From an optimization exercise on the open Yosys and OpenROAD flow, aimed at small area and few clock cycles; shortcuts taken in it are not production practice.
RTL that was checked went through simulation tests only; none was proved equivalent to the original.
Not every run is shown, and edits may drop behaviour that the tests do not exercise.
Only the layout flow was run in runs 2 to 4; the RTL was not checked for function there.

==> flow/run.sh <==
#!/bin/bash
# synth_recipe.tcl (not shown) runs the flow's synth.tcl, then flattens the netlist and writes it again
# the make line also repeats each setting of config.mk as NAME=value (left out here)
make -C /OpenROAD-flow-scripts/flow DESIGN_CONFIG=/design/flow/config.mk WORK_HOME=/design/flow/orfs CLKGATE_MAP_FILE= SYNTH_SCRIPT=/design/flow/synth_recipe.tcl finish
==> flow/config.mk <==
export PLATFORM = sky130hd
export DESIGN_NAME = axi4s_cordic
export DESIGN_NICKNAME = axi4s_cordic
export VERILOG_FILES = /design/flow/design.v
export SDC_FILE = /design/flow/constraint.sdc
export NUM_CORES = 4
export LEC_CHECK = 0
export ABC_AREA = 1
export CAP_MARGIN = 20
export CORE_MARGIN = 2
export CORE_UTILIZATION = 40
export CTS_BUF_LIST = sky130_fd_sc_hd__clkbuf_8
export CTS_CLUSTER_DIAMETER = 60
export CTS_CLUSTER_SIZE = 30
export SLEW_MARGIN = 20
==> flow/constraint.sdc <==
create_clock -name core_clock -period 8.0 [get_ports {clk}]
set_input_delay 1.6000 -clock core_clock [delete_from_list [all_inputs] [get_ports {clk}]]
set_output_delay 1.6000 -clock core_clock [all_outputs]
set_load 0.01 [all_outputs]
==> flow/design.v <==
`timescale 1ns/1ps
`default_nettype none
module axi4s_cordic #(
    parameter MODE = "ROT",       
    parameter integer DW = 12,
    parameter integer PAR = 1,
    parameter integer TDW = ((DW + 7) / 8) * 8
)(
    input  wire clk, resetn,
    input  wire signed [TDW*3*PAR - 1 : 0]  s_axis_tdata,
    input  wire                             s_axis_tlast,
    input  wire                             s_axis_tvalid,
    output wire                             s_axis_tready,
    output logic signed [TDW*3*PAR - 1 : 0] m_axis_tdata,
    output logic                            m_axis_tlast,
    output logic                            m_axis_tvalid,
    input  wire                             m_axis_tready
);
    function automatic [12:0] step0(input [12:0] a, input [12:0] b, input sub);
        logic [12:0] bs;
        logic c, k, sb;
        begin
            bs = b;
            c = sub;
            for (int j = 0; j < 13; j++) begin
                bs[j] = b[j + 0] ^ sub;
                step0[j] = a[j] ^ bs[j] ^ c;
                c = (a[j] & bs[j]) | (c & (a[j] ^ bs[j]));
            end
        end
    endfunction
    function automatic [12:0] step1(input [12:0] a, input [12:0] b, input sub);
        logic [12:0] bs;
        logic c, k, sb;
        begin
            bs = b;
            c = sub;
            for (int j = 0; j < 13; j++) begin
                bs[j] = ((j + 1 < 13) ? b[j + 1] : b[12]) ^ sub;
                step1[j] = a[j] ^ bs[j] ^ c;
                c = (a[j] & bs[j]) | (c & (a[j] ^ bs[j]));
            end
        end
    endfunction
    function automatic [12:0] step2(input [12:0] a, input [12:0] b, input sub);
        logic [12:0] bs;
        logic c, k, sb;
        begin
            bs = b;
            c = sub;
            for (int j = 0; j < 11; j++) begin
                bs[j] = b[j + 2] ^ sub;
                step2[j] = a[j] ^ bs[j] ^ c;
                c = (a[j] & bs[j]) | (c & (a[j] ^ bs[j]));
            end
            sb = b[12] ^ sub;
            k = c ^ sb;
            for (int j = 11; j < 13; j++) begin
                step2[j] = a[j] ^ k;
                k = k & (a[j] ^ sb);
            end
        end
    endfunction
    function automatic [12:0] step3(input [12:0] a, input [12:0] b, input sub);
        logic [12:0] bs;
        logic c, k, sb;
        begin
            bs = b;
            c = sub;
            for (int j = 0; j < 13; j++) begin
                bs[j] = ((j + 3 < 13) ? b[j + 3] : b[12]) ^ sub;
                step3[j] = a[j] ^ bs[j] ^ c;
                c = (a[j] & bs[j]) | (c & (a[j] ^ bs[j]));
            end
        end
    endfunction
    function automatic [12:0] step4(input [12:0] a, input [12:0] b, input sub);
        logic [12:0] bs;
        logic c, k, sb;
        begin
            bs = b;
            c = sub;
            for (int j = 0; j < 9; j++) begin
                bs[j] = b[j + 4] ^ sub;
                step4[j] = a[j] ^ bs[j] ^ c;
                c = (a[j] & bs[j]) | (c & (a[j] ^ bs[j]));
            end
            sb = b[12] ^ sub;
            k = c ^ sb;
            for (int j = 9; j < 13; j++) begin
                step4[j] = a[j] ^ k;
                k = k & (a[j] ^ sb);
            end
        end
    endfunction
    function automatic [12:0] step5(input [12:0] a, input [12:0] b, input sub);
        logic [12:0] bs;
        logic c, k, sb;
        begin
            bs = b;
            c = sub;
            for (int j = 0; j < 13; j++) begin
                bs[j] = ((j + 5 < 13) ? b[j + 5] : b[12]) ^ sub;
                step5[j] = a[j] ^ bs[j] ^ c;
                c = (a[j] & bs[j]) | (c & (a[j] ^ bs[j]));
            end
        end
    endfunction
    function automatic [12:0] step6(input [12:0] a, input [12:0] b, input sub);
        logic [12:0] bs;
        logic c, k, sb;
        begin
            bs = b;
            c = sub;
            for (int j = 0; j < 7; j++) begin
                bs[j] = b[j + 6] ^ sub;
                step6[j] = a[j] ^ bs[j] ^ c;
                c = (a[j] & bs[j]) | (c & (a[j] ^ bs[j]));
            end
            sb = b[12] ^ sub;
            k = c ^ sb;
            for (int j = 7; j < 13; j++) begin
                step6[j] = a[j] ^ k;
                k = k & (a[j] ^ sb);
            end
        end
    endfunction
    function automatic [12:0] step7(input [12:0] a, input [12:0] b, input sub);
        logic [12:0] bs;
        logic c, k, sb;
        begin
            bs = b;
            c = sub;
            for (int j = 0; j < 13; j++) begin
                bs[j] = ((j + 7 < 13) ? b[j + 7] : b[12]) ^ sub;
                step7[j] = a[j] ^ bs[j] ^ c;
                c = (a[j] & bs[j]) | (c & (a[j] ^ bs[j]));
            end
        end
    endfunction
    function automatic [12:0] step8(input [12:0] a, input [12:0] b, input sub);
        logic [12:0] bs;
        logic c, k, sb;
        begin
            bs = b;
            c = sub;
            for (int j = 0; j < 5; j++) begin
                bs[j] = b[j + 8] ^ sub;
                step8[j] = a[j] ^ bs[j] ^ c;
                c = (a[j] & bs[j]) | (c & (a[j] ^ bs[j]));
            end
            sb = b[12] ^ sub;
            k = c ^ sb;
            for (int j = 5; j < 13; j++) begin
                step8[j] = a[j] ^ k;
                k = k & (a[j] ^ sb);
            end
        end
    endfunction
    function automatic [12:0] step9(input [12:0] a, input [12:0] b, input sub);
        logic [12:0] bs;
        logic c, k, sb;
        begin
            bs = b;
            c = sub;
            for (int j = 0; j < 4; j++) begin
                bs[j] = b[j + 9] ^ sub;
                step9[j] = a[j] ^ bs[j] ^ c;
                c = (a[j] & bs[j]) | (c & (a[j] ^ bs[j]));
            end
            sb = b[12] ^ sub;
            k = c ^ sb;
            for (int j = 4; j < 13; j++) begin
                step9[j] = a[j] ^ k;
                k = k & (a[j] ^ sb);
            end
        end
    endfunction
    function automatic [12:0] step10(input [12:0] a, input [12:0] b, input sub);
        logic [12:0] bs;
        logic c, k, sb;
        begin
            bs = b;
            c = sub;
            for (int j = 0; j < 3; j++) begin
                bs[j] = b[j + 10] ^ sub;
                step10[j] = a[j] ^ bs[j] ^ c;
                c = (a[j] & bs[j]) | (c & (a[j] ^ bs[j]));
            end
            sb = b[12] ^ sub;
            k = c ^ sb;
            for (int j = 3; j < 13; j++) begin
                step10[j] = a[j] ^ k;
                k = k & (a[j] ^ sb);
            end
        end
    endfunction
    function automatic [12:0] step11(input [12:0] a, input [12:0] b, input sub);
        logic [12:0] bs;
        logic c, k, sb;
        begin
            bs = b;
            c = sub;
            for (int j = 0; j < 2; j++) begin
                bs[j] = b[j + 11] ^ sub;
                step11[j] = a[j] ^ bs[j] ^ c;
                c = (a[j] & bs[j]) | (c & (a[j] ^ bs[j]));
            end
            sb = b[12] ^ sub;
            k = c ^ sb;
            for (int j = 2; j < 13; j++) begin
                step11[j] = a[j] ^ k;
                k = k & (a[j] ^ sb);
            end
        end
    endfunction
    logic [5:0] v;
    logic [5:0] l;
    wire en = ~v[5] | m_axis_tready;
    assign s_axis_tready = en;
    assign m_axis_tvalid = v[5];
    assign m_axis_tlast = l[5];
    always_ff @(posedge clk) begin
        if (!resetn) v <= '0;
        else if (en) v <= {v[4:0], s_axis_tvalid};
    end
    always_ff @(posedge clk) begin
        if (en) l <= {l[4:0], s_axis_tlast};
    end
    wire [11:0] x_in = s_axis_tdata[15:4];
    wire [11:0] y_in = s_axis_tdata[31:20];
    wire q_in = s_axis_tdata[47] ^ s_axis_tdata[46];   
    wire signed [12:0] x_q = q_in ? -{x_in[11], x_in} : {x_in[11], x_in};
    wire signed [12:0] y_q = q_in ? -{y_in[11], y_in} : {y_in[11], y_in};
    wire signed [11:0] ang_s0 = {s_axis_tdata[46:36], 1'b0};
    wire d0_c1 = (ang_s0 > 14'sd0);
    wire signed [12:0] x_1 = step0(x_q, y_q, d0_c1);
    wire signed [12:0] y_1 = step0(y_q, x_q, ~d0_c1);
    wire [11:0] kk2 = (d0_c1 ? 12'd3072 : 12'd1024);
    wire [11:0] as3;
    wire [12:0] ac4;
    assign ac4[0] = 1'b0;
    assign as3[0] = ang_s0[0] ^ kk2[0] ^ ac4[0];
    assign ac4[1] = (ang_s0[0] & kk2[0]) | (ac4[0] & (ang_s0[0] ^ kk2[0]));
    assign as3[1] = ang_s0[1] ^ kk2[1] ^ ac4[1];
    assign ac4[2] = (ang_s0[1] & kk2[1]) | (ac4[1] & (ang_s0[1] ^ kk2[1]));
    assign as3[2] = ang_s0[2] ^ kk2[2] ^ ac4[2];
    assign ac4[3] = (ang_s0[2] & kk2[2]) | (ac4[2] & (ang_s0[2] ^ kk2[2]));
    assign as3[3] = ang_s0[3] ^ kk2[3] ^ ac4[3];
    assign ac4[4] = (ang_s0[3] & kk2[3]) | (ac4[3] & (ang_s0[3] ^ kk2[3]));
    assign as3[4] = ang_s0[4] ^ kk2[4] ^ ac4[4];
    assign ac4[5] = (ang_s0[4] & kk2[4]) | (ac4[4] & (ang_s0[4] ^ kk2[4]));
    assign as3[5] = ang_s0[5] ^ kk2[5] ^ ac4[5];
    assign ac4[6] = (ang_s0[5] & kk2[5]) | (ac4[5] & (ang_s0[5] ^ kk2[5]));
    assign as3[6] = ang_s0[6] ^ kk2[6] ^ ac4[6];
    assign ac4[7] = (ang_s0[6] & kk2[6]) | (ac4[6] & (ang_s0[6] ^ kk2[6]));
    assign as3[7] = ang_s0[7] ^ kk2[7] ^ ac4[7];
    assign ac4[8] = (ang_s0[7] & kk2[7]) | (ac4[7] & (ang_s0[7] ^ kk2[7]));
    assign as3[8] = ang_s0[8] ^ kk2[8] ^ ac4[8];
    assign ac4[9] = (ang_s0[8] & kk2[8]) | (ac4[8] & (ang_s0[8] ^ kk2[8]));
    assign as3[9] = ang_s0[9] ^ kk2[9] ^ ac4[9];
    assign ac4[10] = (ang_s0[9] & kk2[9]) | (ac4[9] & (ang_s0[9] ^ kk2[9]));
    assign as3[10] = ang_s0[10] ^ kk2[10] ^ ac4[10];
    assign ac4[11] = (ang_s0[10] & kk2[10]) | (ac4[10] & (ang_s0[10] ^ kk2[10]));
    assign as3[11] = ang_s0[11] ^ kk2[11] ^ ac4[11];
    assign ac4[12] = (ang_s0[11] & kk2[11]) | (ac4[11] & (ang_s0[11] ^ kk2[11]));
    wire signed [11:0] ang5 = as3[11:0];
    wire dn6 = ang5 > 0;
    logic signed [12:0] x_r0;
    logic signed [12:0] y_r0;
    logic signed [11:0] ang_r0;
    logic signed [0:0] d_r0;
    always_ff @(posedge clk) begin
        if (en) begin
            x_r0 <= x_1;
            y_r0 <= y_1;
            ang_r0 <= ang5;
            d_r0 <= dn6;
        end
    end
    wire signed [12:0] x_2 = step1(x_r0, y_r0, d_r0);
    wire signed [12:0] y_2 = step1(y_r0, x_r0, ~d_r0);
    wire d2_c7 = (d_r0 ? (ang_r0 > 14'sd605) : (ang_r0 > -14'sd605));
    wire signed [12:0] x_3 = step2(x_2, y_2, d2_c7);
    wire signed [12:0] y_3 = step2(y_2, x_2, ~d2_c7);
    wire [11:0] kk8 = (d_r0 ? (d2_c7 ? 12'd3172 : 12'd3810) : (d2_c7 ? 12'd286 : 12'd924));
    wire [11:0] as9;
    wire [12:0] ac10;
    assign ac10[0] = 1'b0;
    assign as9[0] = ang_r0[0] ^ kk8[0] ^ ac10[0];
    assign ac10[1] = (ang_r0[0] & kk8[0]) | (ac10[0] & (ang_r0[0] ^ kk8[0]));
    assign as9[1] = ang_r0[1] ^ kk8[1] ^ ac10[1];
    assign ac10[2] = (ang_r0[1] & kk8[1]) | (ac10[1] & (ang_r0[1] ^ kk8[1]));
    assign as9[2] = ang_r0[2] ^ kk8[2] ^ ac10[2];
    assign ac10[3] = (ang_r0[2] & kk8[2]) | (ac10[2] & (ang_r0[2] ^ kk8[2]));
    assign as9[3] = ang_r0[3] ^ kk8[3] ^ ac10[3];
    assign ac10[4] = (ang_r0[3] & kk8[3]) | (ac10[3] & (ang_r0[3] ^ kk8[3]));
    assign as9[4] = ang_r0[4] ^ kk8[4] ^ ac10[4];
    assign ac10[5] = (ang_r0[4] & kk8[4]) | (ac10[4] & (ang_r0[4] ^ kk8[4]));
    assign as9[5] = ang_r0[5] ^ kk8[5] ^ ac10[5];
    assign ac10[6] = (ang_r0[5] & kk8[5]) | (ac10[5] & (ang_r0[5] ^ kk8[5]));
    assign as9[6] = ang_r0[6] ^ kk8[6] ^ ac10[6];
    assign ac10[7] = (ang_r0[6] & kk8[6]) | (ac10[6] & (ang_r0[6] ^ kk8[6]));
    assign as9[7] = ang_r0[7] ^ kk8[7] ^ ac10[7];
    assign ac10[8] = (ang_r0[7] & kk8[7]) | (ac10[7] & (ang_r0[7] ^ kk8[7]));
    assign as9[8] = ang_r0[8] ^ kk8[8] ^ ac10[8];
    assign ac10[9] = (ang_r0[8] & kk8[8]) | (ac10[8] & (ang_r0[8] ^ kk8[8]));
    assign as9[9] = ang_r0[9] ^ kk8[9] ^ ac10[9];
    assign ac10[10] = (ang_r0[9] & kk8[9]) | (ac10[9] & (ang_r0[9] ^ kk8[9]));
    assign as9[10] = ang_r0[10] ^ kk8[10] ^ ac10[10];
    assign ac10[11] = (ang_r0[10] & kk8[10]) | (ac10[10] & (ang_r0[10] ^ kk8[10]));
    assign as9[11] = ang_r0[11] ^ kk8[11] ^ ac10[11];
    assign ac10[12] = (ang_r0[11] & kk8[11]) | (ac10[11] & (ang_r0[11] ^ kk8[11]));
    wire signed [9:0] ang11 = as9[9:0];
    wire dn12 = ang11 > 0;
    logic signed [12:0] x_r1;
    logic signed [12:0] y_r1;
    logic signed [9:0] ang_r1;
    logic signed [0:0] d_r1;
    always_ff @(posedge clk) begin
        if (en) begin
            x_r1 <= x_3;
            y_r1 <= y_3;
            ang_r1 <= ang11;
            d_r1 <= dn12;
        end
    end
    wire signed [12:0] x_4 = step3(x_r1, y_r1, d_r1);
    wire signed [12:0] y_4 = step3(y_r1, x_r1, ~d_r1);
    wire d4_c13 = (d_r1 ? (ang_r1 > 14'sd162) : (ang_r1 > -14'sd162));
    wire signed [12:0] x_5 = step4(x_4, y_4, d4_c13);
    wire signed [12:0] y_5 = step4(y_4, x_4, ~d4_c13);
    wire [9:0] kk14 = (d_r1 ? (d4_c13 ? 10'd781 : 10'd943) : (d4_c13 ? 10'd81 : 10'd243));
    wire [9:0] as15;
    wire [10:0] ac16;
    assign ac16[0] = 1'b0;
    assign as15[0] = ang_r1[0] ^ kk14[0] ^ ac16[0];
    assign ac16[1] = (ang_r1[0] & kk14[0]) | (ac16[0] & (ang_r1[0] ^ kk14[0]));
    assign as15[1] = ang_r1[1] ^ kk14[1] ^ ac16[1];
    assign ac16[2] = (ang_r1[1] & kk14[1]) | (ac16[1] & (ang_r1[1] ^ kk14[1]));
    assign as15[2] = ang_r1[2] ^ kk14[2] ^ ac16[2];
    assign ac16[3] = (ang_r1[2] & kk14[2]) | (ac16[2] & (ang_r1[2] ^ kk14[2]));
    assign as15[3] = ang_r1[3] ^ kk14[3] ^ ac16[3];
    assign ac16[4] = (ang_r1[3] & kk14[3]) | (ac16[3] & (ang_r1[3] ^ kk14[3]));
    assign as15[4] = ang_r1[4] ^ kk14[4] ^ ac16[4];
    assign ac16[5] = (ang_r1[4] & kk14[4]) | (ac16[4] & (ang_r1[4] ^ kk14[4]));
    assign as15[5] = ang_r1[5] ^ kk14[5] ^ ac16[5];
    assign ac16[6] = (ang_r1[5] & kk14[5]) | (ac16[5] & (ang_r1[5] ^ kk14[5]));
    assign as15[6] = ang_r1[6] ^ kk14[6] ^ ac16[6];
    assign ac16[7] = (ang_r1[6] & kk14[6]) | (ac16[6] & (ang_r1[6] ^ kk14[6]));
    assign as15[7] = ang_r1[7] ^ kk14[7] ^ ac16[7];
    assign ac16[8] = (ang_r1[7] & kk14[7]) | (ac16[7] & (ang_r1[7] ^ kk14[7]));
    assign as15[8] = ang_r1[8] ^ kk14[8] ^ ac16[8];
    assign ac16[9] = (ang_r1[8] & kk14[8]) | (ac16[8] & (ang_r1[8] ^ kk14[8]));
    assign as15[9] = ang_r1[9] ^ kk14[9] ^ ac16[9];
    assign ac16[10] = (ang_r1[9] & kk14[9]) | (ac16[9] & (ang_r1[9] ^ kk14[9]));
    wire signed [7:0] ang17 = as15[7:0];
    wire dn18 = ang17 > 0;
    logic signed [12:0] x_r2;
    logic signed [12:0] y_r2;
    logic signed [7:0] ang_r2;
    logic signed [0:0] d_r2;
    always_ff @(posedge clk) begin
        if (en) begin
            x_r2 <= x_5;
            y_r2 <= y_5;
            ang_r2 <= ang17;
            d_r2 <= dn18;
        end
    end
    wire signed [12:0] x_6 = step5(x_r2, y_r2, d_r2);
    wire signed [12:0] y_6 = step5(y_r2, x_r2, ~d_r2);
    wire d6_c19 = (d_r2 ? (ang_r2 > 14'sd41) : (ang_r2 > -14'sd41));
    wire signed [12:0] x_7 = step6(x_6, y_6, d6_c19);
    wire signed [12:0] y_7 = step6(y_6, x_6, ~d6_c19);
    wire [7:0] kk20 = (d_r2 ? (d6_c19 ? 8'd195 : 8'd235) : (d6_c19 ? 8'd21 : 8'd61));
    wire [7:0] as21;
    wire [8:0] ac22;
    assign ac22[0] = 1'b0;
    assign as21[0] = ang_r2[0] ^ kk20[0] ^ ac22[0];
    assign ac22[1] = (ang_r2[0] & kk20[0]) | (ac22[0] & (ang_r2[0] ^ kk20[0]));
    assign as21[1] = ang_r2[1] ^ kk20[1] ^ ac22[1];
    assign ac22[2] = (ang_r2[1] & kk20[1]) | (ac22[1] & (ang_r2[1] ^ kk20[1]));
    assign as21[2] = ang_r2[2] ^ kk20[2] ^ ac22[2];
    assign ac22[3] = (ang_r2[2] & kk20[2]) | (ac22[2] & (ang_r2[2] ^ kk20[2]));
    assign as21[3] = ang_r2[3] ^ kk20[3] ^ ac22[3];
    assign ac22[4] = (ang_r2[3] & kk20[3]) | (ac22[3] & (ang_r2[3] ^ kk20[3]));
    assign as21[4] = ang_r2[4] ^ kk20[4] ^ ac22[4];
    assign ac22[5] = (ang_r2[4] & kk20[4]) | (ac22[4] & (ang_r2[4] ^ kk20[4]));
    assign as21[5] = ang_r2[5] ^ kk20[5] ^ ac22[5];
    assign ac22[6] = (ang_r2[5] & kk20[5]) | (ac22[5] & (ang_r2[5] ^ kk20[5]));
    assign as21[6] = ang_r2[6] ^ kk20[6] ^ ac22[6];
    assign ac22[7] = (ang_r2[6] & kk20[6]) | (ac22[6] & (ang_r2[6] ^ kk20[6]));
    assign as21[7] = ang_r2[7] ^ kk20[7] ^ ac22[7];
    assign ac22[8] = (ang_r2[7] & kk20[7]) | (ac22[7] & (ang_r2[7] ^ kk20[7]));
    wire signed [5:0] ang23 = as21[5:0];
    wire dn24 = ang23 > 0;
    logic signed [12:0] x_r3;
    logic signed [12:0] y_r3;
    logic signed [5:0] ang_r3;
    logic signed [0:0] d_r3;
    always_ff @(posedge clk) begin
        if (en) begin
            x_r3 <= x_7;
            y_r3 <= y_7;
            ang_r3 <= ang23;
            d_r3 <= dn24;
        end
    end
    wire signed [12:0] x_8 = step7(x_r3, y_r3, d_r3);
    wire signed [12:0] y_8 = step7(y_r3, x_r3, ~d_r3);
    wire d8_c25 = (d_r3 ? (ang_r3 > 14'sd10) : (ang_r3 > -14'sd10));
    wire signed [12:0] x_9 = step8(x_8, y_8, d8_c25);
    wire signed [12:0] y_9 = step8(y_8, x_8, ~d8_c25);
    wire [5:0] kk26 = (d_r3 ? (d8_c25 ? 6'd49 : 6'd59) : (d8_c25 ? 6'd5 : 6'd15));
    wire [5:0] as27;
    wire [6:0] ac28;
    assign ac28[0] = 1'b0;
    assign as27[0] = ang_r3[0] ^ kk26[0] ^ ac28[0];
    assign ac28[1] = (ang_r3[0] & kk26[0]) | (ac28[0] & (ang_r3[0] ^ kk26[0]));
    assign as27[1] = ang_r3[1] ^ kk26[1] ^ ac28[1];
    assign ac28[2] = (ang_r3[1] & kk26[1]) | (ac28[1] & (ang_r3[1] ^ kk26[1]));
    assign as27[2] = ang_r3[2] ^ kk26[2] ^ ac28[2];
    assign ac28[3] = (ang_r3[2] & kk26[2]) | (ac28[2] & (ang_r3[2] ^ kk26[2]));
    assign as27[3] = ang_r3[3] ^ kk26[3] ^ ac28[3];
    assign ac28[4] = (ang_r3[3] & kk26[3]) | (ac28[3] & (ang_r3[3] ^ kk26[3]));
    assign as27[4] = ang_r3[4] ^ kk26[4] ^ ac28[4];
    assign ac28[5] = (ang_r3[4] & kk26[4]) | (ac28[4] & (ang_r3[4] ^ kk26[4]));
    assign as27[5] = ang_r3[5] ^ kk26[5] ^ ac28[5];
    assign ac28[6] = (ang_r3[5] & kk26[5]) | (ac28[5] & (ang_r3[5] ^ kk26[5]));
    wire signed [3:0] ang29 = as27[3:0];
    wire dn30 = ang29 > 0;
    logic signed [12:0] x_r4;
    logic signed [12:0] y_r4;
    logic signed [3:0] ang_r4;
    logic signed [0:0] d_r4;
    always_ff @(posedge clk) begin
        if (en) begin
            x_r4 <= x_9;
            y_r4 <= y_9;
            ang_r4 <= ang29;
            d_r4 <= dn30;
        end
    end
    wire signed [12:0] x_10 = step9(x_r4, y_r4, d_r4);
    wire signed [12:0] y_10 = step9(y_r4, x_r4, ~d_r4);
    wire d10_c31 = (d_r4 ? (ang_r4 > 14'sd3) : (ang_r4 > -14'sd3));
    wire signed [12:0] x_11 = step10(x_10, y_10, d10_c31);
    wire signed [12:0] y_11 = step10(y_10, x_10, ~d10_c31);
    wire d11_c32 = (d_r4 ? (d10_c31 ? (ang_r4 > 14'sd4) : (ang_r4 > 14'sd2)) : (d10_c31 ? (ang_r4 > -14'sd2) : (ang_r4 > -14'sd4)));
    wire signed [12:0] x_12 = step11(x_11, y_11, d11_c32);
    wire signed [12:0] y_12 = step11(y_11, x_11, ~d11_c32);
    logic signed [12:0] x_r5;
    logic signed [12:0] y_r5;
    always_ff @(posedge clk) begin
        if (en) begin
            x_r5 <= x_12;
            y_r5 <= y_12;
        end
    end
    wire [11:0] x_g;
    wire [12:0] x_v = x_r5;
    wire x_g_t1 = ~x_v[0] ^ ~x_v[3] ^ 1'b1;
    wire x_g_t2 = (~x_v[0] & ~x_v[3]) | (1'b1 & (~x_v[0] ^ ~x_v[3]));
    wire x_g_t3 = ~x_v[0] ^ ~x_v[3] ^ ~x_v[6];
    wire x_g_t4 = (~x_v[0] & ~x_v[3]) | (~x_v[6] & (~x_v[0] ^ ~x_v[3]));
    wire x_g_t5 = ~x_v[1] ^ ~x_v[4] ^ ~x_v[7];
    wire x_g_t6 = (~x_v[1] & ~x_v[4]) | (~x_v[7] & (~x_v[1] ^ ~x_v[4]));
    wire x_g_t7 = ~x_v[2] ^ ~x_v[5] ^ ~x_v[8];
    wire x_g_t8 = (~x_v[2] & ~x_v[5]) | (~x_v[8] & (~x_v[2] ^ ~x_v[5]));
    wire x_g_t9 = x_v[0] ^ ~x_v[3] ^ ~x_v[6];
    wire x_g_t10 = (x_v[0] & ~x_v[3]) | (~x_v[6] & (x_v[0] ^ ~x_v[3]));
    wire x_g_t11 = x_v[1] ^ ~x_v[4] ^ ~x_v[7];
    wire x_g_t12 = (x_v[1] & ~x_v[4]) | (~x_v[7] & (x_v[1] ^ ~x_v[4]));
    wire x_g_t13 = x_v[0] ^ x_v[2] ^ ~x_v[5];
    wire x_g_t14 = (x_v[0] & x_v[2]) | (~x_v[5] & (x_v[0] ^ x_v[2]));
    wire x_g_t15 = x_v[1] ^ x_v[3] ^ ~x_v[6];
    wire x_g_t16 = (x_v[1] & x_v[3]) | (~x_v[6] & (x_v[1] ^ x_v[3]));
    wire x_g_t17 = ~x_v[9] ^ x_v[12] ^ 1'b1;
    wire x_g_t18 = (~x_v[9] & x_v[12]) | (1'b1 & (~x_v[9] ^ x_v[12]));
    wire x_g_t19 = x_v[2] ^ x_v[4] ^ ~x_v[7];
    wire x_g_t20 = (x_v[2] & x_v[4]) | (~x_v[7] & (x_v[2] ^ x_v[4]));
    wire x_g_t21 = x_v[3] ^ x_v[5] ^ ~x_v[8];
    wire x_g_t22 = (x_v[3] & x_v[5]) | (~x_v[8] & (x_v[3] ^ x_v[5]));
    wire x_g_t23 = x_v[4] ^ x_v[6] ^ ~x_v[9];
    wire x_g_t24 = (x_v[4] & x_v[6]) | (~x_v[9] & (x_v[4] ^ x_v[6]));
    wire x_g_t25 = x_v[5] ^ x_v[7] ^ ~x_v[10];
    wire x_g_t26 = (x_v[5] & x_v[7]) | (~x_v[10] & (x_v[5] ^ x_v[7]));
    wire x_g_t27 = x_v[6] ^ x_v[8] ^ ~x_v[11];
    wire x_g_t28 = (x_v[6] & x_v[8]) | (~x_v[11] & (x_v[6] ^ x_v[8]));
    wire x_g_t29 = x_v[7] ^ x_v[9] ^ x_v[12];
    wire x_g_t30 = (x_v[7] & x_v[9]) | (x_v[12] & (x_v[7] ^ x_v[9]));
    wire x_g_t31 = x_v[8] ^ x_v[10] ^ 1'b1;
    wire x_g_t32 = (x_v[8] & x_v[10]) | (1'b1 & (x_v[8] ^ x_v[10]));
    wire x_g_t33 = x_v[9] ^ x_v[11] ^ 1'b1;
    wire x_g_t34 = (x_v[9] & x_v[11]) | (1'b1 & (x_v[9] ^ x_v[11]));
    wire x_g_t35 = x_g_t2 ^ ~x_v[1] ^ ~x_v[4];
    wire x_g_t36 = (x_g_t2 & ~x_v[1]) | (~x_v[4] & (x_g_t2 ^ ~x_v[1]));
    wire x_g_t37 = x_g_t8 ^ x_g_t9 ^ ~x_v[9];
    wire x_g_t38 = (x_g_t8 & x_g_t9) | (~x_v[9] & (x_g_t8 ^ x_g_t9));
    wire x_g_t39 = x_g_t10 ^ x_g_t11 ^ ~x_v[10];
    wire x_g_t40 = (x_g_t10 & x_g_t11) | (~x_v[10] & (x_g_t10 ^ x_g_t11));
    wire x_g_t41 = x_g_t12 ^ x_g_t13 ^ ~x_v[8];
    wire x_g_t42 = (x_g_t12 & x_g_t13) | (~x_v[8] & (x_g_t12 ^ x_g_t13));
    wire x_g_t43 = x_g_t14 ^ x_g_t15 ^ x_g_t17;
    wire x_g_t44 = (x_g_t14 & x_g_t15) | (x_g_t17 & (x_g_t14 ^ x_g_t15));
    wire x_g_t45 = x_g_t16 ^ x_g_t18 ^ x_g_t19;
    wire x_g_t46 = (x_g_t16 & x_g_t18) | (x_g_t19 & (x_g_t16 ^ x_g_t18));
    wire x_g_t47 = x_g_t20 ^ x_g_t21 ^ ~x_v[11];
    wire x_g_t48 = (x_g_t20 & x_g_t21) | (~x_v[11] & (x_g_t20 ^ x_g_t21));
    wire x_g_t49 = x_g_t22 ^ x_g_t23 ^ x_v[12];
    wire x_g_t50 = (x_g_t22 & x_g_t23) | (x_v[12] & (x_g_t22 ^ x_g_t23));
    wire x_g_t51 = x_g_t24 ^ x_g_t25 ^ 1'b1;
    wire x_g_t52 = (x_g_t24 & x_g_t25) | (1'b1 & (x_g_t24 ^ x_g_t25));
    wire x_g_t53 = x_g_t26 ^ x_g_t27 ^ 1'b1;
    wire x_g_t54 = (x_g_t26 & x_g_t27) | (1'b1 & (x_g_t26 ^ x_g_t27));
    wire x_g_t55 = x_g_t34 ^ x_v[10] ^ ~x_v[12];
    wire x_g_t56 = (x_g_t34 & x_v[10]) | (~x_v[12] & (x_g_t34 ^ x_v[10]));
    wire x_g_t57 = x_g_t36 ^ ~x_v[2] ^ ~x_v[5];
    wire x_g_t58 = (x_g_t36 & ~x_v[2]) | (~x_v[5] & (x_g_t36 ^ ~x_v[2]));
    wire x_g_t59 = x_g_t40 ^ x_g_t41 ^ ~x_v[11];
    wire x_g_t60 = (x_g_t40 & x_g_t41) | (~x_v[11] & (x_g_t40 ^ x_g_t41));
    wire x_g_t61 = x_g_t44 ^ x_g_t45 ^ ~x_v[10];
    wire x_g_t62 = (x_g_t44 & x_g_t45) | (~x_v[10] & (x_g_t44 ^ x_g_t45));
    wire x_g_t63 = x_g_t46 ^ x_g_t47 ^ 1'b1;
    wire x_g_t64 = (x_g_t46 & x_g_t47) | (1'b1 & (x_g_t46 ^ x_g_t47));
    wire x_g_t65 = x_g_t54 ^ x_g_t28 ^ x_g_t29;
    wire x_g_t66 = (x_g_t54 & x_g_t28) | (x_g_t29 & (x_g_t54 ^ x_g_t28));
    wire x_g_t67 = x_g_t56 ^ x_v[11] ^ 1'b1;
    wire x_g_t68 = (x_g_t56 & x_v[11]) | (1'b1 & (x_g_t56 ^ x_v[11]));
    wire x_g_t69 = x_g_t58 ^ x_g_t3 ^ 1'b1;
    wire x_g_t70 = (x_g_t58 & x_g_t3) | (1'b1 & (x_g_t58 ^ x_g_t3));
    wire x_g_t71 = x_g_t60 ^ x_g_t42 ^ x_g_t43;
    wire x_g_t72 = (x_g_t60 & x_g_t42) | (x_g_t43 & (x_g_t60 ^ x_g_t42));
    wire x_g_t73 = x_g_t64 ^ x_g_t48 ^ x_g_t49;
    wire x_g_t74 = (x_g_t64 & x_g_t48) | (x_g_t49 & (x_g_t64 ^ x_g_t48));
    wire x_g_t75 = x_g_t66 ^ x_g_t30 ^ x_g_t31;
    wire x_g_t76 = (x_g_t66 & x_g_t30) | (x_g_t31 & (x_g_t66 ^ x_g_t30));
    wire x_g_t77 = x_g_t70 ^ x_g_t4 ^ x_g_t5;
    wire x_g_t78 = (x_g_t70 & x_g_t4) | (x_g_t5 & (x_g_t70 ^ x_g_t4));
    wire x_g_t79 = x_g_t72 ^ x_g_t61 ^ 1'b1;
    wire x_g_t80 = (x_g_t72 & x_g_t61) | (1'b1 & (x_g_t72 ^ x_g_t61));
    wire x_g_t81 = x_g_t74 ^ x_g_t50 ^ x_g_t51;
    wire x_g_t82 = (x_g_t74 & x_g_t50) | (x_g_t51 & (x_g_t74 ^ x_g_t50));
    wire x_g_t83 = x_g_t76 ^ x_g_t32 ^ x_g_t33;
    wire x_g_t84 = (x_g_t76 & x_g_t32) | (x_g_t33 & (x_g_t76 ^ x_g_t32));
    wire x_g_t85 = x_g_t78 ^ x_g_t6 ^ x_g_t7;
    wire x_g_t86 = (x_g_t78 & x_g_t6) | (x_g_t7 & (x_g_t78 ^ x_g_t6));
    wire x_g_t87 = x_g_t80 ^ x_g_t62 ^ x_g_t63;
    wire x_g_t88 = (x_g_t80 & x_g_t62) | (x_g_t63 & (x_g_t80 ^ x_g_t62));
    wire x_g_t89 = x_g_t82 ^ x_g_t52 ^ x_g_t53;
    wire x_g_t90 = (x_g_t82 & x_g_t52) | (x_g_t53 & (x_g_t82 ^ x_g_t52));
    wire [23:0] x_g_a = {x_g_t68, x_g_t67, x_g_t84, x_g_t83, x_g_t75, x_g_t90, x_g_t89, x_g_t81, x_g_t88, x_g_t87, x_g_t79, x_g_t71, x_g_t59, x_g_t38, x_g_t86, x_g_t85, x_g_t77, x_g_t69, x_g_t57, x_g_t35, x_g_t1, ~x_v[2], ~x_v[1], ~x_v[0]};
    wire [23:0] x_g_b = {~x_v[12], 1'b0, x_g_t55, 1'b0, 1'b0, x_g_t65, 1'b0, 1'b0, x_g_t73, 1'b0, 1'b0, 1'b0, 1'b0, x_g_t39, x_g_t37, 1'b0, 1'b0, 1'b0, 1'b0, 1'b0, 1'b0, 1'b0, 1'b0, 1'b1};
    wire [23:0] x_g_g = x_g_a & x_g_b;
    wire [23:0] x_g_q = x_g_a ^ x_g_b;
    wire x_g_t91 = x_g_g[1] | (x_g_q[1] & x_g_g[0]);
    wire x_g_t92 = x_g_q[1] & x_g_q[0];
    wire x_g_t93 = x_g_g[3] | (x_g_q[3] & x_g_g[2]);
    wire x_g_t94 = x_g_q[3] & x_g_q[2];
    wire x_g_t95 = x_g_g[5] | (x_g_q[5] & x_g_g[4]);
    wire x_g_t96 = x_g_q[5] & x_g_q[4];
    wire x_g_t97 = x_g_g[7] | (x_g_q[7] & x_g_g[6]);
    wire x_g_t98 = x_g_q[7] & x_g_q[6];
    wire x_g_t99 = x_g_g[9] | (x_g_q[9] & x_g_g[8]);
    wire x_g_t100 = x_g_q[9] & x_g_q[8];
    wire x_g_t101 = x_g_g[11] | (x_g_q[11] & x_g_g[10]);
    wire x_g_t102 = x_g_q[11] & x_g_q[10];
    wire x_g_t103 = x_g_g[13] | (x_g_q[13] & x_g_g[12]);
    wire x_g_t104 = x_g_q[13] & x_g_q[12];
    wire x_g_t105 = x_g_g[15] | (x_g_q[15] & x_g_g[14]);
    wire x_g_t106 = x_g_q[15] & x_g_q[14];
    wire x_g_t107 = x_g_g[17] | (x_g_q[17] & x_g_g[16]);
    wire x_g_t108 = x_g_q[17] & x_g_q[16];
    wire x_g_t109 = x_g_g[19] | (x_g_q[19] & x_g_g[18]);
    wire x_g_t110 = x_g_q[19] & x_g_q[18];
    wire x_g_t111 = x_g_g[21] | (x_g_q[21] & x_g_g[20]);
    wire x_g_t112 = x_g_q[21] & x_g_q[20];
    wire x_g_t113 = x_g_g[23] | (x_g_q[23] & x_g_g[22]);
    wire x_g_t114 = x_g_q[23] & x_g_q[22];
    wire x_g_t115 = x_g_t93 | (x_g_t94 & x_g_t91);
    wire x_g_t116 = x_g_t94 & x_g_t92;
    wire x_g_t117 = x_g_t97 | (x_g_t98 & x_g_t95);
    wire x_g_t118 = x_g_t98 & x_g_t96;
    wire x_g_t119 = x_g_t101 | (x_g_t102 & x_g_t99);
    wire x_g_t120 = x_g_t102 & x_g_t100;
    wire x_g_t121 = x_g_t105 | (x_g_t106 & x_g_t103);
    wire x_g_t122 = x_g_t106 & x_g_t104;
    wire x_g_t123 = x_g_t109 | (x_g_t110 & x_g_t107);
    wire x_g_t124 = x_g_t110 & x_g_t108;
    wire x_g_t125 = x_g_t113 | (x_g_t114 & x_g_t111);
    wire x_g_t126 = x_g_t114 & x_g_t112;
    wire x_g_t127 = x_g_t117 | (x_g_t118 & x_g_t115);
    wire x_g_t128 = x_g_t118 & x_g_t116;
    wire x_g_t129 = x_g_t121 | (x_g_t122 & x_g_t119);
    wire x_g_t130 = x_g_t122 & x_g_t120;
    wire x_g_t131 = x_g_t125 | (x_g_t126 & x_g_t123);
    wire x_g_t132 = x_g_t126 & x_g_t124;
    wire x_g_t133 = x_g_t129 | (x_g_t130 & x_g_t127);
    wire x_g_t134 = x_g_t130 & x_g_t128;
    wire x_g_t135 = x_g_t131 | (x_g_t132 & x_g_t133);
    wire x_g_t136 = x_g_t132 & x_g_t134;
    wire x_g_t137 = x_g_t119 | (x_g_t120 & x_g_t127);
    wire x_g_t138 = x_g_t120 & x_g_t128;
    wire x_g_t139 = x_g_t123 | (x_g_t124 & x_g_t133);
    wire x_g_t140 = x_g_t124 & x_g_t134;
    wire x_g_t141 = x_g_t95 | (x_g_t96 & x_g_t115);
    wire x_g_t142 = x_g_t96 & x_g_t116;
    wire x_g_t143 = x_g_t99 | (x_g_t100 & x_g_t127);
    wire x_g_t144 = x_g_t100 & x_g_t128;
    wire x_g_t145 = x_g_t103 | (x_g_t104 & x_g_t137);
    wire x_g_t146 = x_g_t104 & x_g_t138;
    wire x_g_t147 = x_g_t107 | (x_g_t108 & x_g_t133);
    wire x_g_t148 = x_g_t108 & x_g_t134;
    wire x_g_t149 = x_g_t111 | (x_g_t112 & x_g_t139);
    wire x_g_t150 = x_g_t112 & x_g_t140;
    wire x_g_t151 = x_g_g[2] | (x_g_q[2] & x_g_t91);
    wire x_g_t152 = x_g_q[2] & x_g_t92;
    wire x_g_t153 = x_g_g[4] | (x_g_q[4] & x_g_t115);
    wire x_g_t154 = x_g_q[4] & x_g_t116;
    wire x_g_t155 = x_g_g[6] | (x_g_q[6] & x_g_t141);
    wire x_g_t156 = x_g_q[6] & x_g_t142;
    wire x_g_t157 = x_g_g[8] | (x_g_q[8] & x_g_t127);
    wire x_g_t158 = x_g_q[8] & x_g_t128;
    wire x_g_t159 = x_g_g[10] | (x_g_q[10] & x_g_t143);
    wire x_g_t160 = x_g_q[10] & x_g_t144;
    wire x_g_t161 = x_g_g[12] | (x_g_q[12] & x_g_t137);
    wire x_g_t162 = x_g_q[12] & x_g_t138;
    wire x_g_t163 = x_g_g[14] | (x_g_q[14] & x_g_t145);
    wire x_g_t164 = x_g_q[14] & x_g_t146;
    wire x_g_t165 = x_g_g[16] | (x_g_q[16] & x_g_t133);
    wire x_g_t166 = x_g_q[16] & x_g_t134;
    wire x_g_t167 = x_g_g[18] | (x_g_q[18] & x_g_t147);
    wire x_g_t168 = x_g_q[18] & x_g_t148;
    wire x_g_t169 = x_g_g[20] | (x_g_q[20] & x_g_t139);
    wire x_g_t170 = x_g_q[20] & x_g_t140;
    wire x_g_t171 = x_g_g[22] | (x_g_q[22] & x_g_t149);
    wire x_g_t172 = x_g_q[22] & x_g_t150;
    wire [23:0] x_g_cc = {x_g_t171, x_g_t149, x_g_t169, x_g_t139, x_g_t167, x_g_t147, x_g_t165, x_g_t133, x_g_t163, x_g_t145, x_g_t161, x_g_t137, x_g_t159, x_g_t143, x_g_t157, x_g_t127, x_g_t155, x_g_t141, x_g_t153, x_g_t115, x_g_t151, x_g_t91, x_g_g[0], 1'b0};
    wire [23:0] x_g_s = x_g_q ^ x_g_cc;
    assign x_g = x_g_s[23:12];
    wire [11:0] y_g;
    wire [12:0] y_v = y_r5;
    wire y_g_t1 = ~y_v[0] ^ ~y_v[3] ^ 1'b1;
    wire y_g_t2 = (~y_v[0] & ~y_v[3]) | (1'b1 & (~y_v[0] ^ ~y_v[3]));
    wire y_g_t3 = ~y_v[0] ^ ~y_v[3] ^ ~y_v[6];
    wire y_g_t4 = (~y_v[0] & ~y_v[3]) | (~y_v[6] & (~y_v[0] ^ ~y_v[3]));
    wire y_g_t5 = ~y_v[1] ^ ~y_v[4] ^ ~y_v[7];
    wire y_g_t6 = (~y_v[1] & ~y_v[4]) | (~y_v[7] & (~y_v[1] ^ ~y_v[4]));
    wire y_g_t7 = ~y_v[2] ^ ~y_v[5] ^ ~y_v[8];
    wire y_g_t8 = (~y_v[2] & ~y_v[5]) | (~y_v[8] & (~y_v[2] ^ ~y_v[5]));
    wire y_g_t9 = y_v[0] ^ ~y_v[3] ^ ~y_v[6];
    wire y_g_t10 = (y_v[0] & ~y_v[3]) | (~y_v[6] & (y_v[0] ^ ~y_v[3]));
    wire y_g_t11 = y_v[1] ^ ~y_v[4] ^ ~y_v[7];
    wire y_g_t12 = (y_v[1] & ~y_v[4]) | (~y_v[7] & (y_v[1] ^ ~y_v[4]));
    wire y_g_t13 = y_v[0] ^ y_v[2] ^ ~y_v[5];
    wire y_g_t14 = (y_v[0] & y_v[2]) | (~y_v[5] & (y_v[0] ^ y_v[2]));
    wire y_g_t15 = y_v[1] ^ y_v[3] ^ ~y_v[6];
    wire y_g_t16 = (y_v[1] & y_v[3]) | (~y_v[6] & (y_v[1] ^ y_v[3]));
    wire y_g_t17 = ~y_v[9] ^ y_v[12] ^ 1'b1;
    wire y_g_t18 = (~y_v[9] & y_v[12]) | (1'b1 & (~y_v[9] ^ y_v[12]));
    wire y_g_t19 = y_v[2] ^ y_v[4] ^ ~y_v[7];
    wire y_g_t20 = (y_v[2] & y_v[4]) | (~y_v[7] & (y_v[2] ^ y_v[4]));
    wire y_g_t21 = y_v[3] ^ y_v[5] ^ ~y_v[8];
    wire y_g_t22 = (y_v[3] & y_v[5]) | (~y_v[8] & (y_v[3] ^ y_v[5]));
    wire y_g_t23 = y_v[4] ^ y_v[6] ^ ~y_v[9];
    wire y_g_t24 = (y_v[4] & y_v[6]) | (~y_v[9] & (y_v[4] ^ y_v[6]));
    wire y_g_t25 = y_v[5] ^ y_v[7] ^ ~y_v[10];
    wire y_g_t26 = (y_v[5] & y_v[7]) | (~y_v[10] & (y_v[5] ^ y_v[7]));
    wire y_g_t27 = y_v[6] ^ y_v[8] ^ ~y_v[11];
    wire y_g_t28 = (y_v[6] & y_v[8]) | (~y_v[11] & (y_v[6] ^ y_v[8]));
    wire y_g_t29 = y_v[7] ^ y_v[9] ^ y_v[12];
    wire y_g_t30 = (y_v[7] & y_v[9]) | (y_v[12] & (y_v[7] ^ y_v[9]));
    wire y_g_t31 = y_v[8] ^ y_v[10] ^ 1'b1;
    wire y_g_t32 = (y_v[8] & y_v[10]) | (1'b1 & (y_v[8] ^ y_v[10]));
    wire y_g_t33 = y_v[9] ^ y_v[11] ^ 1'b1;
    wire y_g_t34 = (y_v[9] & y_v[11]) | (1'b1 & (y_v[9] ^ y_v[11]));
    wire y_g_t35 = y_g_t2 ^ ~y_v[1] ^ ~y_v[4];
    wire y_g_t36 = (y_g_t2 & ~y_v[1]) | (~y_v[4] & (y_g_t2 ^ ~y_v[1]));
    wire y_g_t37 = y_g_t8 ^ y_g_t9 ^ ~y_v[9];
    wire y_g_t38 = (y_g_t8 & y_g_t9) | (~y_v[9] & (y_g_t8 ^ y_g_t9));
    wire y_g_t39 = y_g_t10 ^ y_g_t11 ^ ~y_v[10];
    wire y_g_t40 = (y_g_t10 & y_g_t11) | (~y_v[10] & (y_g_t10 ^ y_g_t11));
    wire y_g_t41 = y_g_t12 ^ y_g_t13 ^ ~y_v[8];
    wire y_g_t42 = (y_g_t12 & y_g_t13) | (~y_v[8] & (y_g_t12 ^ y_g_t13));
    wire y_g_t43 = y_g_t14 ^ y_g_t15 ^ y_g_t17;
    wire y_g_t44 = (y_g_t14 & y_g_t15) | (y_g_t17 & (y_g_t14 ^ y_g_t15));
    wire y_g_t45 = y_g_t16 ^ y_g_t18 ^ y_g_t19;
    wire y_g_t46 = (y_g_t16 & y_g_t18) | (y_g_t19 & (y_g_t16 ^ y_g_t18));
    wire y_g_t47 = y_g_t20 ^ y_g_t21 ^ ~y_v[11];
    wire y_g_t48 = (y_g_t20 & y_g_t21) | (~y_v[11] & (y_g_t20 ^ y_g_t21));
    wire y_g_t49 = y_g_t22 ^ y_g_t23 ^ y_v[12];
    wire y_g_t50 = (y_g_t22 & y_g_t23) | (y_v[12] & (y_g_t22 ^ y_g_t23));
    wire y_g_t51 = y_g_t24 ^ y_g_t25 ^ 1'b1;
    wire y_g_t52 = (y_g_t24 & y_g_t25) | (1'b1 & (y_g_t24 ^ y_g_t25));
    wire y_g_t53 = y_g_t26 ^ y_g_t27 ^ 1'b1;
    wire y_g_t54 = (y_g_t26 & y_g_t27) | (1'b1 & (y_g_t26 ^ y_g_t27));
    wire y_g_t55 = y_g_t34 ^ y_v[10] ^ ~y_v[12];
    wire y_g_t56 = (y_g_t34 & y_v[10]) | (~y_v[12] & (y_g_t34 ^ y_v[10]));
    wire y_g_t57 = y_g_t36 ^ ~y_v[2] ^ ~y_v[5];
    wire y_g_t58 = (y_g_t36 & ~y_v[2]) | (~y_v[5] & (y_g_t36 ^ ~y_v[2]));
    wire y_g_t59 = y_g_t40 ^ y_g_t41 ^ ~y_v[11];
    wire y_g_t60 = (y_g_t40 & y_g_t41) | (~y_v[11] & (y_g_t40 ^ y_g_t41));
    wire y_g_t61 = y_g_t44 ^ y_g_t45 ^ ~y_v[10];
    wire y_g_t62 = (y_g_t44 & y_g_t45) | (~y_v[10] & (y_g_t44 ^ y_g_t45));
    wire y_g_t63 = y_g_t46 ^ y_g_t47 ^ 1'b1;
    wire y_g_t64 = (y_g_t46 & y_g_t47) | (1'b1 & (y_g_t46 ^ y_g_t47));
    wire y_g_t65 = y_g_t54 ^ y_g_t28 ^ y_g_t29;
    wire y_g_t66 = (y_g_t54 & y_g_t28) | (y_g_t29 & (y_g_t54 ^ y_g_t28));
    wire y_g_t67 = y_g_t56 ^ y_v[11] ^ 1'b1;
    wire y_g_t68 = (y_g_t56 & y_v[11]) | (1'b1 & (y_g_t56 ^ y_v[11]));
    wire y_g_t69 = y_g_t58 ^ y_g_t3 ^ 1'b1;
    wire y_g_t70 = (y_g_t58 & y_g_t3) | (1'b1 & (y_g_t58 ^ y_g_t3));
    wire y_g_t71 = y_g_t60 ^ y_g_t42 ^ y_g_t43;
    wire y_g_t72 = (y_g_t60 & y_g_t42) | (y_g_t43 & (y_g_t60 ^ y_g_t42));
    wire y_g_t73 = y_g_t64 ^ y_g_t48 ^ y_g_t49;
    wire y_g_t74 = (y_g_t64 & y_g_t48) | (y_g_t49 & (y_g_t64 ^ y_g_t48));
    wire y_g_t75 = y_g_t66 ^ y_g_t30 ^ y_g_t31;
    wire y_g_t76 = (y_g_t66 & y_g_t30) | (y_g_t31 & (y_g_t66 ^ y_g_t30));
    wire y_g_t77 = y_g_t70 ^ y_g_t4 ^ y_g_t5;
    wire y_g_t78 = (y_g_t70 & y_g_t4) | (y_g_t5 & (y_g_t70 ^ y_g_t4));
    wire y_g_t79 = y_g_t72 ^ y_g_t61 ^ 1'b1;
    wire y_g_t80 = (y_g_t72 & y_g_t61) | (1'b1 & (y_g_t72 ^ y_g_t61));
    wire y_g_t81 = y_g_t74 ^ y_g_t50 ^ y_g_t51;
    wire y_g_t82 = (y_g_t74 & y_g_t50) | (y_g_t51 & (y_g_t74 ^ y_g_t50));
    wire y_g_t83 = y_g_t76 ^ y_g_t32 ^ y_g_t33;
    wire y_g_t84 = (y_g_t76 & y_g_t32) | (y_g_t33 & (y_g_t76 ^ y_g_t32));
    wire y_g_t85 = y_g_t78 ^ y_g_t6 ^ y_g_t7;
    wire y_g_t86 = (y_g_t78 & y_g_t6) | (y_g_t7 & (y_g_t78 ^ y_g_t6));
    wire y_g_t87 = y_g_t80 ^ y_g_t62 ^ y_g_t63;
    wire y_g_t88 = (y_g_t80 & y_g_t62) | (y_g_t63 & (y_g_t80 ^ y_g_t62));
    wire y_g_t89 = y_g_t82 ^ y_g_t52 ^ y_g_t53;
    wire y_g_t90 = (y_g_t82 & y_g_t52) | (y_g_t53 & (y_g_t82 ^ y_g_t52));
    wire [23:0] y_g_a = {y_g_t68, y_g_t67, y_g_t84, y_g_t83, y_g_t75, y_g_t90, y_g_t89, y_g_t81, y_g_t88, y_g_t87, y_g_t79, y_g_t71, y_g_t59, y_g_t38, y_g_t86, y_g_t85, y_g_t77, y_g_t69, y_g_t57, y_g_t35, y_g_t1, ~y_v[2], ~y_v[1], ~y_v[0]};
    wire [23:0] y_g_b = {~y_v[12], 1'b0, y_g_t55, 1'b0, 1'b0, y_g_t65, 1'b0, 1'b0, y_g_t73, 1'b0, 1'b0, 1'b0, 1'b0, y_g_t39, y_g_t37, 1'b0, 1'b0, 1'b0, 1'b0, 1'b0, 1'b0, 1'b0, 1'b0, 1'b1};
    wire [23:0] y_g_g = y_g_a & y_g_b;
    wire [23:0] y_g_q = y_g_a ^ y_g_b;
    wire y_g_t91 = y_g_g[1] | (y_g_q[1] & y_g_g[0]);
    wire y_g_t92 = y_g_q[1] & y_g_q[0];
    wire y_g_t93 = y_g_g[3] | (y_g_q[3] & y_g_g[2]);
    wire y_g_t94 = y_g_q[3] & y_g_q[2];
    wire y_g_t95 = y_g_g[5] | (y_g_q[5] & y_g_g[4]);
    wire y_g_t96 = y_g_q[5] & y_g_q[4];
    wire y_g_t97 = y_g_g[7] | (y_g_q[7] & y_g_g[6]);
    wire y_g_t98 = y_g_q[7] & y_g_q[6];
    wire y_g_t99 = y_g_g[9] | (y_g_q[9] & y_g_g[8]);
    wire y_g_t100 = y_g_q[9] & y_g_q[8];
    wire y_g_t101 = y_g_g[11] | (y_g_q[11] & y_g_g[10]);
    wire y_g_t102 = y_g_q[11] & y_g_q[10];
    wire y_g_t103 = y_g_g[13] | (y_g_q[13] & y_g_g[12]);
    wire y_g_t104 = y_g_q[13] & y_g_q[12];
    wire y_g_t105 = y_g_g[15] | (y_g_q[15] & y_g_g[14]);
    wire y_g_t106 = y_g_q[15] & y_g_q[14];
    wire y_g_t107 = y_g_g[17] | (y_g_q[17] & y_g_g[16]);
    wire y_g_t108 = y_g_q[17] & y_g_q[16];
    wire y_g_t109 = y_g_g[19] | (y_g_q[19] & y_g_g[18]);
    wire y_g_t110 = y_g_q[19] & y_g_q[18];
    wire y_g_t111 = y_g_g[21] | (y_g_q[21] & y_g_g[20]);
    wire y_g_t112 = y_g_q[21] & y_g_q[20];
    wire y_g_t113 = y_g_g[23] | (y_g_q[23] & y_g_g[22]);
    wire y_g_t114 = y_g_q[23] & y_g_q[22];
    wire y_g_t115 = y_g_t93 | (y_g_t94 & y_g_t91);
    wire y_g_t116 = y_g_t94 & y_g_t92;
    wire y_g_t117 = y_g_t97 | (y_g_t98 & y_g_t95);
    wire y_g_t118 = y_g_t98 & y_g_t96;
    wire y_g_t119 = y_g_t101 | (y_g_t102 & y_g_t99);
    wire y_g_t120 = y_g_t102 & y_g_t100;
    wire y_g_t121 = y_g_t105 | (y_g_t106 & y_g_t103);
    wire y_g_t122 = y_g_t106 & y_g_t104;
    wire y_g_t123 = y_g_t109 | (y_g_t110 & y_g_t107);
    wire y_g_t124 = y_g_t110 & y_g_t108;
    wire y_g_t125 = y_g_t113 | (y_g_t114 & y_g_t111);
    wire y_g_t126 = y_g_t114 & y_g_t112;
    wire y_g_t127 = y_g_t117 | (y_g_t118 & y_g_t115);
    wire y_g_t128 = y_g_t118 & y_g_t116;
    wire y_g_t129 = y_g_t121 | (y_g_t122 & y_g_t119);
    wire y_g_t130 = y_g_t122 & y_g_t120;
    wire y_g_t131 = y_g_t125 | (y_g_t126 & y_g_t123);
    wire y_g_t132 = y_g_t126 & y_g_t124;
    wire y_g_t133 = y_g_t129 | (y_g_t130 & y_g_t127);
    wire y_g_t134 = y_g_t130 & y_g_t128;
    wire y_g_t135 = y_g_t131 | (y_g_t132 & y_g_t133);
    wire y_g_t136 = y_g_t132 & y_g_t134;
    wire y_g_t137 = y_g_t119 | (y_g_t120 & y_g_t127);
    wire y_g_t138 = y_g_t120 & y_g_t128;
    wire y_g_t139 = y_g_t123 | (y_g_t124 & y_g_t133);
    wire y_g_t140 = y_g_t124 & y_g_t134;
    wire y_g_t141 = y_g_t95 | (y_g_t96 & y_g_t115);
    wire y_g_t142 = y_g_t96 & y_g_t116;
    wire y_g_t143 = y_g_t99 | (y_g_t100 & y_g_t127);
    wire y_g_t144 = y_g_t100 & y_g_t128;
    wire y_g_t145 = y_g_t103 | (y_g_t104 & y_g_t137);
    wire y_g_t146 = y_g_t104 & y_g_t138;
    wire y_g_t147 = y_g_t107 | (y_g_t108 & y_g_t133);
    wire y_g_t148 = y_g_t108 & y_g_t134;
    wire y_g_t149 = y_g_t111 | (y_g_t112 & y_g_t139);
    wire y_g_t150 = y_g_t112 & y_g_t140;
    wire y_g_t151 = y_g_g[2] | (y_g_q[2] & y_g_t91);
    wire y_g_t152 = y_g_q[2] & y_g_t92;
    wire y_g_t153 = y_g_g[4] | (y_g_q[4] & y_g_t115);
    wire y_g_t154 = y_g_q[4] & y_g_t116;
    wire y_g_t155 = y_g_g[6] | (y_g_q[6] & y_g_t141);
    wire y_g_t156 = y_g_q[6] & y_g_t142;
    wire y_g_t157 = y_g_g[8] | (y_g_q[8] & y_g_t127);
    wire y_g_t158 = y_g_q[8] & y_g_t128;
    wire y_g_t159 = y_g_g[10] | (y_g_q[10] & y_g_t143);
    wire y_g_t160 = y_g_q[10] & y_g_t144;
    wire y_g_t161 = y_g_g[12] | (y_g_q[12] & y_g_t137);
    wire y_g_t162 = y_g_q[12] & y_g_t138;
    wire y_g_t163 = y_g_g[14] | (y_g_q[14] & y_g_t145);
    wire y_g_t164 = y_g_q[14] & y_g_t146;
    wire y_g_t165 = y_g_g[16] | (y_g_q[16] & y_g_t133);
    wire y_g_t166 = y_g_q[16] & y_g_t134;
    wire y_g_t167 = y_g_g[18] | (y_g_q[18] & y_g_t147);
    wire y_g_t168 = y_g_q[18] & y_g_t148;
    wire y_g_t169 = y_g_g[20] | (y_g_q[20] & y_g_t139);
    wire y_g_t170 = y_g_q[20] & y_g_t140;
    wire y_g_t171 = y_g_g[22] | (y_g_q[22] & y_g_t149);
    wire y_g_t172 = y_g_q[22] & y_g_t150;
    wire [23:0] y_g_cc = {y_g_t171, y_g_t149, y_g_t169, y_g_t139, y_g_t167, y_g_t147, y_g_t165, y_g_t133, y_g_t163, y_g_t145, y_g_t161, y_g_t137, y_g_t159, y_g_t143, y_g_t157, y_g_t127, y_g_t155, y_g_t141, y_g_t153, y_g_t115, y_g_t151, y_g_t91, y_g_g[0], 1'b0};
    wire [23:0] y_g_s = y_g_q ^ y_g_cc;
    assign y_g = y_g_s[23:12];
    assign m_axis_tdata = {12'd0, 4'd0, y_g, 4'd0, x_g, 4'd0};
endmodule
`default_nettype wire
==> flow_summary.yaml, run 1 <==
place:
  gp_congestion: 0.8182
  detailedPlacementHpwl_um: 28230
critical_path:
  path_buf_inv: 0
  crit_path_cell_trace: "xor2_1, fa_1, fa_1, fa_1, fa_1, fa_1, fa_1, fa_1, fa_1, fa_1, fa_1, xor2_1, fa_1, fa_1, fa_1, xnor2_1, nor3_2, nand2_1, nor2_1, nand3_1, xor2_1"
  crit_path_end_kind: "register"
  worstPathMaxFanout: 4
  crit_arrival_ns: 7.98
synthesis:
  synth-edff-count: 201
  synth_top_family_by_area: "adder cells"
  synthAdderAreaFrac_pct: 30.75
  async_reset_ff_share_pct: 0
  yosysMostFrequentCell: "inv_1"
  yosysTopAreaCell: "edfxtp_1"
  synth_ff_type: "edfxtp_1"
  yosys-top-cells-area: "edfxtp_1, fa_1, xor2_1, inv_1, xnor2_1"
  netlist_instances: 1783
  synthSimpleGateAreaFrac_pct: 10.67
  synth_compound_area_share_pct: 2.806
clocking:
  cts_tree: "yes"
  worstSkewPairLatency_ns: 0.61
  cts_root_buf: "clkbuf_8"
  clock-sinks: 207
floorplan:
  rows: 80
  die_y_um: 224.5
  dieArea_sq_mm: 0.05038
route:
  first_pass_iters: 4
  drtAntennaViolNets: 0
  dr.first_iter.drc_count: 306
  drcViolationCount: 0
final_layout:
  fill_cells: 4415
  area_delta_synth_final_pct: 10.66
timing:
  setup_tns_ns: 0
  finalCriticalPeriod_ns: 7.673
  fmax_ghz: 0.1303
  fin_hold_ws_ns: 0.4291
  fin_ws_ns: 0.3265
  setup_violations: 0
run_status:
  status: "no timing/DRC/antenna violations"
grt:
  antenna_found_initial: 0
  grt_pass1_wl_um: 56610
Testbench counts for the RTL of run 1, summed over its fixed seeds: cycles 12,048.
[run 1: through the flow]
stage	std cells	utilization [%]	area, sq um
final	2520	44.97	21510
after global routing	2519	44.96	21510
after CTS	2512	44.83	21450
after detailed placement	2472	43.72	20920
after global placement	2472	43.72	20920
after floorplan	1806	-	19530
[run 1: worst paths after layout]
check	start	endpoint	depth (start not counted)
max	d_r2	y_r3[12]	21
min	l[0]	l[1]	0
max reg2reg	d_r2	y_r3[12]	21
min reg2reg	l[0]	l[1]	0
[run 1: layer usage]
layer	part of all wire, %	routed length (um)	vias up	GRT usage, %
met5	0	0	-	0
met4	3.2	1072	0	4.636
met3	2.0	664	54	1.398
met2	59	19460	109	28.92
met1	36	11950	5702	13.74
li1	-	-	5715	-
[run 1: state kept, by name (all words and copies together), names as in the netlist, 3 cells and up]
register  count
ang_r0       11
y_r4         13
ang_r1        9
ang_r4        3
x_r4         13
x_r3         13
x_r5         13
y_r1         13
v             6
y_r2         13
y_r5         13
ang_r3        5
x_r2         13
x_r1         13
y_r3         13
l             6
x_r0         12
y_r0         13
ang_r2        7
[run 1: placed cells by master (no fill, tap or decap), types with 7 or more instances in the layout]
cell,count
clkbuf_8,22
o21ai_0,40
ha_1,49
nand2_4,9
nor3_1,13
a21oi_1,20
fa_1,267
buf_4,36
xnor2_1,106
nand2_1,177
edfxtp_1,201
nand2_2,18
nand3_1,75
conb_1,24
nor4_1,7
nor2_1,78
clkdlybuf4s50_1,67
xor2_1,246
nand4_1,13
inv_1,333
or2_2,13
[run 1: logic make-up after synthesis]
family,after synthesis
AOI/OAI and AO/OA,89
xor gates and xnor gates,352
adders and majority gates,317
buffers and inverters,383
DFF,207
muxes,5
other,1
and+or+nand+nor,429
[run 1: cell type report]
class                      count  area, sq um  area share (%)
timing repair buffer         104        952.2           4.426
tap                          615        769.5           3.577
antenna                        1        2.502         0.01163
multi-input combinational   1216        11830           55.00
clock inverter                18        225.2           1.047
inverter                     337         1272           5.915
clock buffer                  22        302.8           1.407
sequential                   207         6156           28.61
[run 1: timing repair]
item,4_1_cts,5_1_grt
setup buffers,0,7
gates resized for setup,0,5
endpoints found under the setup margin,0,3
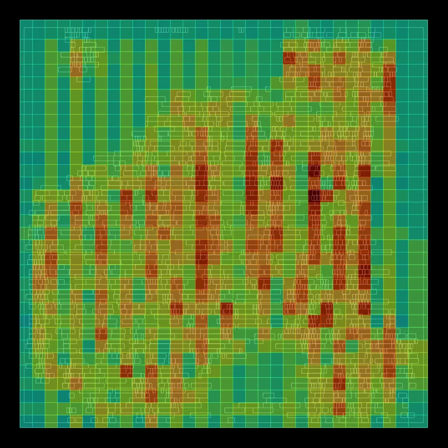
(run_1/congestion.png)
GRT Overall Usage: 13.77%
WL/cell: 13.15 um
met1 usage: 13.74%

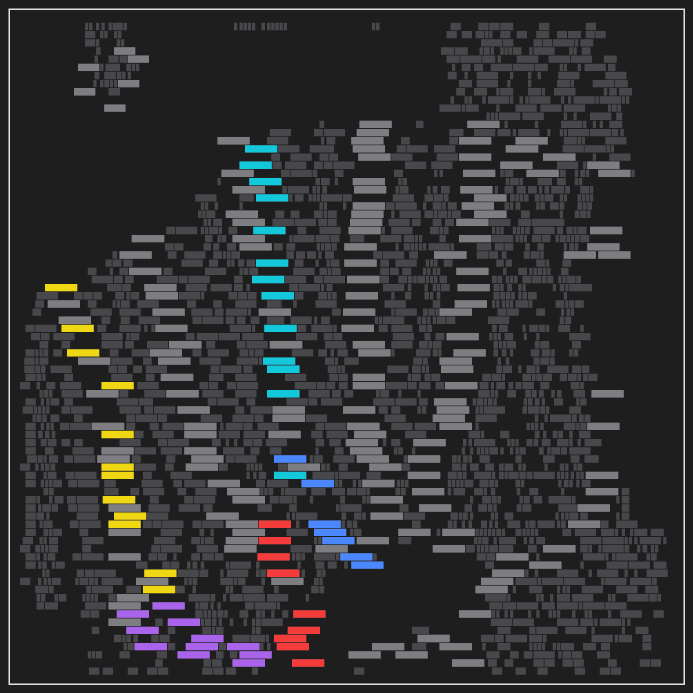
(run_1/flops_by_reg.png)
Drawn at 3 px/um. Other sequential cells in the stronger grey, the rest of the logic in the fainter grey.
| colour | name in the netlist | placed flops |
|---|---|---|
| purple | ang_r0 | 11 |
| red | ang_r1 | 9 |
| cyan | y_r2 | 13 |
| yellow | x_r0 | 12 |
| blue | ang_r2 | 7 |
not coloured: 155
Seq area share: 28.61%
sequential cell area: 0.006156 sq mm
Core Util, Final: 44.97%

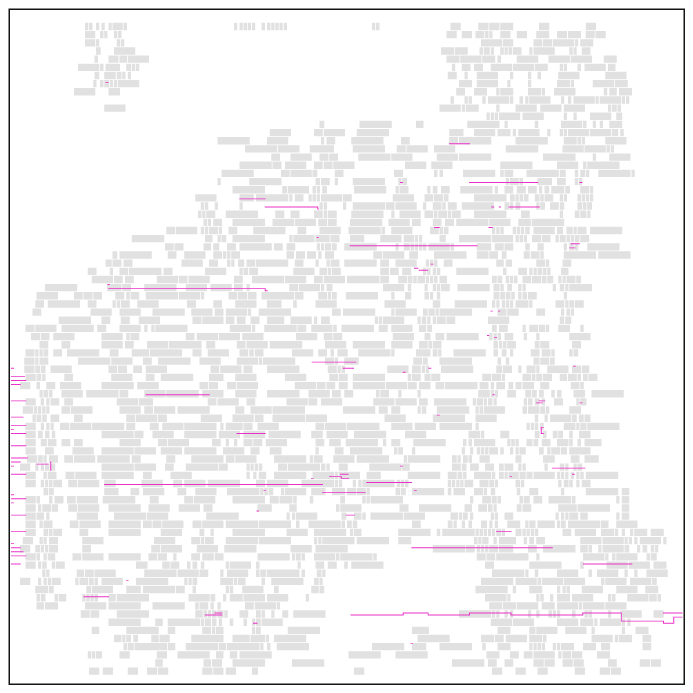
(run_1/layer_met3.png)
Drawn at 3 px/um. Cells faint in the background.
main direction: horizontal
longest straight run: 72.7 um
share of all routed wire: 2.0%
Vias: 11580
Post-Route WL: 33150 um
met3 usage: 1.398%

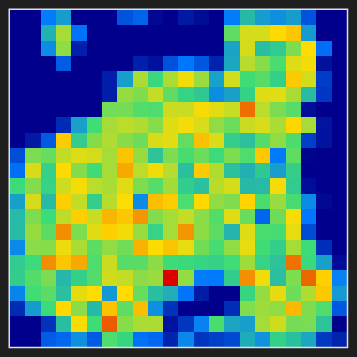
(run_1/cell_density.png)
Drawn at 1.5 px/um. The die is cut into 22 by 22 equal tiles; dark blue is low, red is high, 0 to 100% covered.
densest ninth of the die: middle
mean over tiles: 41%
nearly empty tiles: 20%
emptiest ninth of the die: top left
fullest tile: 100%
tiles over 75% full: 8.5%
Initial Util: 40.64%
Core Footprint: 0.04785 sq mm

==> run_1/wires.png <==
Drawn at 2 px/um. Two of the layers only.
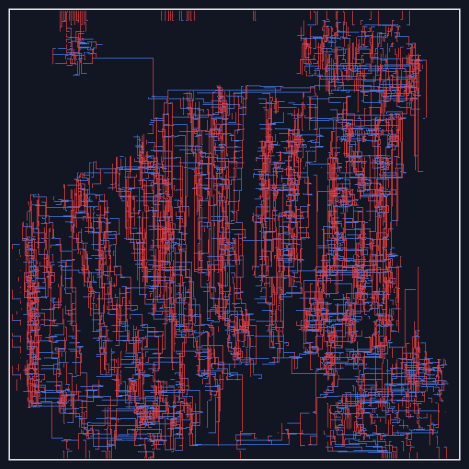

--- run 2 (diff from run 1) ---
--- a/flow/design.v
+++ b/flow/design.v
@@ -68,9 +68,15 @@
             bs = b;
             c = sub;
-            for (int j = 0; j < 13; j++) begin
-                bs[j] = ((j + 3 < 13) ? b[j + 3] : b[12]) ^ sub;
+            for (int j = 0; j < 10; j++) begin
+                bs[j] = b[j + 3] ^ sub;
                 step3[j] = a[j] ^ bs[j] ^ c;
                 c = (a[j] & bs[j]) | (c & (a[j] ^ bs[j]));
             end
+            sb = b[12] ^ sub;
+            k = c ^ sb;
+            for (int j = 10; j < 13; j++) begin
+                step3[j] = a[j] ^ k;
+                k = k & (a[j] ^ sb);
+            end
         end
     endfunction
@@ -100,9 +106,15 @@
             bs = b;
             c = sub;
-            for (int j = 0; j < 13; j++) begin
-                bs[j] = ((j + 5 < 13) ? b[j + 5] : b[12]) ^ sub;
+            for (int j = 0; j < 8; j++) begin
+                bs[j] = b[j + 5] ^ sub;
                 step5[j] = a[j] ^ bs[j] ^ c;
                 c = (a[j] & bs[j]) | (c & (a[j] ^ bs[j]));
             end
+            sb = b[12] ^ sub;
+            k = c ^ sb;
+            for (int j = 8; j < 13; j++) begin
+                step5[j] = a[j] ^ k;
+                k = k & (a[j] ^ sb);
+            end
         end
     endfunction
@@ -132,9 +144,15 @@
             bs = b;
             c = sub;
-            for (int j = 0; j < 13; j++) begin
-                bs[j] = ((j + 7 < 13) ? b[j + 7] : b[12]) ^ sub;
+            for (int j = 0; j < 6; j++) begin
+                bs[j] = b[j + 7] ^ sub;
                 step7[j] = a[j] ^ bs[j] ^ c;
                 c = (a[j] & bs[j]) | (c & (a[j] ^ bs[j]));
             end
+            sb = b[12] ^ sub;
+            k = c ^ sb;
+            for (int j = 6; j < 13; j++) begin
+                step7[j] = a[j] ^ k;
+                k = k & (a[j] ^ sb);
+            end
         end
     endfunction
@@ -266,9 +284,7 @@
     assign ac4[12] = (ang_s0[11] & kk2[11]) | (ac4[11] & (ang_s0[11] ^ kk2[11]));
     wire signed [11:0] ang5 = as3[11:0];
-    wire dn6 = ang5 > 0;
     logic signed [12:0] x_r0;
     logic signed [12:0] y_r0;
     logic signed [11:0] ang_r0;
-    logic signed [0:0] d_r0;
     always_ff @(posedge clk) begin
         if (en) begin
@@ -276,13 +292,13 @@
             y_r0 <= y_1;
             ang_r0 <= ang5;
-            d_r0 <= dn6;
         end
     end
-    wire signed [12:0] x_2 = step1(x_r0, y_r0, d_r0);
-    wire signed [12:0] y_2 = step1(y_r0, x_r0, ~d_r0);
-    wire d2_c7 = (d_r0 ? (ang_r0 > 14'sd605) : (ang_r0 > -14'sd605));
+    wire d1_c6 = (ang_r0 > 14'sd0);
+    wire signed [12:0] x_2 = step1(x_r0, y_r0, d1_c6);
+    wire signed [12:0] y_2 = step1(y_r0, x_r0, ~d1_c6);
+    wire d2_c7 = (d1_c6 ? (ang_r0 > 14'sd605) : (ang_r0 > -14'sd605));
     wire signed [12:0] x_3 = step2(x_2, y_2, d2_c7);
     wire signed [12:0] y_3 = step2(y_2, x_2, ~d2_c7);
-    wire [11:0] kk8 = (d_r0 ? (d2_c7 ? 12'd3172 : 12'd3810) : (d2_c7 ? 12'd286 : 12'd924));
+    wire [11:0] kk8 = (d1_c6 ? (d2_c7 ? 12'd3172 : 12'd3810) : (d2_c7 ? 12'd286 : 12'd924));
     wire [11:0] as9;
     wire [12:0] ac10;
@@ -313,9 +329,7 @@
     assign ac10[12] = (ang_r0[11] & kk8[11]) | (ac10[11] & (ang_r0[11] ^ kk8[11]));
     wire signed [9:0] ang11 = as9[9:0];
-    wire dn12 = ang11 > 0;
     logic signed [12:0] x_r1;
     logic signed [12:0] y_r1;
     logic signed [9:0] ang_r1;
-    logic signed [0:0] d_r1;
     always_ff @(posedge clk) begin
         if (en) begin
@@ -323,13 +337,13 @@
             y_r1 <= y_3;
             ang_r1 <= ang11;
-            d_r1 <= dn12;
         end
     end
-    wire signed [12:0] x_4 = step3(x_r1, y_r1, d_r1);
-    wire signed [12:0] y_4 = step3(y_r1, x_r1, ~d_r1);
-    wire d4_c13 = (d_r1 ? (ang_r1 > 14'sd162) : (ang_r1 > -14'sd162));
+    wire d3_c12 = (ang_r1 > 14'sd0);
+    wire signed [12:0] x_4 = step3(x_r1, y_r1, d3_c12);
+    wire signed [12:0] y_4 = step3(y_r1, x_r1, ~d3_c12);
+    wire d4_c13 = (d3_c12 ? (ang_r1 > 14'sd162) : (ang_r1 > -14'sd162));
     wire signed [12:0] x_5 = step4(x_4, y_4, d4_c13);
     wire signed [12:0] y_5 = step4(y_4, x_4, ~d4_c13);
-    wire [9:0] kk14 = (d_r1 ? (d4_c13 ? 10'd781 : 10'd943) : (d4_c13 ? 10'd81 : 10'd243));
+    wire [9:0] kk14 = (d3_c12 ? (d4_c13 ? 10'd781 : 10'd943) : (d4_c13 ? 10'd81 : 10'd243));
     wire [9:0] as15;
     wire [10:0] ac16;
@@ -356,9 +370,7 @@
     assign ac16[10] = (ang_r1[9] & kk14[9]) | (ac16[9] & (ang_r1[9] ^ kk14[9]));
     wire signed [7:0] ang17 = as15[7:0];
-    wire dn18 = ang17 > 0;
     logic signed [12:0] x_r2;
     logic signed [12:0] y_r2;
     logic signed [7:0] ang_r2;
-    logic signed [0:0] d_r2;
     always_ff @(posedge clk) begin
         if (en) begin
@@ -366,13 +378,13 @@
             y_r2 <= y_5;
             ang_r2 <= ang17;
-            d_r2 <= dn18;
         end
     end
-    wire signed [12:0] x_6 = step5(x_r2, y_r2, d_r2);
-    wire signed [12:0] y_6 = step5(y_r2, x_r2, ~d_r2);
-    wire d6_c19 = (d_r2 ? (ang_r2 > 14'sd41) : (ang_r2 > -14'sd41));
+    wire d5_c18 = (ang_r2 > 14'sd0);
+    wire signed [12:0] x_6 = step5(x_r2, y_r2, d5_c18);
+    wire signed [12:0] y_6 = step5(y_r2, x_r2, ~d5_c18);
+    wire d6_c19 = (d5_c18 ? (ang_r2 > 14'sd41) : (ang_r2 > -14'sd41));
     wire signed [12:0] x_7 = step6(x_6, y_6, d6_c19);
     wire signed [12:0] y_7 = step6(y_6, x_6, ~d6_c19);
-    wire [7:0] kk20 = (d_r2 ? (d6_c19 ? 8'd195 : 8'd235) : (d6_c19 ? 8'd21 : 8'd61));
+    wire [7:0] kk20 = (d5_c18 ? (d6_c19 ? 8'd195 : 8'd235) : (d6_c19 ? 8'd21 : 8'd61));
     wire [7:0] as21;
     wire [8:0] ac22;
@@ -395,9 +407,7 @@
     assign ac22[8] = (ang_r2[7] & kk20[7]) | (ac22[7] & (ang_r2[7] ^ kk20[7]));
     wire signed [5:0] ang23 = as21[5:0];
-    wire dn24 = ang23 > 0;
     logic signed [12:0] x_r3;
     logic signed [12:0] y_r3;
     logic signed [5:0] ang_r3;
-    logic signed [0:0] d_r3;
     always_ff @(posedge clk) begin
         if (en) begin
@@ -405,13 +415,13 @@
             y_r3 <= y_7;
             ang_r3 <= ang23;
-            d_r3 <= dn24;
         end
     end
-    wire signed [12:0] x_8 = step7(x_r3, y_r3, d_r3);
-    wire signed [12:0] y_8 = step7(y_r3, x_r3, ~d_r3);
-    wire d8_c25 = (d_r3 ? (ang_r3 > 14'sd10) : (ang_r3 > -14'sd10));
+    wire d7_c24 = (ang_r3 > 14'sd0);
+    wire signed [12:0] x_8 = step7(x_r3, y_r3, d7_c24);
+    wire signed [12:0] y_8 = step7(y_r3, x_r3, ~d7_c24);
+    wire d8_c25 = (d7_c24 ? (ang_r3 > 14'sd10) : (ang_r3 > -14'sd10));
     wire signed [12:0] x_9 = step8(x_8, y_8, d8_c25);
     wire signed [12:0] y_9 = step8(y_8, x_8, ~d8_c25);
-    wire [5:0] kk26 = (d_r3 ? (d8_c25 ? 6'd49 : 6'd59) : (d8_c25 ? 6'd5 : 6'd15));
+    wire [5:0] kk26 = (d7_c24 ? (d8_c25 ? 6'd49 : 6'd59) : (d8_c25 ? 6'd5 : 6'd15));
     wire [5:0] as27;
     wire [6:0] ac28;
@@ -430,9 +440,7 @@
     assign ac28[6] = (ang_r3[5] & kk26[5]) | (ac28[5] & (ang_r3[5] ^ kk26[5]));
     wire signed [3:0] ang29 = as27[3:0];
-    wire dn30 = ang29 > 0;
     logic signed [12:0] x_r4;
     logic signed [12:0] y_r4;
     logic signed [3:0] ang_r4;
-    logic signed [0:0] d_r4;
     always_ff @(posedge clk) begin
         if (en) begin
@@ -440,13 +448,13 @@
             y_r4 <= y_9;
             ang_r4 <= ang29;
-            d_r4 <= dn30;
         end
     end
-    wire signed [12:0] x_10 = step9(x_r4, y_r4, d_r4);
-    wire signed [12:0] y_10 = step9(y_r4, x_r4, ~d_r4);
-    wire d10_c31 = (d_r4 ? (ang_r4 > 14'sd3) : (ang_r4 > -14'sd3));
+    wire d9_c30 = (ang_r4 > 14'sd0);
+    wire signed [12:0] x_10 = step9(x_r4, y_r4, d9_c30);
+    wire signed [12:0] y_10 = step9(y_r4, x_r4, ~d9_c30);
+    wire d10_c31 = (d9_c30 ? (ang_r4 > 14'sd3) : (ang_r4 > -14'sd3));
     wire signed [12:0] x_11 = step10(x_10, y_10, d10_c31);
     wire signed [12:0] y_11 = step10(y_10, x_10, ~d10_c31);
-    wire d11_c32 = (d_r4 ? (d10_c31 ? (ang_r4 > 14'sd4) : (ang_r4 > 14'sd2)) : (d10_c31 ? (ang_r4 > -14'sd2) : (ang_r4 > -14'sd4)));
+    wire d11_c32 = (d9_c30 ? (d10_c31 ? (ang_r4 > 14'sd4) : (ang_r4 > 14'sd2)) : (d10_c31 ? (ang_r4 > -14'sd2) : (ang_r4 > -14'sd4)));
     wire signed [12:0] x_12 = step11(x_11, y_11, d11_c32);
     wire signed [12:0] y_12 = step11(y_11, x_11, ~d11_c32);
--- a/flow/config.mk
+++ b/flow/config.mk
@@ -10,6 +10,5 @@
 export CORE_MARGIN = 2
 export CORE_UTILIZATION = 40
-export CTS_BUF_LIST = sky130_fd_sc_hd__clkbuf_8
-export CTS_CLUSTER_DIAMETER = 60
-export CTS_CLUSTER_SIZE = 30
+export CTS_CLUSTER_DIAMETER = 80
+export CTS_CLUSTER_SIZE = 40
 export SLEW_MARGIN = 20
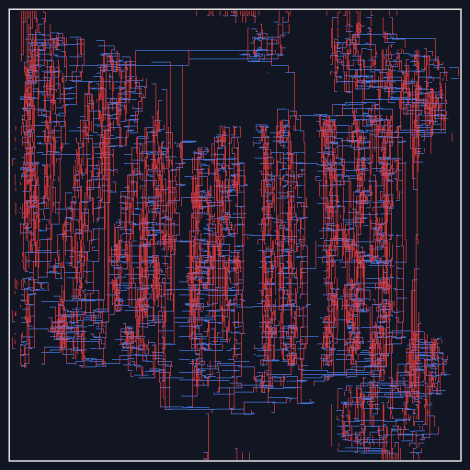
(run_2/wires.png)
Drawn at 2 px/um. Two of the layers only.
| colour | layer | wire length |
|---|---|---|
| blue | metal 1 | 11600 um |
| red | metal 2 | 20.8 mm |
GRT Overall Usage: 14.19%
Vias: 11990
Post-Route WL: 34220 um

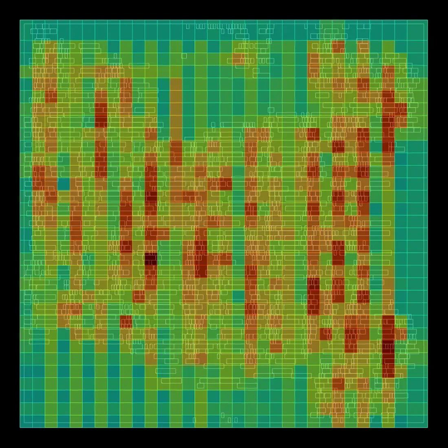
(run_2/congestion.png)
routing usage on met2: 30.60%
WL/cell: 13.00 um
met1 usage: 13.27%
Core Util, Final: 44.56%
met3 usage: 1.917%

==> flow_summary.yaml, run 2 <==
final_layout:
  area_delta_synth_final_pct: 10.76
  layout_commonest_cell: "inv_1"
  final_area_sq_mm: 0.02167
  final_cell_count_no_fill: 2633
  layout_common_cells: "inv_1, xor2_1, fa_1"
  antenna_cells: 0
place:
  detailedPlacementHpwl_um: 29110
  placed_area_sq_mm: 0.02098
  gp_congestion: 0.8349
  placedCellCount: 2591
route:
  drtAntennaViolNets: 0
  dr.first_iter.drc_count: 423
  first_pass_iters: 4
synthesis:
  yosysTopAreaCell: "edfxtp_1"
  synth-edff-count: 196
  netlist_instances: 1903
  synth_ff_type: "edfxtp_1"
  synthSimpleGateAreaFrac_pct: 12.51
  synth_top_family_by_area: "adder cells"
  yosysMostFrequentCell: "inv_1"
  async_reset_ff_share_pct: 0
  synthAdderAreaFrac_pct: 28.03
critical_path:
  crit_path_end_kind: "register"
  reg2reg_depth: 23
  rr_startpoint: "y_r2[5]"
  crit_arrival_ns: 7.98
  worstPathMaxFanout: 4
hold_path:
  hold_end: "l[3]"
  min-delay-start: "l[2]"
floorplan:
  core-area_sq_mm: 0.04865
  die_y_um: 225.2
  dieArea_sq_mm: 0.05071
  start_util_pct: 40.23
  die_w_um: 225.2
  rows: 81
timing:
  setup_tns_ns: 0
  fin_ws_ns: 0.2788
  fin_hold_ws_ns: 0.4150
  fmax_ghz: 0.1295
  finalCriticalPeriod_ns: 7.721
run_status:
  status: "no timing/DRC/antenna violations"
clocking:
  clock-sinks: 202
  cts_root_buf: "clkbuf_16"
  cts_tree: "yes"
grt:
  grt_pass1_wl_um: 58760
  antenna_found_initial: 0
## run 2: cell count changes in the layout (fill, tap and decap cells not counted), sizes merged, moves of 5 or more
cell | previous run | this run
nand2 | 204 | 257
xor2 | 246 | 275
edfxtp | 201 | 196
inv | 348 | 375
o21ai | 48 | 60
nand4 | 19 | 26
nand3 | 78 | 99
a31oi | 0 | 5
fa | 268 | 244
buf | 37 | 32
## run 2: layout make-up
cell class | count | area [sq um]
Sequential cell | 202 | 6006
Clock buffer | 21 | 483.0
Multi-Input combinational cell | 1308 | 11990
Tap cell | 622 | 778.2
Inverter | 370 | 1396
Fill cell | 4576 | 26970
Clock inverter | 11 | 113.9
Timing Repair Buffer | 99 | 910.9
## run 2: repair_timing
item | 4_1_cts | 5_1_grt
endpoints found under the setup margin | 0 | 5
endpoints found under the hold margin | 0 | 0
setup buffers | 0 | 10
resized for setup | 0 | 5
## run 2: critical path: stages, from the launching register on
cell and delay, ns:
edfxtp_1 0.35, inv_1 0.08, or2_2 0.30, o21ai_0 0.08, inv_1 0.08, fa_1 0.39, fa_1 0.40, fa_1 0.43
fa_1 0.42, fa_1 0.42, fa_1 0.42, fa_2 0.61, xnor2_1 0.11, fa_1 0.42, fa_1 0.41, fa_1 0.39
fa_1 0.46, fa_1 0.41, fa_1 0.45, xor2_2 0.23, nand4_1 0.20, a21oi_2 0.18, nand2_1 0.09, xor2_1 0.14
## run 2: layer usage
| layer | global-route usage [%] | vias up | part of all wire [%] |
|---|---|---|---|
| met5 | 0 | - | 0 |
| met1 | 13.27 | 5791 | 34 |
| met4 | 4.508 | 0 | 3.0 |
| met3 | 1.917 | 53 | 2.3 |
| li1 | - | 6034 | - |
| met2 | 30.60 | 112 | 61 |
## run 2: how the worst max path moves through the flow
stage,cells past startpoint,to
2_1_floorplan,28,y_r2[12]
3_3_place_gp,18,x_r0[12]
3_5_place_dp,18,x_r0[12]
4_1_cts,23,m_axis_tdata[15]
5_1_grt,23,y_r3[12]
6_report,23,y_r3[12]
## run 2: cells by family after synthesis
group / after synthesis
buffers and inverters: 416
adders and majority gates: 292
DFF: 202
other: 1
xor gates and xnor gates: 377
AOI/OAI and AO/OA: 100
and+or+nand+nor: 514
muxes: 1
==> run_2/flops_by_reg.png <==
Drawn at 3 px/um. Other sequential cells in the stronger grey, the rest of the logic in the fainter grey.
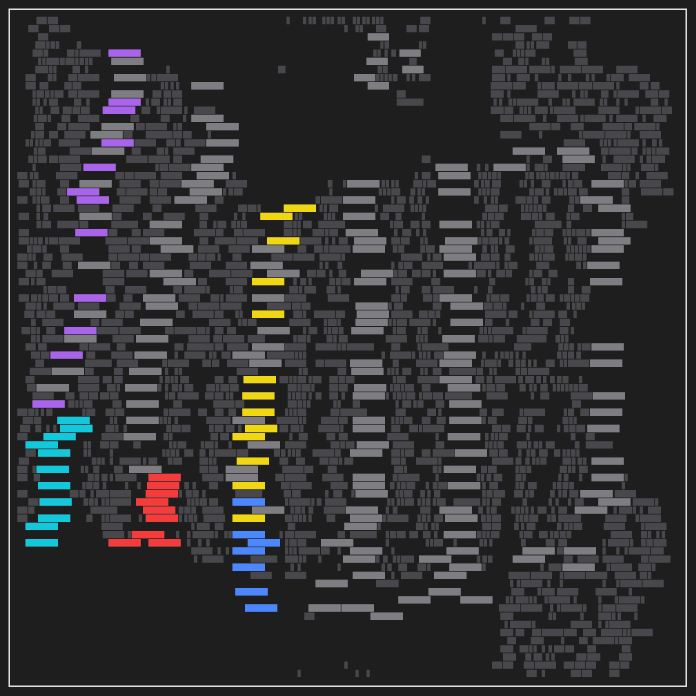

--- run 3 (diff from run 2) ---
--- a/flow/design.v
+++ b/flow/design.v
@@ -233,16 +233,16 @@
         end
     endfunction
-    logic [5:0] v;
-    logic [5:0] l;
-    wire en = ~v[5] | m_axis_tready;
+    logic [4:0] v;
+    logic [4:0] l;
+    wire en = ~v[4] | m_axis_tready;
     assign s_axis_tready = en;
-    assign m_axis_tvalid = v[5];
-    assign m_axis_tlast = l[5];
+    assign m_axis_tvalid = v[4];
+    assign m_axis_tlast = l[4];
     always_ff @(posedge clk) begin
         if (!resetn) v <= '0;
-        else if (en) v <= {v[4:0], s_axis_tvalid};
+        else if (en) v <= {v[3:0], s_axis_tvalid};
     end
     always_ff @(posedge clk) begin
-        if (en) l <= {l[4:0], s_axis_tlast};
+        if (en) l <= {l[3:0], s_axis_tlast};
     end
     wire [11:0] x_in = s_axis_tdata[15:4];
@@ -284,7 +284,10 @@
     assign ac4[12] = (ang_s0[11] & kk2[11]) | (ac4[11] & (ang_s0[11] ^ kk2[11]));
     wire signed [11:0] ang5 = as3[11:0];
+    wire dn6 = ang5 > 0;
     logic signed [12:0] x_r0;
     logic signed [12:0] y_r0;
     logic signed [11:0] ang_r0;
+    logic signed [0:0] d_r0;
+    logic signed [0:0] dy_r0;
     always_ff @(posedge clk) begin
         if (en) begin
@@ -292,13 +295,14 @@
             y_r0 <= y_1;
             ang_r0 <= ang5;
+            d_r0 <= dn6;
+            dy_r0 <= ~dn6;
         end
     end
-    wire d1_c6 = (ang_r0 > 14'sd0);
-    wire signed [12:0] x_2 = step1(x_r0, y_r0, d1_c6);
-    wire signed [12:0] y_2 = step1(y_r0, x_r0, ~d1_c6);
-    wire d2_c7 = (d1_c6 ? (ang_r0 > 14'sd605) : (ang_r0 > -14'sd605));
+    wire signed [12:0] x_2 = step1(x_r0, y_r0, d_r0);
+    wire signed [12:0] y_2 = step1(y_r0, x_r0, dy_r0);
+    wire d2_c7 = (d_r0 ? (ang_r0 > 14'sd605) : (ang_r0 > -14'sd605));
     wire signed [12:0] x_3 = step2(x_2, y_2, d2_c7);
     wire signed [12:0] y_3 = step2(y_2, x_2, ~d2_c7);
-    wire [11:0] kk8 = (d1_c6 ? (d2_c7 ? 12'd3172 : 12'd3810) : (d2_c7 ? 12'd286 : 12'd924));
+    wire [11:0] kk8 = (d_r0 ? (d2_c7 ? 12'd3172 : 12'd3810) : (d2_c7 ? 12'd286 : 12'd924));
     wire [11:0] as9;
     wire [12:0] ac10;
@@ -329,7 +333,10 @@
     assign ac10[12] = (ang_r0[11] & kk8[11]) | (ac10[11] & (ang_r0[11] ^ kk8[11]));
     wire signed [9:0] ang11 = as9[9:0];
+    wire dn12 = ang11 > 0;
     logic signed [12:0] x_r1;
     logic signed [12:0] y_r1;
     logic signed [9:0] ang_r1;
+    logic signed [0:0] d_r1;
+    logic signed [0:0] dy_r1;
     always_ff @(posedge clk) begin
         if (en) begin
@@ -337,13 +344,14 @@
             y_r1 <= y_3;
             ang_r1 <= ang11;
+            d_r1 <= dn12;
+            dy_r1 <= ~dn12;
         end
     end
-    wire d3_c12 = (ang_r1 > 14'sd0);
-    wire signed [12:0] x_4 = step3(x_r1, y_r1, d3_c12);
-    wire signed [12:0] y_4 = step3(y_r1, x_r1, ~d3_c12);
-    wire d4_c13 = (d3_c12 ? (ang_r1 > 14'sd162) : (ang_r1 > -14'sd162));
+    wire signed [12:0] x_4 = step3(x_r1, y_r1, d_r1);
+    wire signed [12:0] y_4 = step3(y_r1, x_r1, dy_r1);
+    wire d4_c13 = (d_r1 ? (ang_r1 > 14'sd162) : (ang_r1 > -14'sd162));
     wire signed [12:0] x_5 = step4(x_4, y_4, d4_c13);
     wire signed [12:0] y_5 = step4(y_4, x_4, ~d4_c13);
-    wire [9:0] kk14 = (d3_c12 ? (d4_c13 ? 10'd781 : 10'd943) : (d4_c13 ? 10'd81 : 10'd243));
+    wire [9:0] kk14 = (d_r1 ? (d4_c13 ? 10'd781 : 10'd943) : (d4_c13 ? 10'd81 : 10'd243));
     wire [9:0] as15;
     wire [10:0] ac16;
@@ -370,7 +378,10 @@
     assign ac16[10] = (ang_r1[9] & kk14[9]) | (ac16[9] & (ang_r1[9] ^ kk14[9]));
     wire signed [7:0] ang17 = as15[7:0];
+    wire dn18 = ang17 > 0;
     logic signed [12:0] x_r2;
     logic signed [12:0] y_r2;
     logic signed [7:0] ang_r2;
+    logic signed [0:0] d_r2;
+    logic signed [0:0] dy_r2;
     always_ff @(posedge clk) begin
         if (en) begin
@@ -378,13 +389,14 @@
             y_r2 <= y_5;
             ang_r2 <= ang17;
+            d_r2 <= dn18;
+            dy_r2 <= ~dn18;
         end
     end
-    wire d5_c18 = (ang_r2 > 14'sd0);
-    wire signed [12:0] x_6 = step5(x_r2, y_r2, d5_c18);
-    wire signed [12:0] y_6 = step5(y_r2, x_r2, ~d5_c18);
-    wire d6_c19 = (d5_c18 ? (ang_r2 > 14'sd41) : (ang_r2 > -14'sd41));
+    wire signed [12:0] x_6 = step5(x_r2, y_r2, d_r2);
+    wire signed [12:0] y_6 = step5(y_r2, x_r2, dy_r2);
+    wire d6_c19 = (d_r2 ? (ang_r2 > 14'sd41) : (ang_r2 > -14'sd41));
     wire signed [12:0] x_7 = step6(x_6, y_6, d6_c19);
     wire signed [12:0] y_7 = step6(y_6, x_6, ~d6_c19);
-    wire [7:0] kk20 = (d5_c18 ? (d6_c19 ? 8'd195 : 8'd235) : (d6_c19 ? 8'd21 : 8'd61));
+    wire [7:0] kk20 = (d_r2 ? (d6_c19 ? 8'd195 : 8'd235) : (d6_c19 ? 8'd21 : 8'd61));
     wire [7:0] as21;
     wire [8:0] ac22;
@@ -407,7 +419,10 @@
     assign ac22[8] = (ang_r2[7] & kk20[7]) | (ac22[7] & (ang_r2[7] ^ kk20[7]));
     wire signed [5:0] ang23 = as21[5:0];
+    wire dn24 = ang23 > 0;
     logic signed [12:0] x_r3;
     logic signed [12:0] y_r3;
     logic signed [5:0] ang_r3;
+    logic signed [0:0] d_r3;
+    logic signed [0:0] dy_r3;
     always_ff @(posedge clk) begin
         if (en) begin
@@ -415,58 +430,55 @@
             y_r3 <= y_7;
             ang_r3 <= ang23;
+            d_r3 <= dn24;
+            dy_r3 <= ~dn24;
         end
     end
-    wire d7_c24 = (ang_r3 > 14'sd0);
-    wire signed [12:0] x_8 = step7(x_r3, y_r3, d7_c24);
-    wire signed [12:0] y_8 = step7(y_r3, x_r3, ~d7_c24);
-    wire d8_c25 = (d7_c24 ? (ang_r3 > 14'sd10) : (ang_r3 > -14'sd10));
+    wire signed [12:0] x_8 = step7(x_r3, y_r3, d_r3);
+    wire signed [12:0] y_8 = step7(y_r3, x_r3, dy_r3);
+    wire d8_c25 = (d_r3 ? (ang_r3 > 14'sd10) : (ang_r3 > -14'sd10));
     wire signed [12:0] x_9 = step8(x_8, y_8, d8_c25);
     wire signed [12:0] y_9 = step8(y_8, x_8, ~d8_c25);
-    wire [5:0] kk26 = (d7_c24 ? (d8_c25 ? 6'd49 : 6'd59) : (d8_c25 ? 6'd5 : 6'd15));
-    wire [5:0] as27;
-    wire [6:0] ac28;
-    assign ac28[0] = 1'b0;
-    assign as27[0] = ang_r3[0] ^ kk26[0] ^ ac28[0];
-    assign ac28[1] = (ang_r3[0] & kk26[0]) | (ac28[0] & (ang_r3[0] ^ kk26[0]));
-    assign as27[1] = ang_r3[1] ^ kk26[1] ^ ac28[1];
-    assign ac28[2] = (ang_r3[1] & kk26[1]) | (ac28[1] & (ang_r3[1] ^ kk26[1]));
-    assign as27[2] = ang_r3[2] ^ kk26[2] ^ ac28[2];
-    assign ac28[3] = (ang_r3[2] & kk26[2]) | (ac28[2] & (ang_r3[2] ^ kk26[2]));
-    assign as27[3] = ang_r3[3] ^ kk26[3] ^ ac28[3];
-    assign ac28[4] = (ang_r3[3] & kk26[3]) | (ac28[3] & (ang_r3[3] ^ kk26[3]));
-    assign as27[4] = ang_r3[4] ^ kk26[4] ^ ac28[4];
-    assign ac28[5] = (ang_r3[4] & kk26[4]) | (ac28[4] & (ang_r3[4] ^ kk26[4]));
-    assign as27[5] = ang_r3[5] ^ kk26[5] ^ ac28[5];
-    assign ac28[6] = (ang_r3[5] & kk26[5]) | (ac28[5] & (ang_r3[5] ^ kk26[5]));
-    wire signed [3:0] ang29 = as27[3:0];
+    wire d9_c26 = (d_r3 ? (d8_c25 ? (ang_r3 > 14'sd15) : (ang_r3 > 14'sd5)) : (d8_c25 ? (ang_r3 > -14'sd5) : (ang_r3 > -14'sd15)));
+    wire signed [12:0] x_10 = step9(x_9, y_9, d9_c26);
+    wire signed [12:0] y_10 = step9(y_9, x_9, ~d9_c26);
+    wire [5:0] kk27 = (d_r3 ? (d8_c25 ? (d9_c26 ? 6'd46 : 6'd52) : (d9_c26 ? 6'd56 : 6'd62)) : (d8_c25 ? (d9_c26 ? 6'd2 : 6'd8) : (d9_c26 ? 6'd12 : 6'd18)));
+    wire [5:0] as28;
+    wire [6:0] ac29;
+    assign ac29[0] = 1'b0;
+    assign as28[0] = ang_r3[0] ^ kk27[0] ^ ac29[0];
+    assign ac29[1] = (ang_r3[0] & kk27[0]) | (ac29[0] & (ang_r3[0] ^ kk27[0]));
+    assign as28[1] = ang_r3[1] ^ kk27[1] ^ ac29[1];
+    assign ac29[2] = (ang_r3[1] & kk27[1]) | (ac29[1] & (ang_r3[1] ^ kk27[1]));
+    assign as28[2] = ang_r3[2] ^ kk27[2] ^ ac29[2];
+    assign ac29[3] = (ang_r3[2] & kk27[2]) | (ac29[2] & (ang_r3[2] ^ kk27[2]));
+    assign as28[3] = ang_r3[3] ^ kk27[3] ^ ac29[3];
+    assign ac29[4] = (ang_r3[3] & kk27[3]) | (ac29[3] & (ang_r3[3] ^ kk27[3]));
+    assign as28[4] = ang_r3[4] ^ kk27[4] ^ ac29[4];
+    assign ac29[5] = (ang_r3[4] & kk27[4]) | (ac29[4] & (ang_r3[4] ^ kk27[4]));
+    assign as28[5] = ang_r3[5] ^ kk27[5] ^ ac29[5];
+    assign ac29[6] = (ang_r3[5] & kk27[5]) | (ac29[5] & (ang_r3[5] ^ kk27[5]));
+    wire signed [2:0] ang30 = as28[2:0];
+    wire dn31 = ang30 > 0;
     logic signed [12:0] x_r4;
     logic signed [12:0] y_r4;
-    logic signed [3:0] ang_r4;
+    logic signed [2:0] ang_r4;
+    logic signed [0:0] d_r4;
+    logic signed [0:0] dy_r4;
     always_ff @(posedge clk) begin
         if (en) begin
-            x_r4 <= x_9;
-            y_r4 <= y_9;
-            ang_r4 <= ang29;
+            x_r4 <= x_10;
+            y_r4 <= y_10;
+            ang_r4 <= ang30;
+            d_r4 <= dn31;
+            dy_r4 <= ~dn31;
         end
     end
-    wire d9_c30 = (ang_r4 > 14'sd0);
-    wire signed [12:0] x_10 = step9(x_r4, y_r4, d9_c30);
-    wire signed [12:0] y_10 = step9(y_r4, x_r4, ~d9_c30);
-    wire d10_c31 = (d9_c30 ? (ang_r4 > 14'sd3) : (ang_r4 > -14'sd3));
-    wire signed [12:0] x_11 = step10(x_10, y_10, d10_c31);
-    wire signed [12:0] y_11 = step10(y_10, x_10, ~d10_c31);
-    wire d11_c32 = (d9_c30 ? (d10_c31 ? (ang_r4 > 14'sd4) : (ang_r4 > 14'sd2)) : (d10_c31 ? (ang_r4 > -14'sd2) : (ang_r4 > -14'sd4)));
+    wire signed [12:0] x_11 = step10(x_r4, y_r4, d_r4);
+    wire signed [12:0] y_11 = step10(y_r4, x_r4, dy_r4);
+    wire d11_c32 = (d_r4 ? (ang_r4 > 14'sd1) : (ang_r4 > -14'sd1));
     wire signed [12:0] x_12 = step11(x_11, y_11, d11_c32);
     wire signed [12:0] y_12 = step11(y_11, x_11, ~d11_c32);
-    logic signed [12:0] x_r5;
-    logic signed [12:0] y_r5;
-    always_ff @(posedge clk) begin
-        if (en) begin
-            x_r5 <= x_12;
-            y_r5 <= y_12;
-        end
-    end
     wire [11:0] x_g;
-    wire [12:0] x_v = x_r5;
+    wire [12:0] x_v = x_12;
     wire x_g_t1 = ~x_v[0] ^ ~x_v[3] ^ 1'b1;
     wire x_g_t2 = (~x_v[0] & ~x_v[3]) | (1'b1 & (~x_v[0] ^ ~x_v[3]));
@@ -649,5 +661,5 @@
     assign x_g = x_g_s[23:12];
     wire [11:0] y_g;
-    wire [12:0] y_v = y_r5;
+    wire [12:0] y_v = y_12;
     wire y_g_t1 = ~y_v[0] ^ ~y_v[3] ^ 1'b1;
     wire y_g_t2 = (~y_v[0] & ~y_v[3]) | (1'b1 & (~y_v[0] ^ ~y_v[3]));
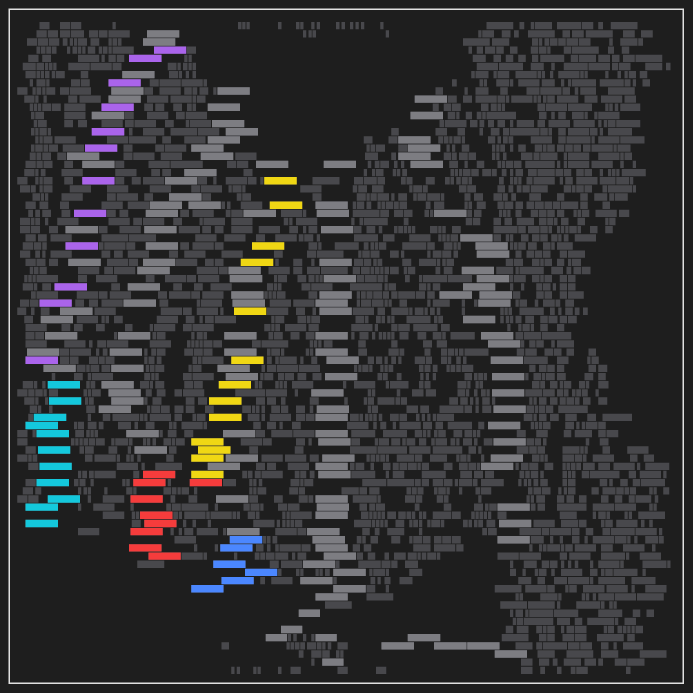
(run_3/flops_by_reg.png)
Drawn at 3 px/um. Other sequential cells in the stronger grey, the rest of the logic in the fainter grey.
| colour | name in the netlist | placed flops |
|---|---|---|
| blue | ang_r2 | 6 |
| red | ang_r1 | 9 |
| cyan | ang_r0 | 11 |
| yellow | y_r2 | 13 |
| purple | y_r0 | 12 |
sequential cell area: 0.005415 sq mm
Seq area share: 22.22%

==> flow_summary.yaml, run 3 <==
run_status:
  status: "complete, but fails checks"
  so_faults: "negative setup slack"
grt:
  antenna_found_initial: 0
  grt_pass1_vias: 14380
  grt_pass1_wl_um: 64430
  grt_max_degree: 70
synthesis:
  synth_seq_cells: 182
  synth_ff_type: "edfxtp_1"
  synth_compound_area_share_pct: 3.465
  yosysSeqAreaShare_pct: 27.92
  netlist_instances: 1910
  synth_top_family_by_area: "adder cells"
  netlist_area_sq_mm: 0.01939
  syn_area_per_cell_sq_um: 10.15
  synthMuxAreaShare_pct: 0.1742
  yosys-top-cells-area: "edfxtp_1, fa_1, xor2_1, inv_1, nand2_1"
  yosysMostFrequentCell: "inv_1"
  synthSimpleGateAreaFrac_pct: 14.30
  synth_warnings: 1
  yosysTopAreaCell: "edfxtp_1"
  synth_top_area_share_pct: 27.41
  netlist_top_cells_count: "inv_1, xor2_1, nand2_1"
  synthAdderAreaFrac_pct: 27.96
  async_reset_ff_share_pct: 0
  synth-edff-count: 177
critical_path:
  reg2reg_depth: 23
  slowest_stage: "fa_1"
  r2r_end: "y_r3[12]"
  startpoint_type: "register"
  rr_startpoint: "d_r2"
  worst_path_largest_cell_delay_ns: 0.51
  cp.required_ns: 6.40
  crit_path_end_kind: "output pin"
  worstPathMaxFanout: 4
  crit_top_cell: "nand2_2"
  crit_arrival_ns: 7.76
hold_path:
  hold_end: "l[3]"
  min_path_type: "register to register"
  whs_path_depth: 0
  min-delay-start: "l[2]"
clocking:
  htree_levels: 4
  cts_tree: "yes"
  cts_root_buf: "clkbuf_16"
  clock_path_buffers: 2
  clock-sinks: 182
  cts_buffers: 17
  clk_pin_slew_worst_paths_ns: 0.07
  worstSkewPairLatency_ns: 0.45
route:
  first_pass_iters: 7
  dr.first_iter.drc_count: 383
  drcViolationCount: 0
  via_per_inst: 4.552
  drtAntennaViolNets: 0
floorplan:
  start_util_pct: 40.53
  core-area_sq_mm: 0.04785
  die_y_um: 224.2
  rows: 80
  dieArea_sq_mm: 0.05026
  die_w_um: 224.2
  io_pins: 104
final_layout:
  layout_commonest_cell: "inv_1"
  layout_common_cells: "inv_1, buf_4, xor2_1"
  utilization_pct: 50.94
  antenna_cells: 0
  area_delta_synth_final_pct: 25.68
  drive_above_1_share_pct: 29.54
  nNetsFinal: 2608
  fill_cells: 4260
timing:
  tightest_slew_ns: 0.7963
  fin_crit_sh_pct: 117.1
  finalCriticalPeriod_ns: 9.364
  clock_skew_ns: 0.01011
  max-slew-margin-rel_pct: 46.91
  final_max_slew_viol_count: 0
  setup_violations: 24
  fin_ws_ns: -1.364
  fin_hold_ws_ns: 0.4196
  hold_viol: 0
  fmax_ghz: 0.1068
place:
  detailedPlacementHpwl_um: 32400
  portBuffers: 67
  gp_congestion: 0.8421
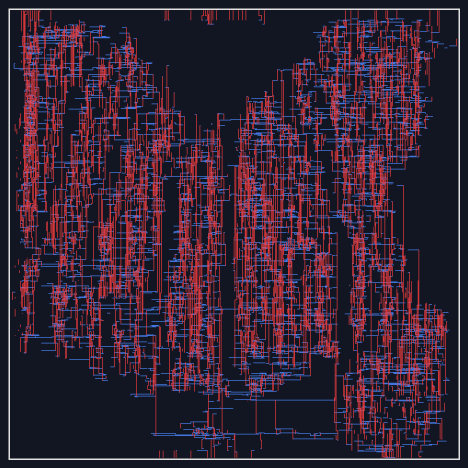
(run_3/wires.png)
Drawn at 2 px/um. Two of the layers only.
| colour | layer | wire length |
|---|---|---|
| red | metal 2 | 22.9 mm |
| blue | metal 1 | 13000 um |
GRT Overall Usage: 15.97%
WL/cell: 13.18 um
Vias: 13170
Post-Route WL: 38140 um

[run 3: cell count changes in the layout (fill, tap and decap cells not counted), sizes merged, moves of 5 or more]
cell and change:
nand4 -8, inv -17, xnor2 -10, clkdlybuf4s50 -24, edfxtp -19, a21oi +7
fa -5, nand2 +45, buf +285
[run 3: per-layer routing]
metal  global-route usage (%)  vias to the layer above  share of wire, %
li1                         -                     6575                 -
met1                    14.66                     6384                34
met2                    33.76                      129                60
met3                    2.164                       82               1.7
met4                    7.306                        0               4.4
met5                        0                        -                 0
[run 3: worst max-delay path by stage]
stage	cells past startpoint	endpoint	start
after floorplan	49	m_axis_tdata[15]	x_r4[10]
after global routing	49	m_axis_tdata[15]	dy_r4
after detailed placement	48	m_axis_tdata[15]	dy_r4
final	49	m_axis_tdata[15]	dy_r4
after CTS	49	m_axis_tdata[15]	dy_r4
after global placement	49	m_axis_tdata[15]	x_r4[10]
[run 3: cell families (layout without fill, tap and decap cells)]
logic type / Yosys count / in the layout
compound gates: 110 / 110
fa+ha+maj: 290 / 290
mux: 3 / 3
buf+inv: 402 / 747
simple gates: 551 / 551
xor+xnor: 371 / 371
flops: 182 / 182
other cells: 1 / 24
[run 3: repair_timing]
action,in CTS,in global routing
pin swaps,72,54
hold buffers,0,0
resized for setup,188,46
endpoints found under the setup margin,40,44
endpoints found under the hold margin,0,0
setup buffers,49,19
[run 3: layout make-up]
type                       instances  area, sq um  area share, %
sequential                       182         5415          22.22
timing repair buffer             360         2920          11.98
clock buffer                      18        429.2          1.761
tap                              615        769.5          3.157
multi-input combinational       1349        13350          54.77
inverter                         355         1344          5.513
clock inverter                    14        147.6         0.6057
[run 3: stage by stage]
step / area [sq um] / setup slack, ns / std cells / setup TNS, ns
global placement: 22800 / -1.284 / 2796 / -23.01
detailed placement: 22800 / -1.419 / 2796 / -27.15
global route: 24370 / -1.819 / 2893 / -33.79
finish: 24370 / -1.364 / 2893 / -23.24
CTS: 24050 / -1.399 / 2874 / -23.04
floorplan: 19960 / -0.8410 / 1933 / -8.057
[run 3: worst max-delay path, delay by kind of cell (launching register included)]
| family | cells | cell delay, ns |
|---|---|---|
| compound gates | 2 | 0.14 |
| fa+ha+maj | 11 | 3.19 |
| buf+inv | 9 | 0.71 |
| flops | 1 | 0.45 |
| simple gates | 22 | 2.01 |
| xor+xnor | 5 | 0.80 |
==> run_3/layer_met3.png <==
Drawn at 3 px/um. Cells faint in the background.
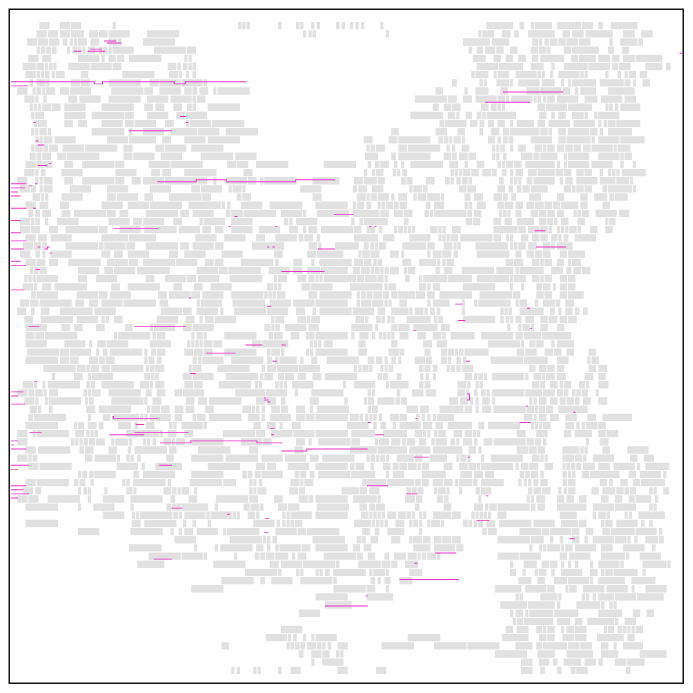

## Run 4: large edit since run 3, in outline
flow/design.v: 845 -> 969 lines; modules unchanged: 0
  axi4s_cordic: edited, 842 -> 966 lines
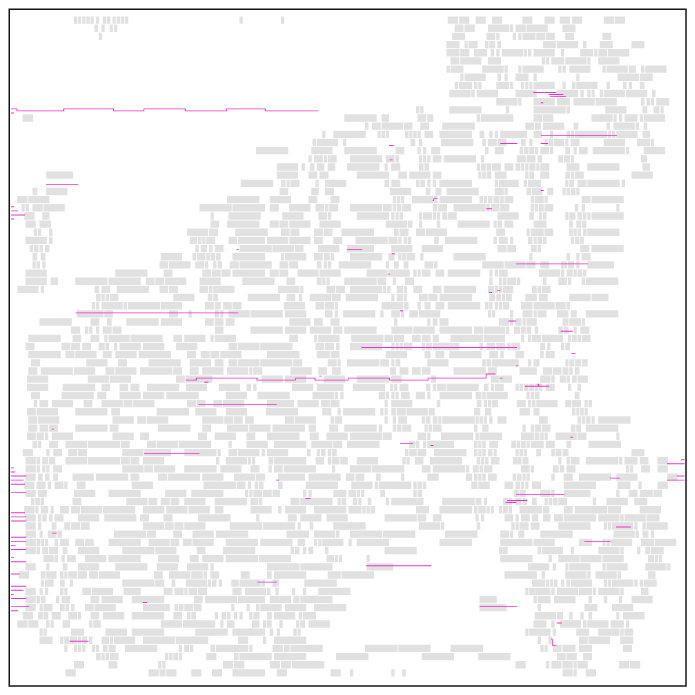
(run_4/layer_met3.png)
Drawn at 3 px/um. Cells faint in the background.
main direction: horizontal
wire length on this layer: 685 um
share of all routed wire: 2.1%
nets with wire on the layer: 59
longest straight run: 53.8 um
Post-Route WL: 32240 um
Vias: 11590
met3 usage: 1.708%

==> flow_summary.yaml, run 4 <==
timing:
  max-slew-margin-rel_pct: 31.92
  tightest_slew_ns: 1.021
  setup_tns_ns: 0
  fin_crit_sh_pct: 95.21
  hold_viol: 0
  finalCriticalPeriod_ns: 7.617
  final_max_slew_viol_count: 0
  setup_violations: 0
final_layout:
  layout_commonest_cell: "inv_1"
  drive_above_1_share_pct: 7.640
  area_delta_synth_final_pct: 10.54
  final_cell_count_no_fill: 2546
  layout_common_cells: "inv_1, fa_1, xor2_1"
  antenna_cells: 0
grt:
  antenna_found_initial: 0
  grt_pass1_wl_um: 55870
  grt_pass1_vias: 12400
  grt_usage_pct: 13.40
place:
  portBuffers: 67
  placedCellCount: 2511
  gp_congestion: 0.8541
  detailedPlacementHpwl_um: 27480
synthesis:
  synth-edff-count: 201
  async_reset_ff_share_pct: 0
  yosysTopAreaCell: "edfxtp_1"
  netlist_area_sq_mm: 0.01954
  yosys-top-cells-area: "edfxtp_1, fa_1, xor2_1, inv_1, xnor2_1"
  synth_ff_type: "edfxtp_1"
  netlist_instances: 1828
  netlist_top_cells_count: "inv_1, fa_1, xor2_1"
  yosysSeqAreaShare_pct: 31.50
  synth_top_area_share_pct: 30.88
  synth_seq_cells: 207
  yosysMostFrequentCell: "inv_1"
  synth_warnings: 1
  syn_area_per_cell_sq_um: 10.69
route:
  drcViolationCount: 0
  drtAntennaViolNets: 0
  dr.first_iter.drc_count: 303
  first_pass_iters: 4
  wire_per_inst_um: 12.66
  via_per_inst: 4.551
critical_path:
  crit_path_cell_trace: "inv_1, a21oi_1, fa_1, fa_1, fa_1, fa_1, fa_1, fa_1, fa_1, fa_1, xor2_1, fa_1, fa_1, fa_1, fa_1, fa_1, inv_1, nor2_1, a211oi_2, nand2_1, nor2_1, nand2_1, nor2_1, xor2_1"
  worstPathMaxFanout: 4
  critPathTopFamily: "adder cells"
  worst_path_largest_cell_delay_ns: 0.52
  crit_arrival_ns: 7.89
  cp.required_ns: 8.27
  r2r_setup_slack_ns: 0.38
  crit_path_end_kind: "register"
  path_buf_inv: 2
  startpoint_type: "register"
clocking:
  clock-sinks: 207
  htree_levels: 1
  cts_buffers: 19
  worstSkewPairLatency_ns: 0.52
  clock_path_buffers: 3
  cts_root_buf: "clkbuf_16"
  clk_pin_slew_worst_paths_ns: 0.08
hold_path:
  min_path_type: "register to register"
run_status:
  status: "no timing/DRC/antenna violations"
floorplan:
  io_pins: 104
  rows: 81
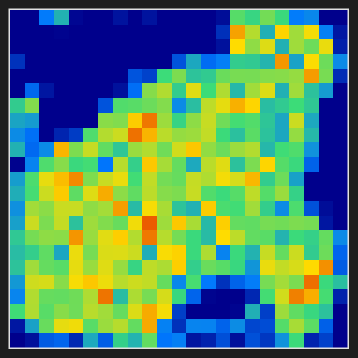
(run_4/cell_density.png)
Drawn at 1.5 px/um. The die is cut into 23 by 23 equal tiles; dark blue is low, red is high, 0 to 100% covered.
nearly empty tiles: 20%
tiles over 75% full: 7.2%
emptiest ninth of the die: top left
mean over tiles: 41%
fullest tile: 90%
Core Util, Final: 44.50%
Initial Util: 40.26%
Core Footprint: 0.04855 sq mm

run 4: cell types whose count changed after synthesis, moves of 11 or more:
cell	previous run	this run
xor2_1	264	249
inv_2	22	7
nand2_1	253	189
edfxtp_1	177	201
fa_1	239	256
nand3_1	81	70
xor2_2	12	1
xnor2_1	89	118
run 4: cell families (layout without fill, tap and decap cells):
| group | count (synthesis) | after routing | synth area share [%] |
|---|---|---|---|
| xor+xnor | 368 | 368 | 16.53 |
| other cells | 1 | 24 | 0.01919 |
| mux | 2 | 2 | 0.1088 |
| compound gates | 97 | 97 | 2.836 |
| simple gates | 458 | 458 | 11.57 |
| buf+inv | 391 | 464 | 8.149 |
| fa+ha+maj | 304 | 304 | 29.29 |
| flops | 207 | 207 | 31.50 |
run 4: final timing paths:
| path | depth (start not counted) | from | endpoint |
|---|---|---|---|
| worst min register to register | 0 | l[4] | l[5] |
| worst min-delay path | 0 | l[4] | l[5] |
| worst max register to register | 24 | d_r2 | y_r3[12] |
| worst max-delay path | 24 | d_r2 | y_r3[12] |
run 4: timing repair:
action / CTS / global route
hold buffers: 0 / 0
endpoints found under the setup margin: 0 / 5
gates resized for setup: 0 / 1
endpoints found under the hold margin: 0 / 0
setup buffers: 0 / 3
run 4: metrics by stage:
| step | setup WS, ns | cell area, sq um | hold WS, ns |
|---|---|---|---|
| after floorplan | 0.1928 | 19630 | 0.4003 |
| after global placement | 0.07669 | 20930 | 0.4014 |
| after detailed placement | 0.1015 | 20930 | 0.4045 |
| after CTS | 0.1803 | 21580 | 0.4231 |
| after global routing | 0.01823 | 21600 | 0.4259 |
| final | 0.3831 | 21600 | 0.4203 |
run 4: layout make-up:
| type | count | area (sq um) |
|---|---|---|
| Fill cell | 4467 | 26940 |
| Sequential cell | 207 | 6156 |
| Timing Repair Buffer | 86 | 813.3 |
| Tap cell | 622 | 778.2 |
| Clock inverter | 12 | 165.2 |
| Inverter | 346 | 1306 |
| Clock buffer | 20 | 479.2 |
| Multi-Input combinational cell | 1253 | 11910 |
run 4: per-layer routing:
metal / track usage [%] / vias up / share of wire (%)
li1: - / 5788 / -
met1: 13.35 / 5648 / 36
met2: 28.20 / 106 / 60
met3: 1.708 / 46 / 2.1
met4: 3.845 / 0 / 2.6
met5: 0 / - / 0

[re-timing with driven ports]
No port has a modelled driver above. Below, the same layouts with a new extraction and two added sets of constraints.
Step 1: set_driving_cell puts a clkbuf_16 on clk and a buf_2 on each other input, an assumption about the parent block.
Step 2 adds t to the input delays and takes it off the output delays; t is the mean of the earliest and latest rising clock arrival at the registers after step 1. Input paths then give back, and output paths get back, about the clock's delay inside the block.
Three values: ideal, step 1, step 2; two values: the first two.
run	t, ns	slack for setup (ns)	worst slew at a driven data input, ns
run 1	0.633	0.327 / 0.298 / -0.095	0.03
run 2	0.562	0.279 / 0.279 / 0.082	0.04
run 3	0.493	-1.364 / -1.414 / -0.921	0.05
run 4	0.567	0.383 / 0.367 / 0.164	0.04
Met with ideal ports but missed after step 2: setup timing in run 1. For run 1, which loses most, drivers alone change the setup slack by -0.029 ns; drivers and shift together by -0.422 ns.
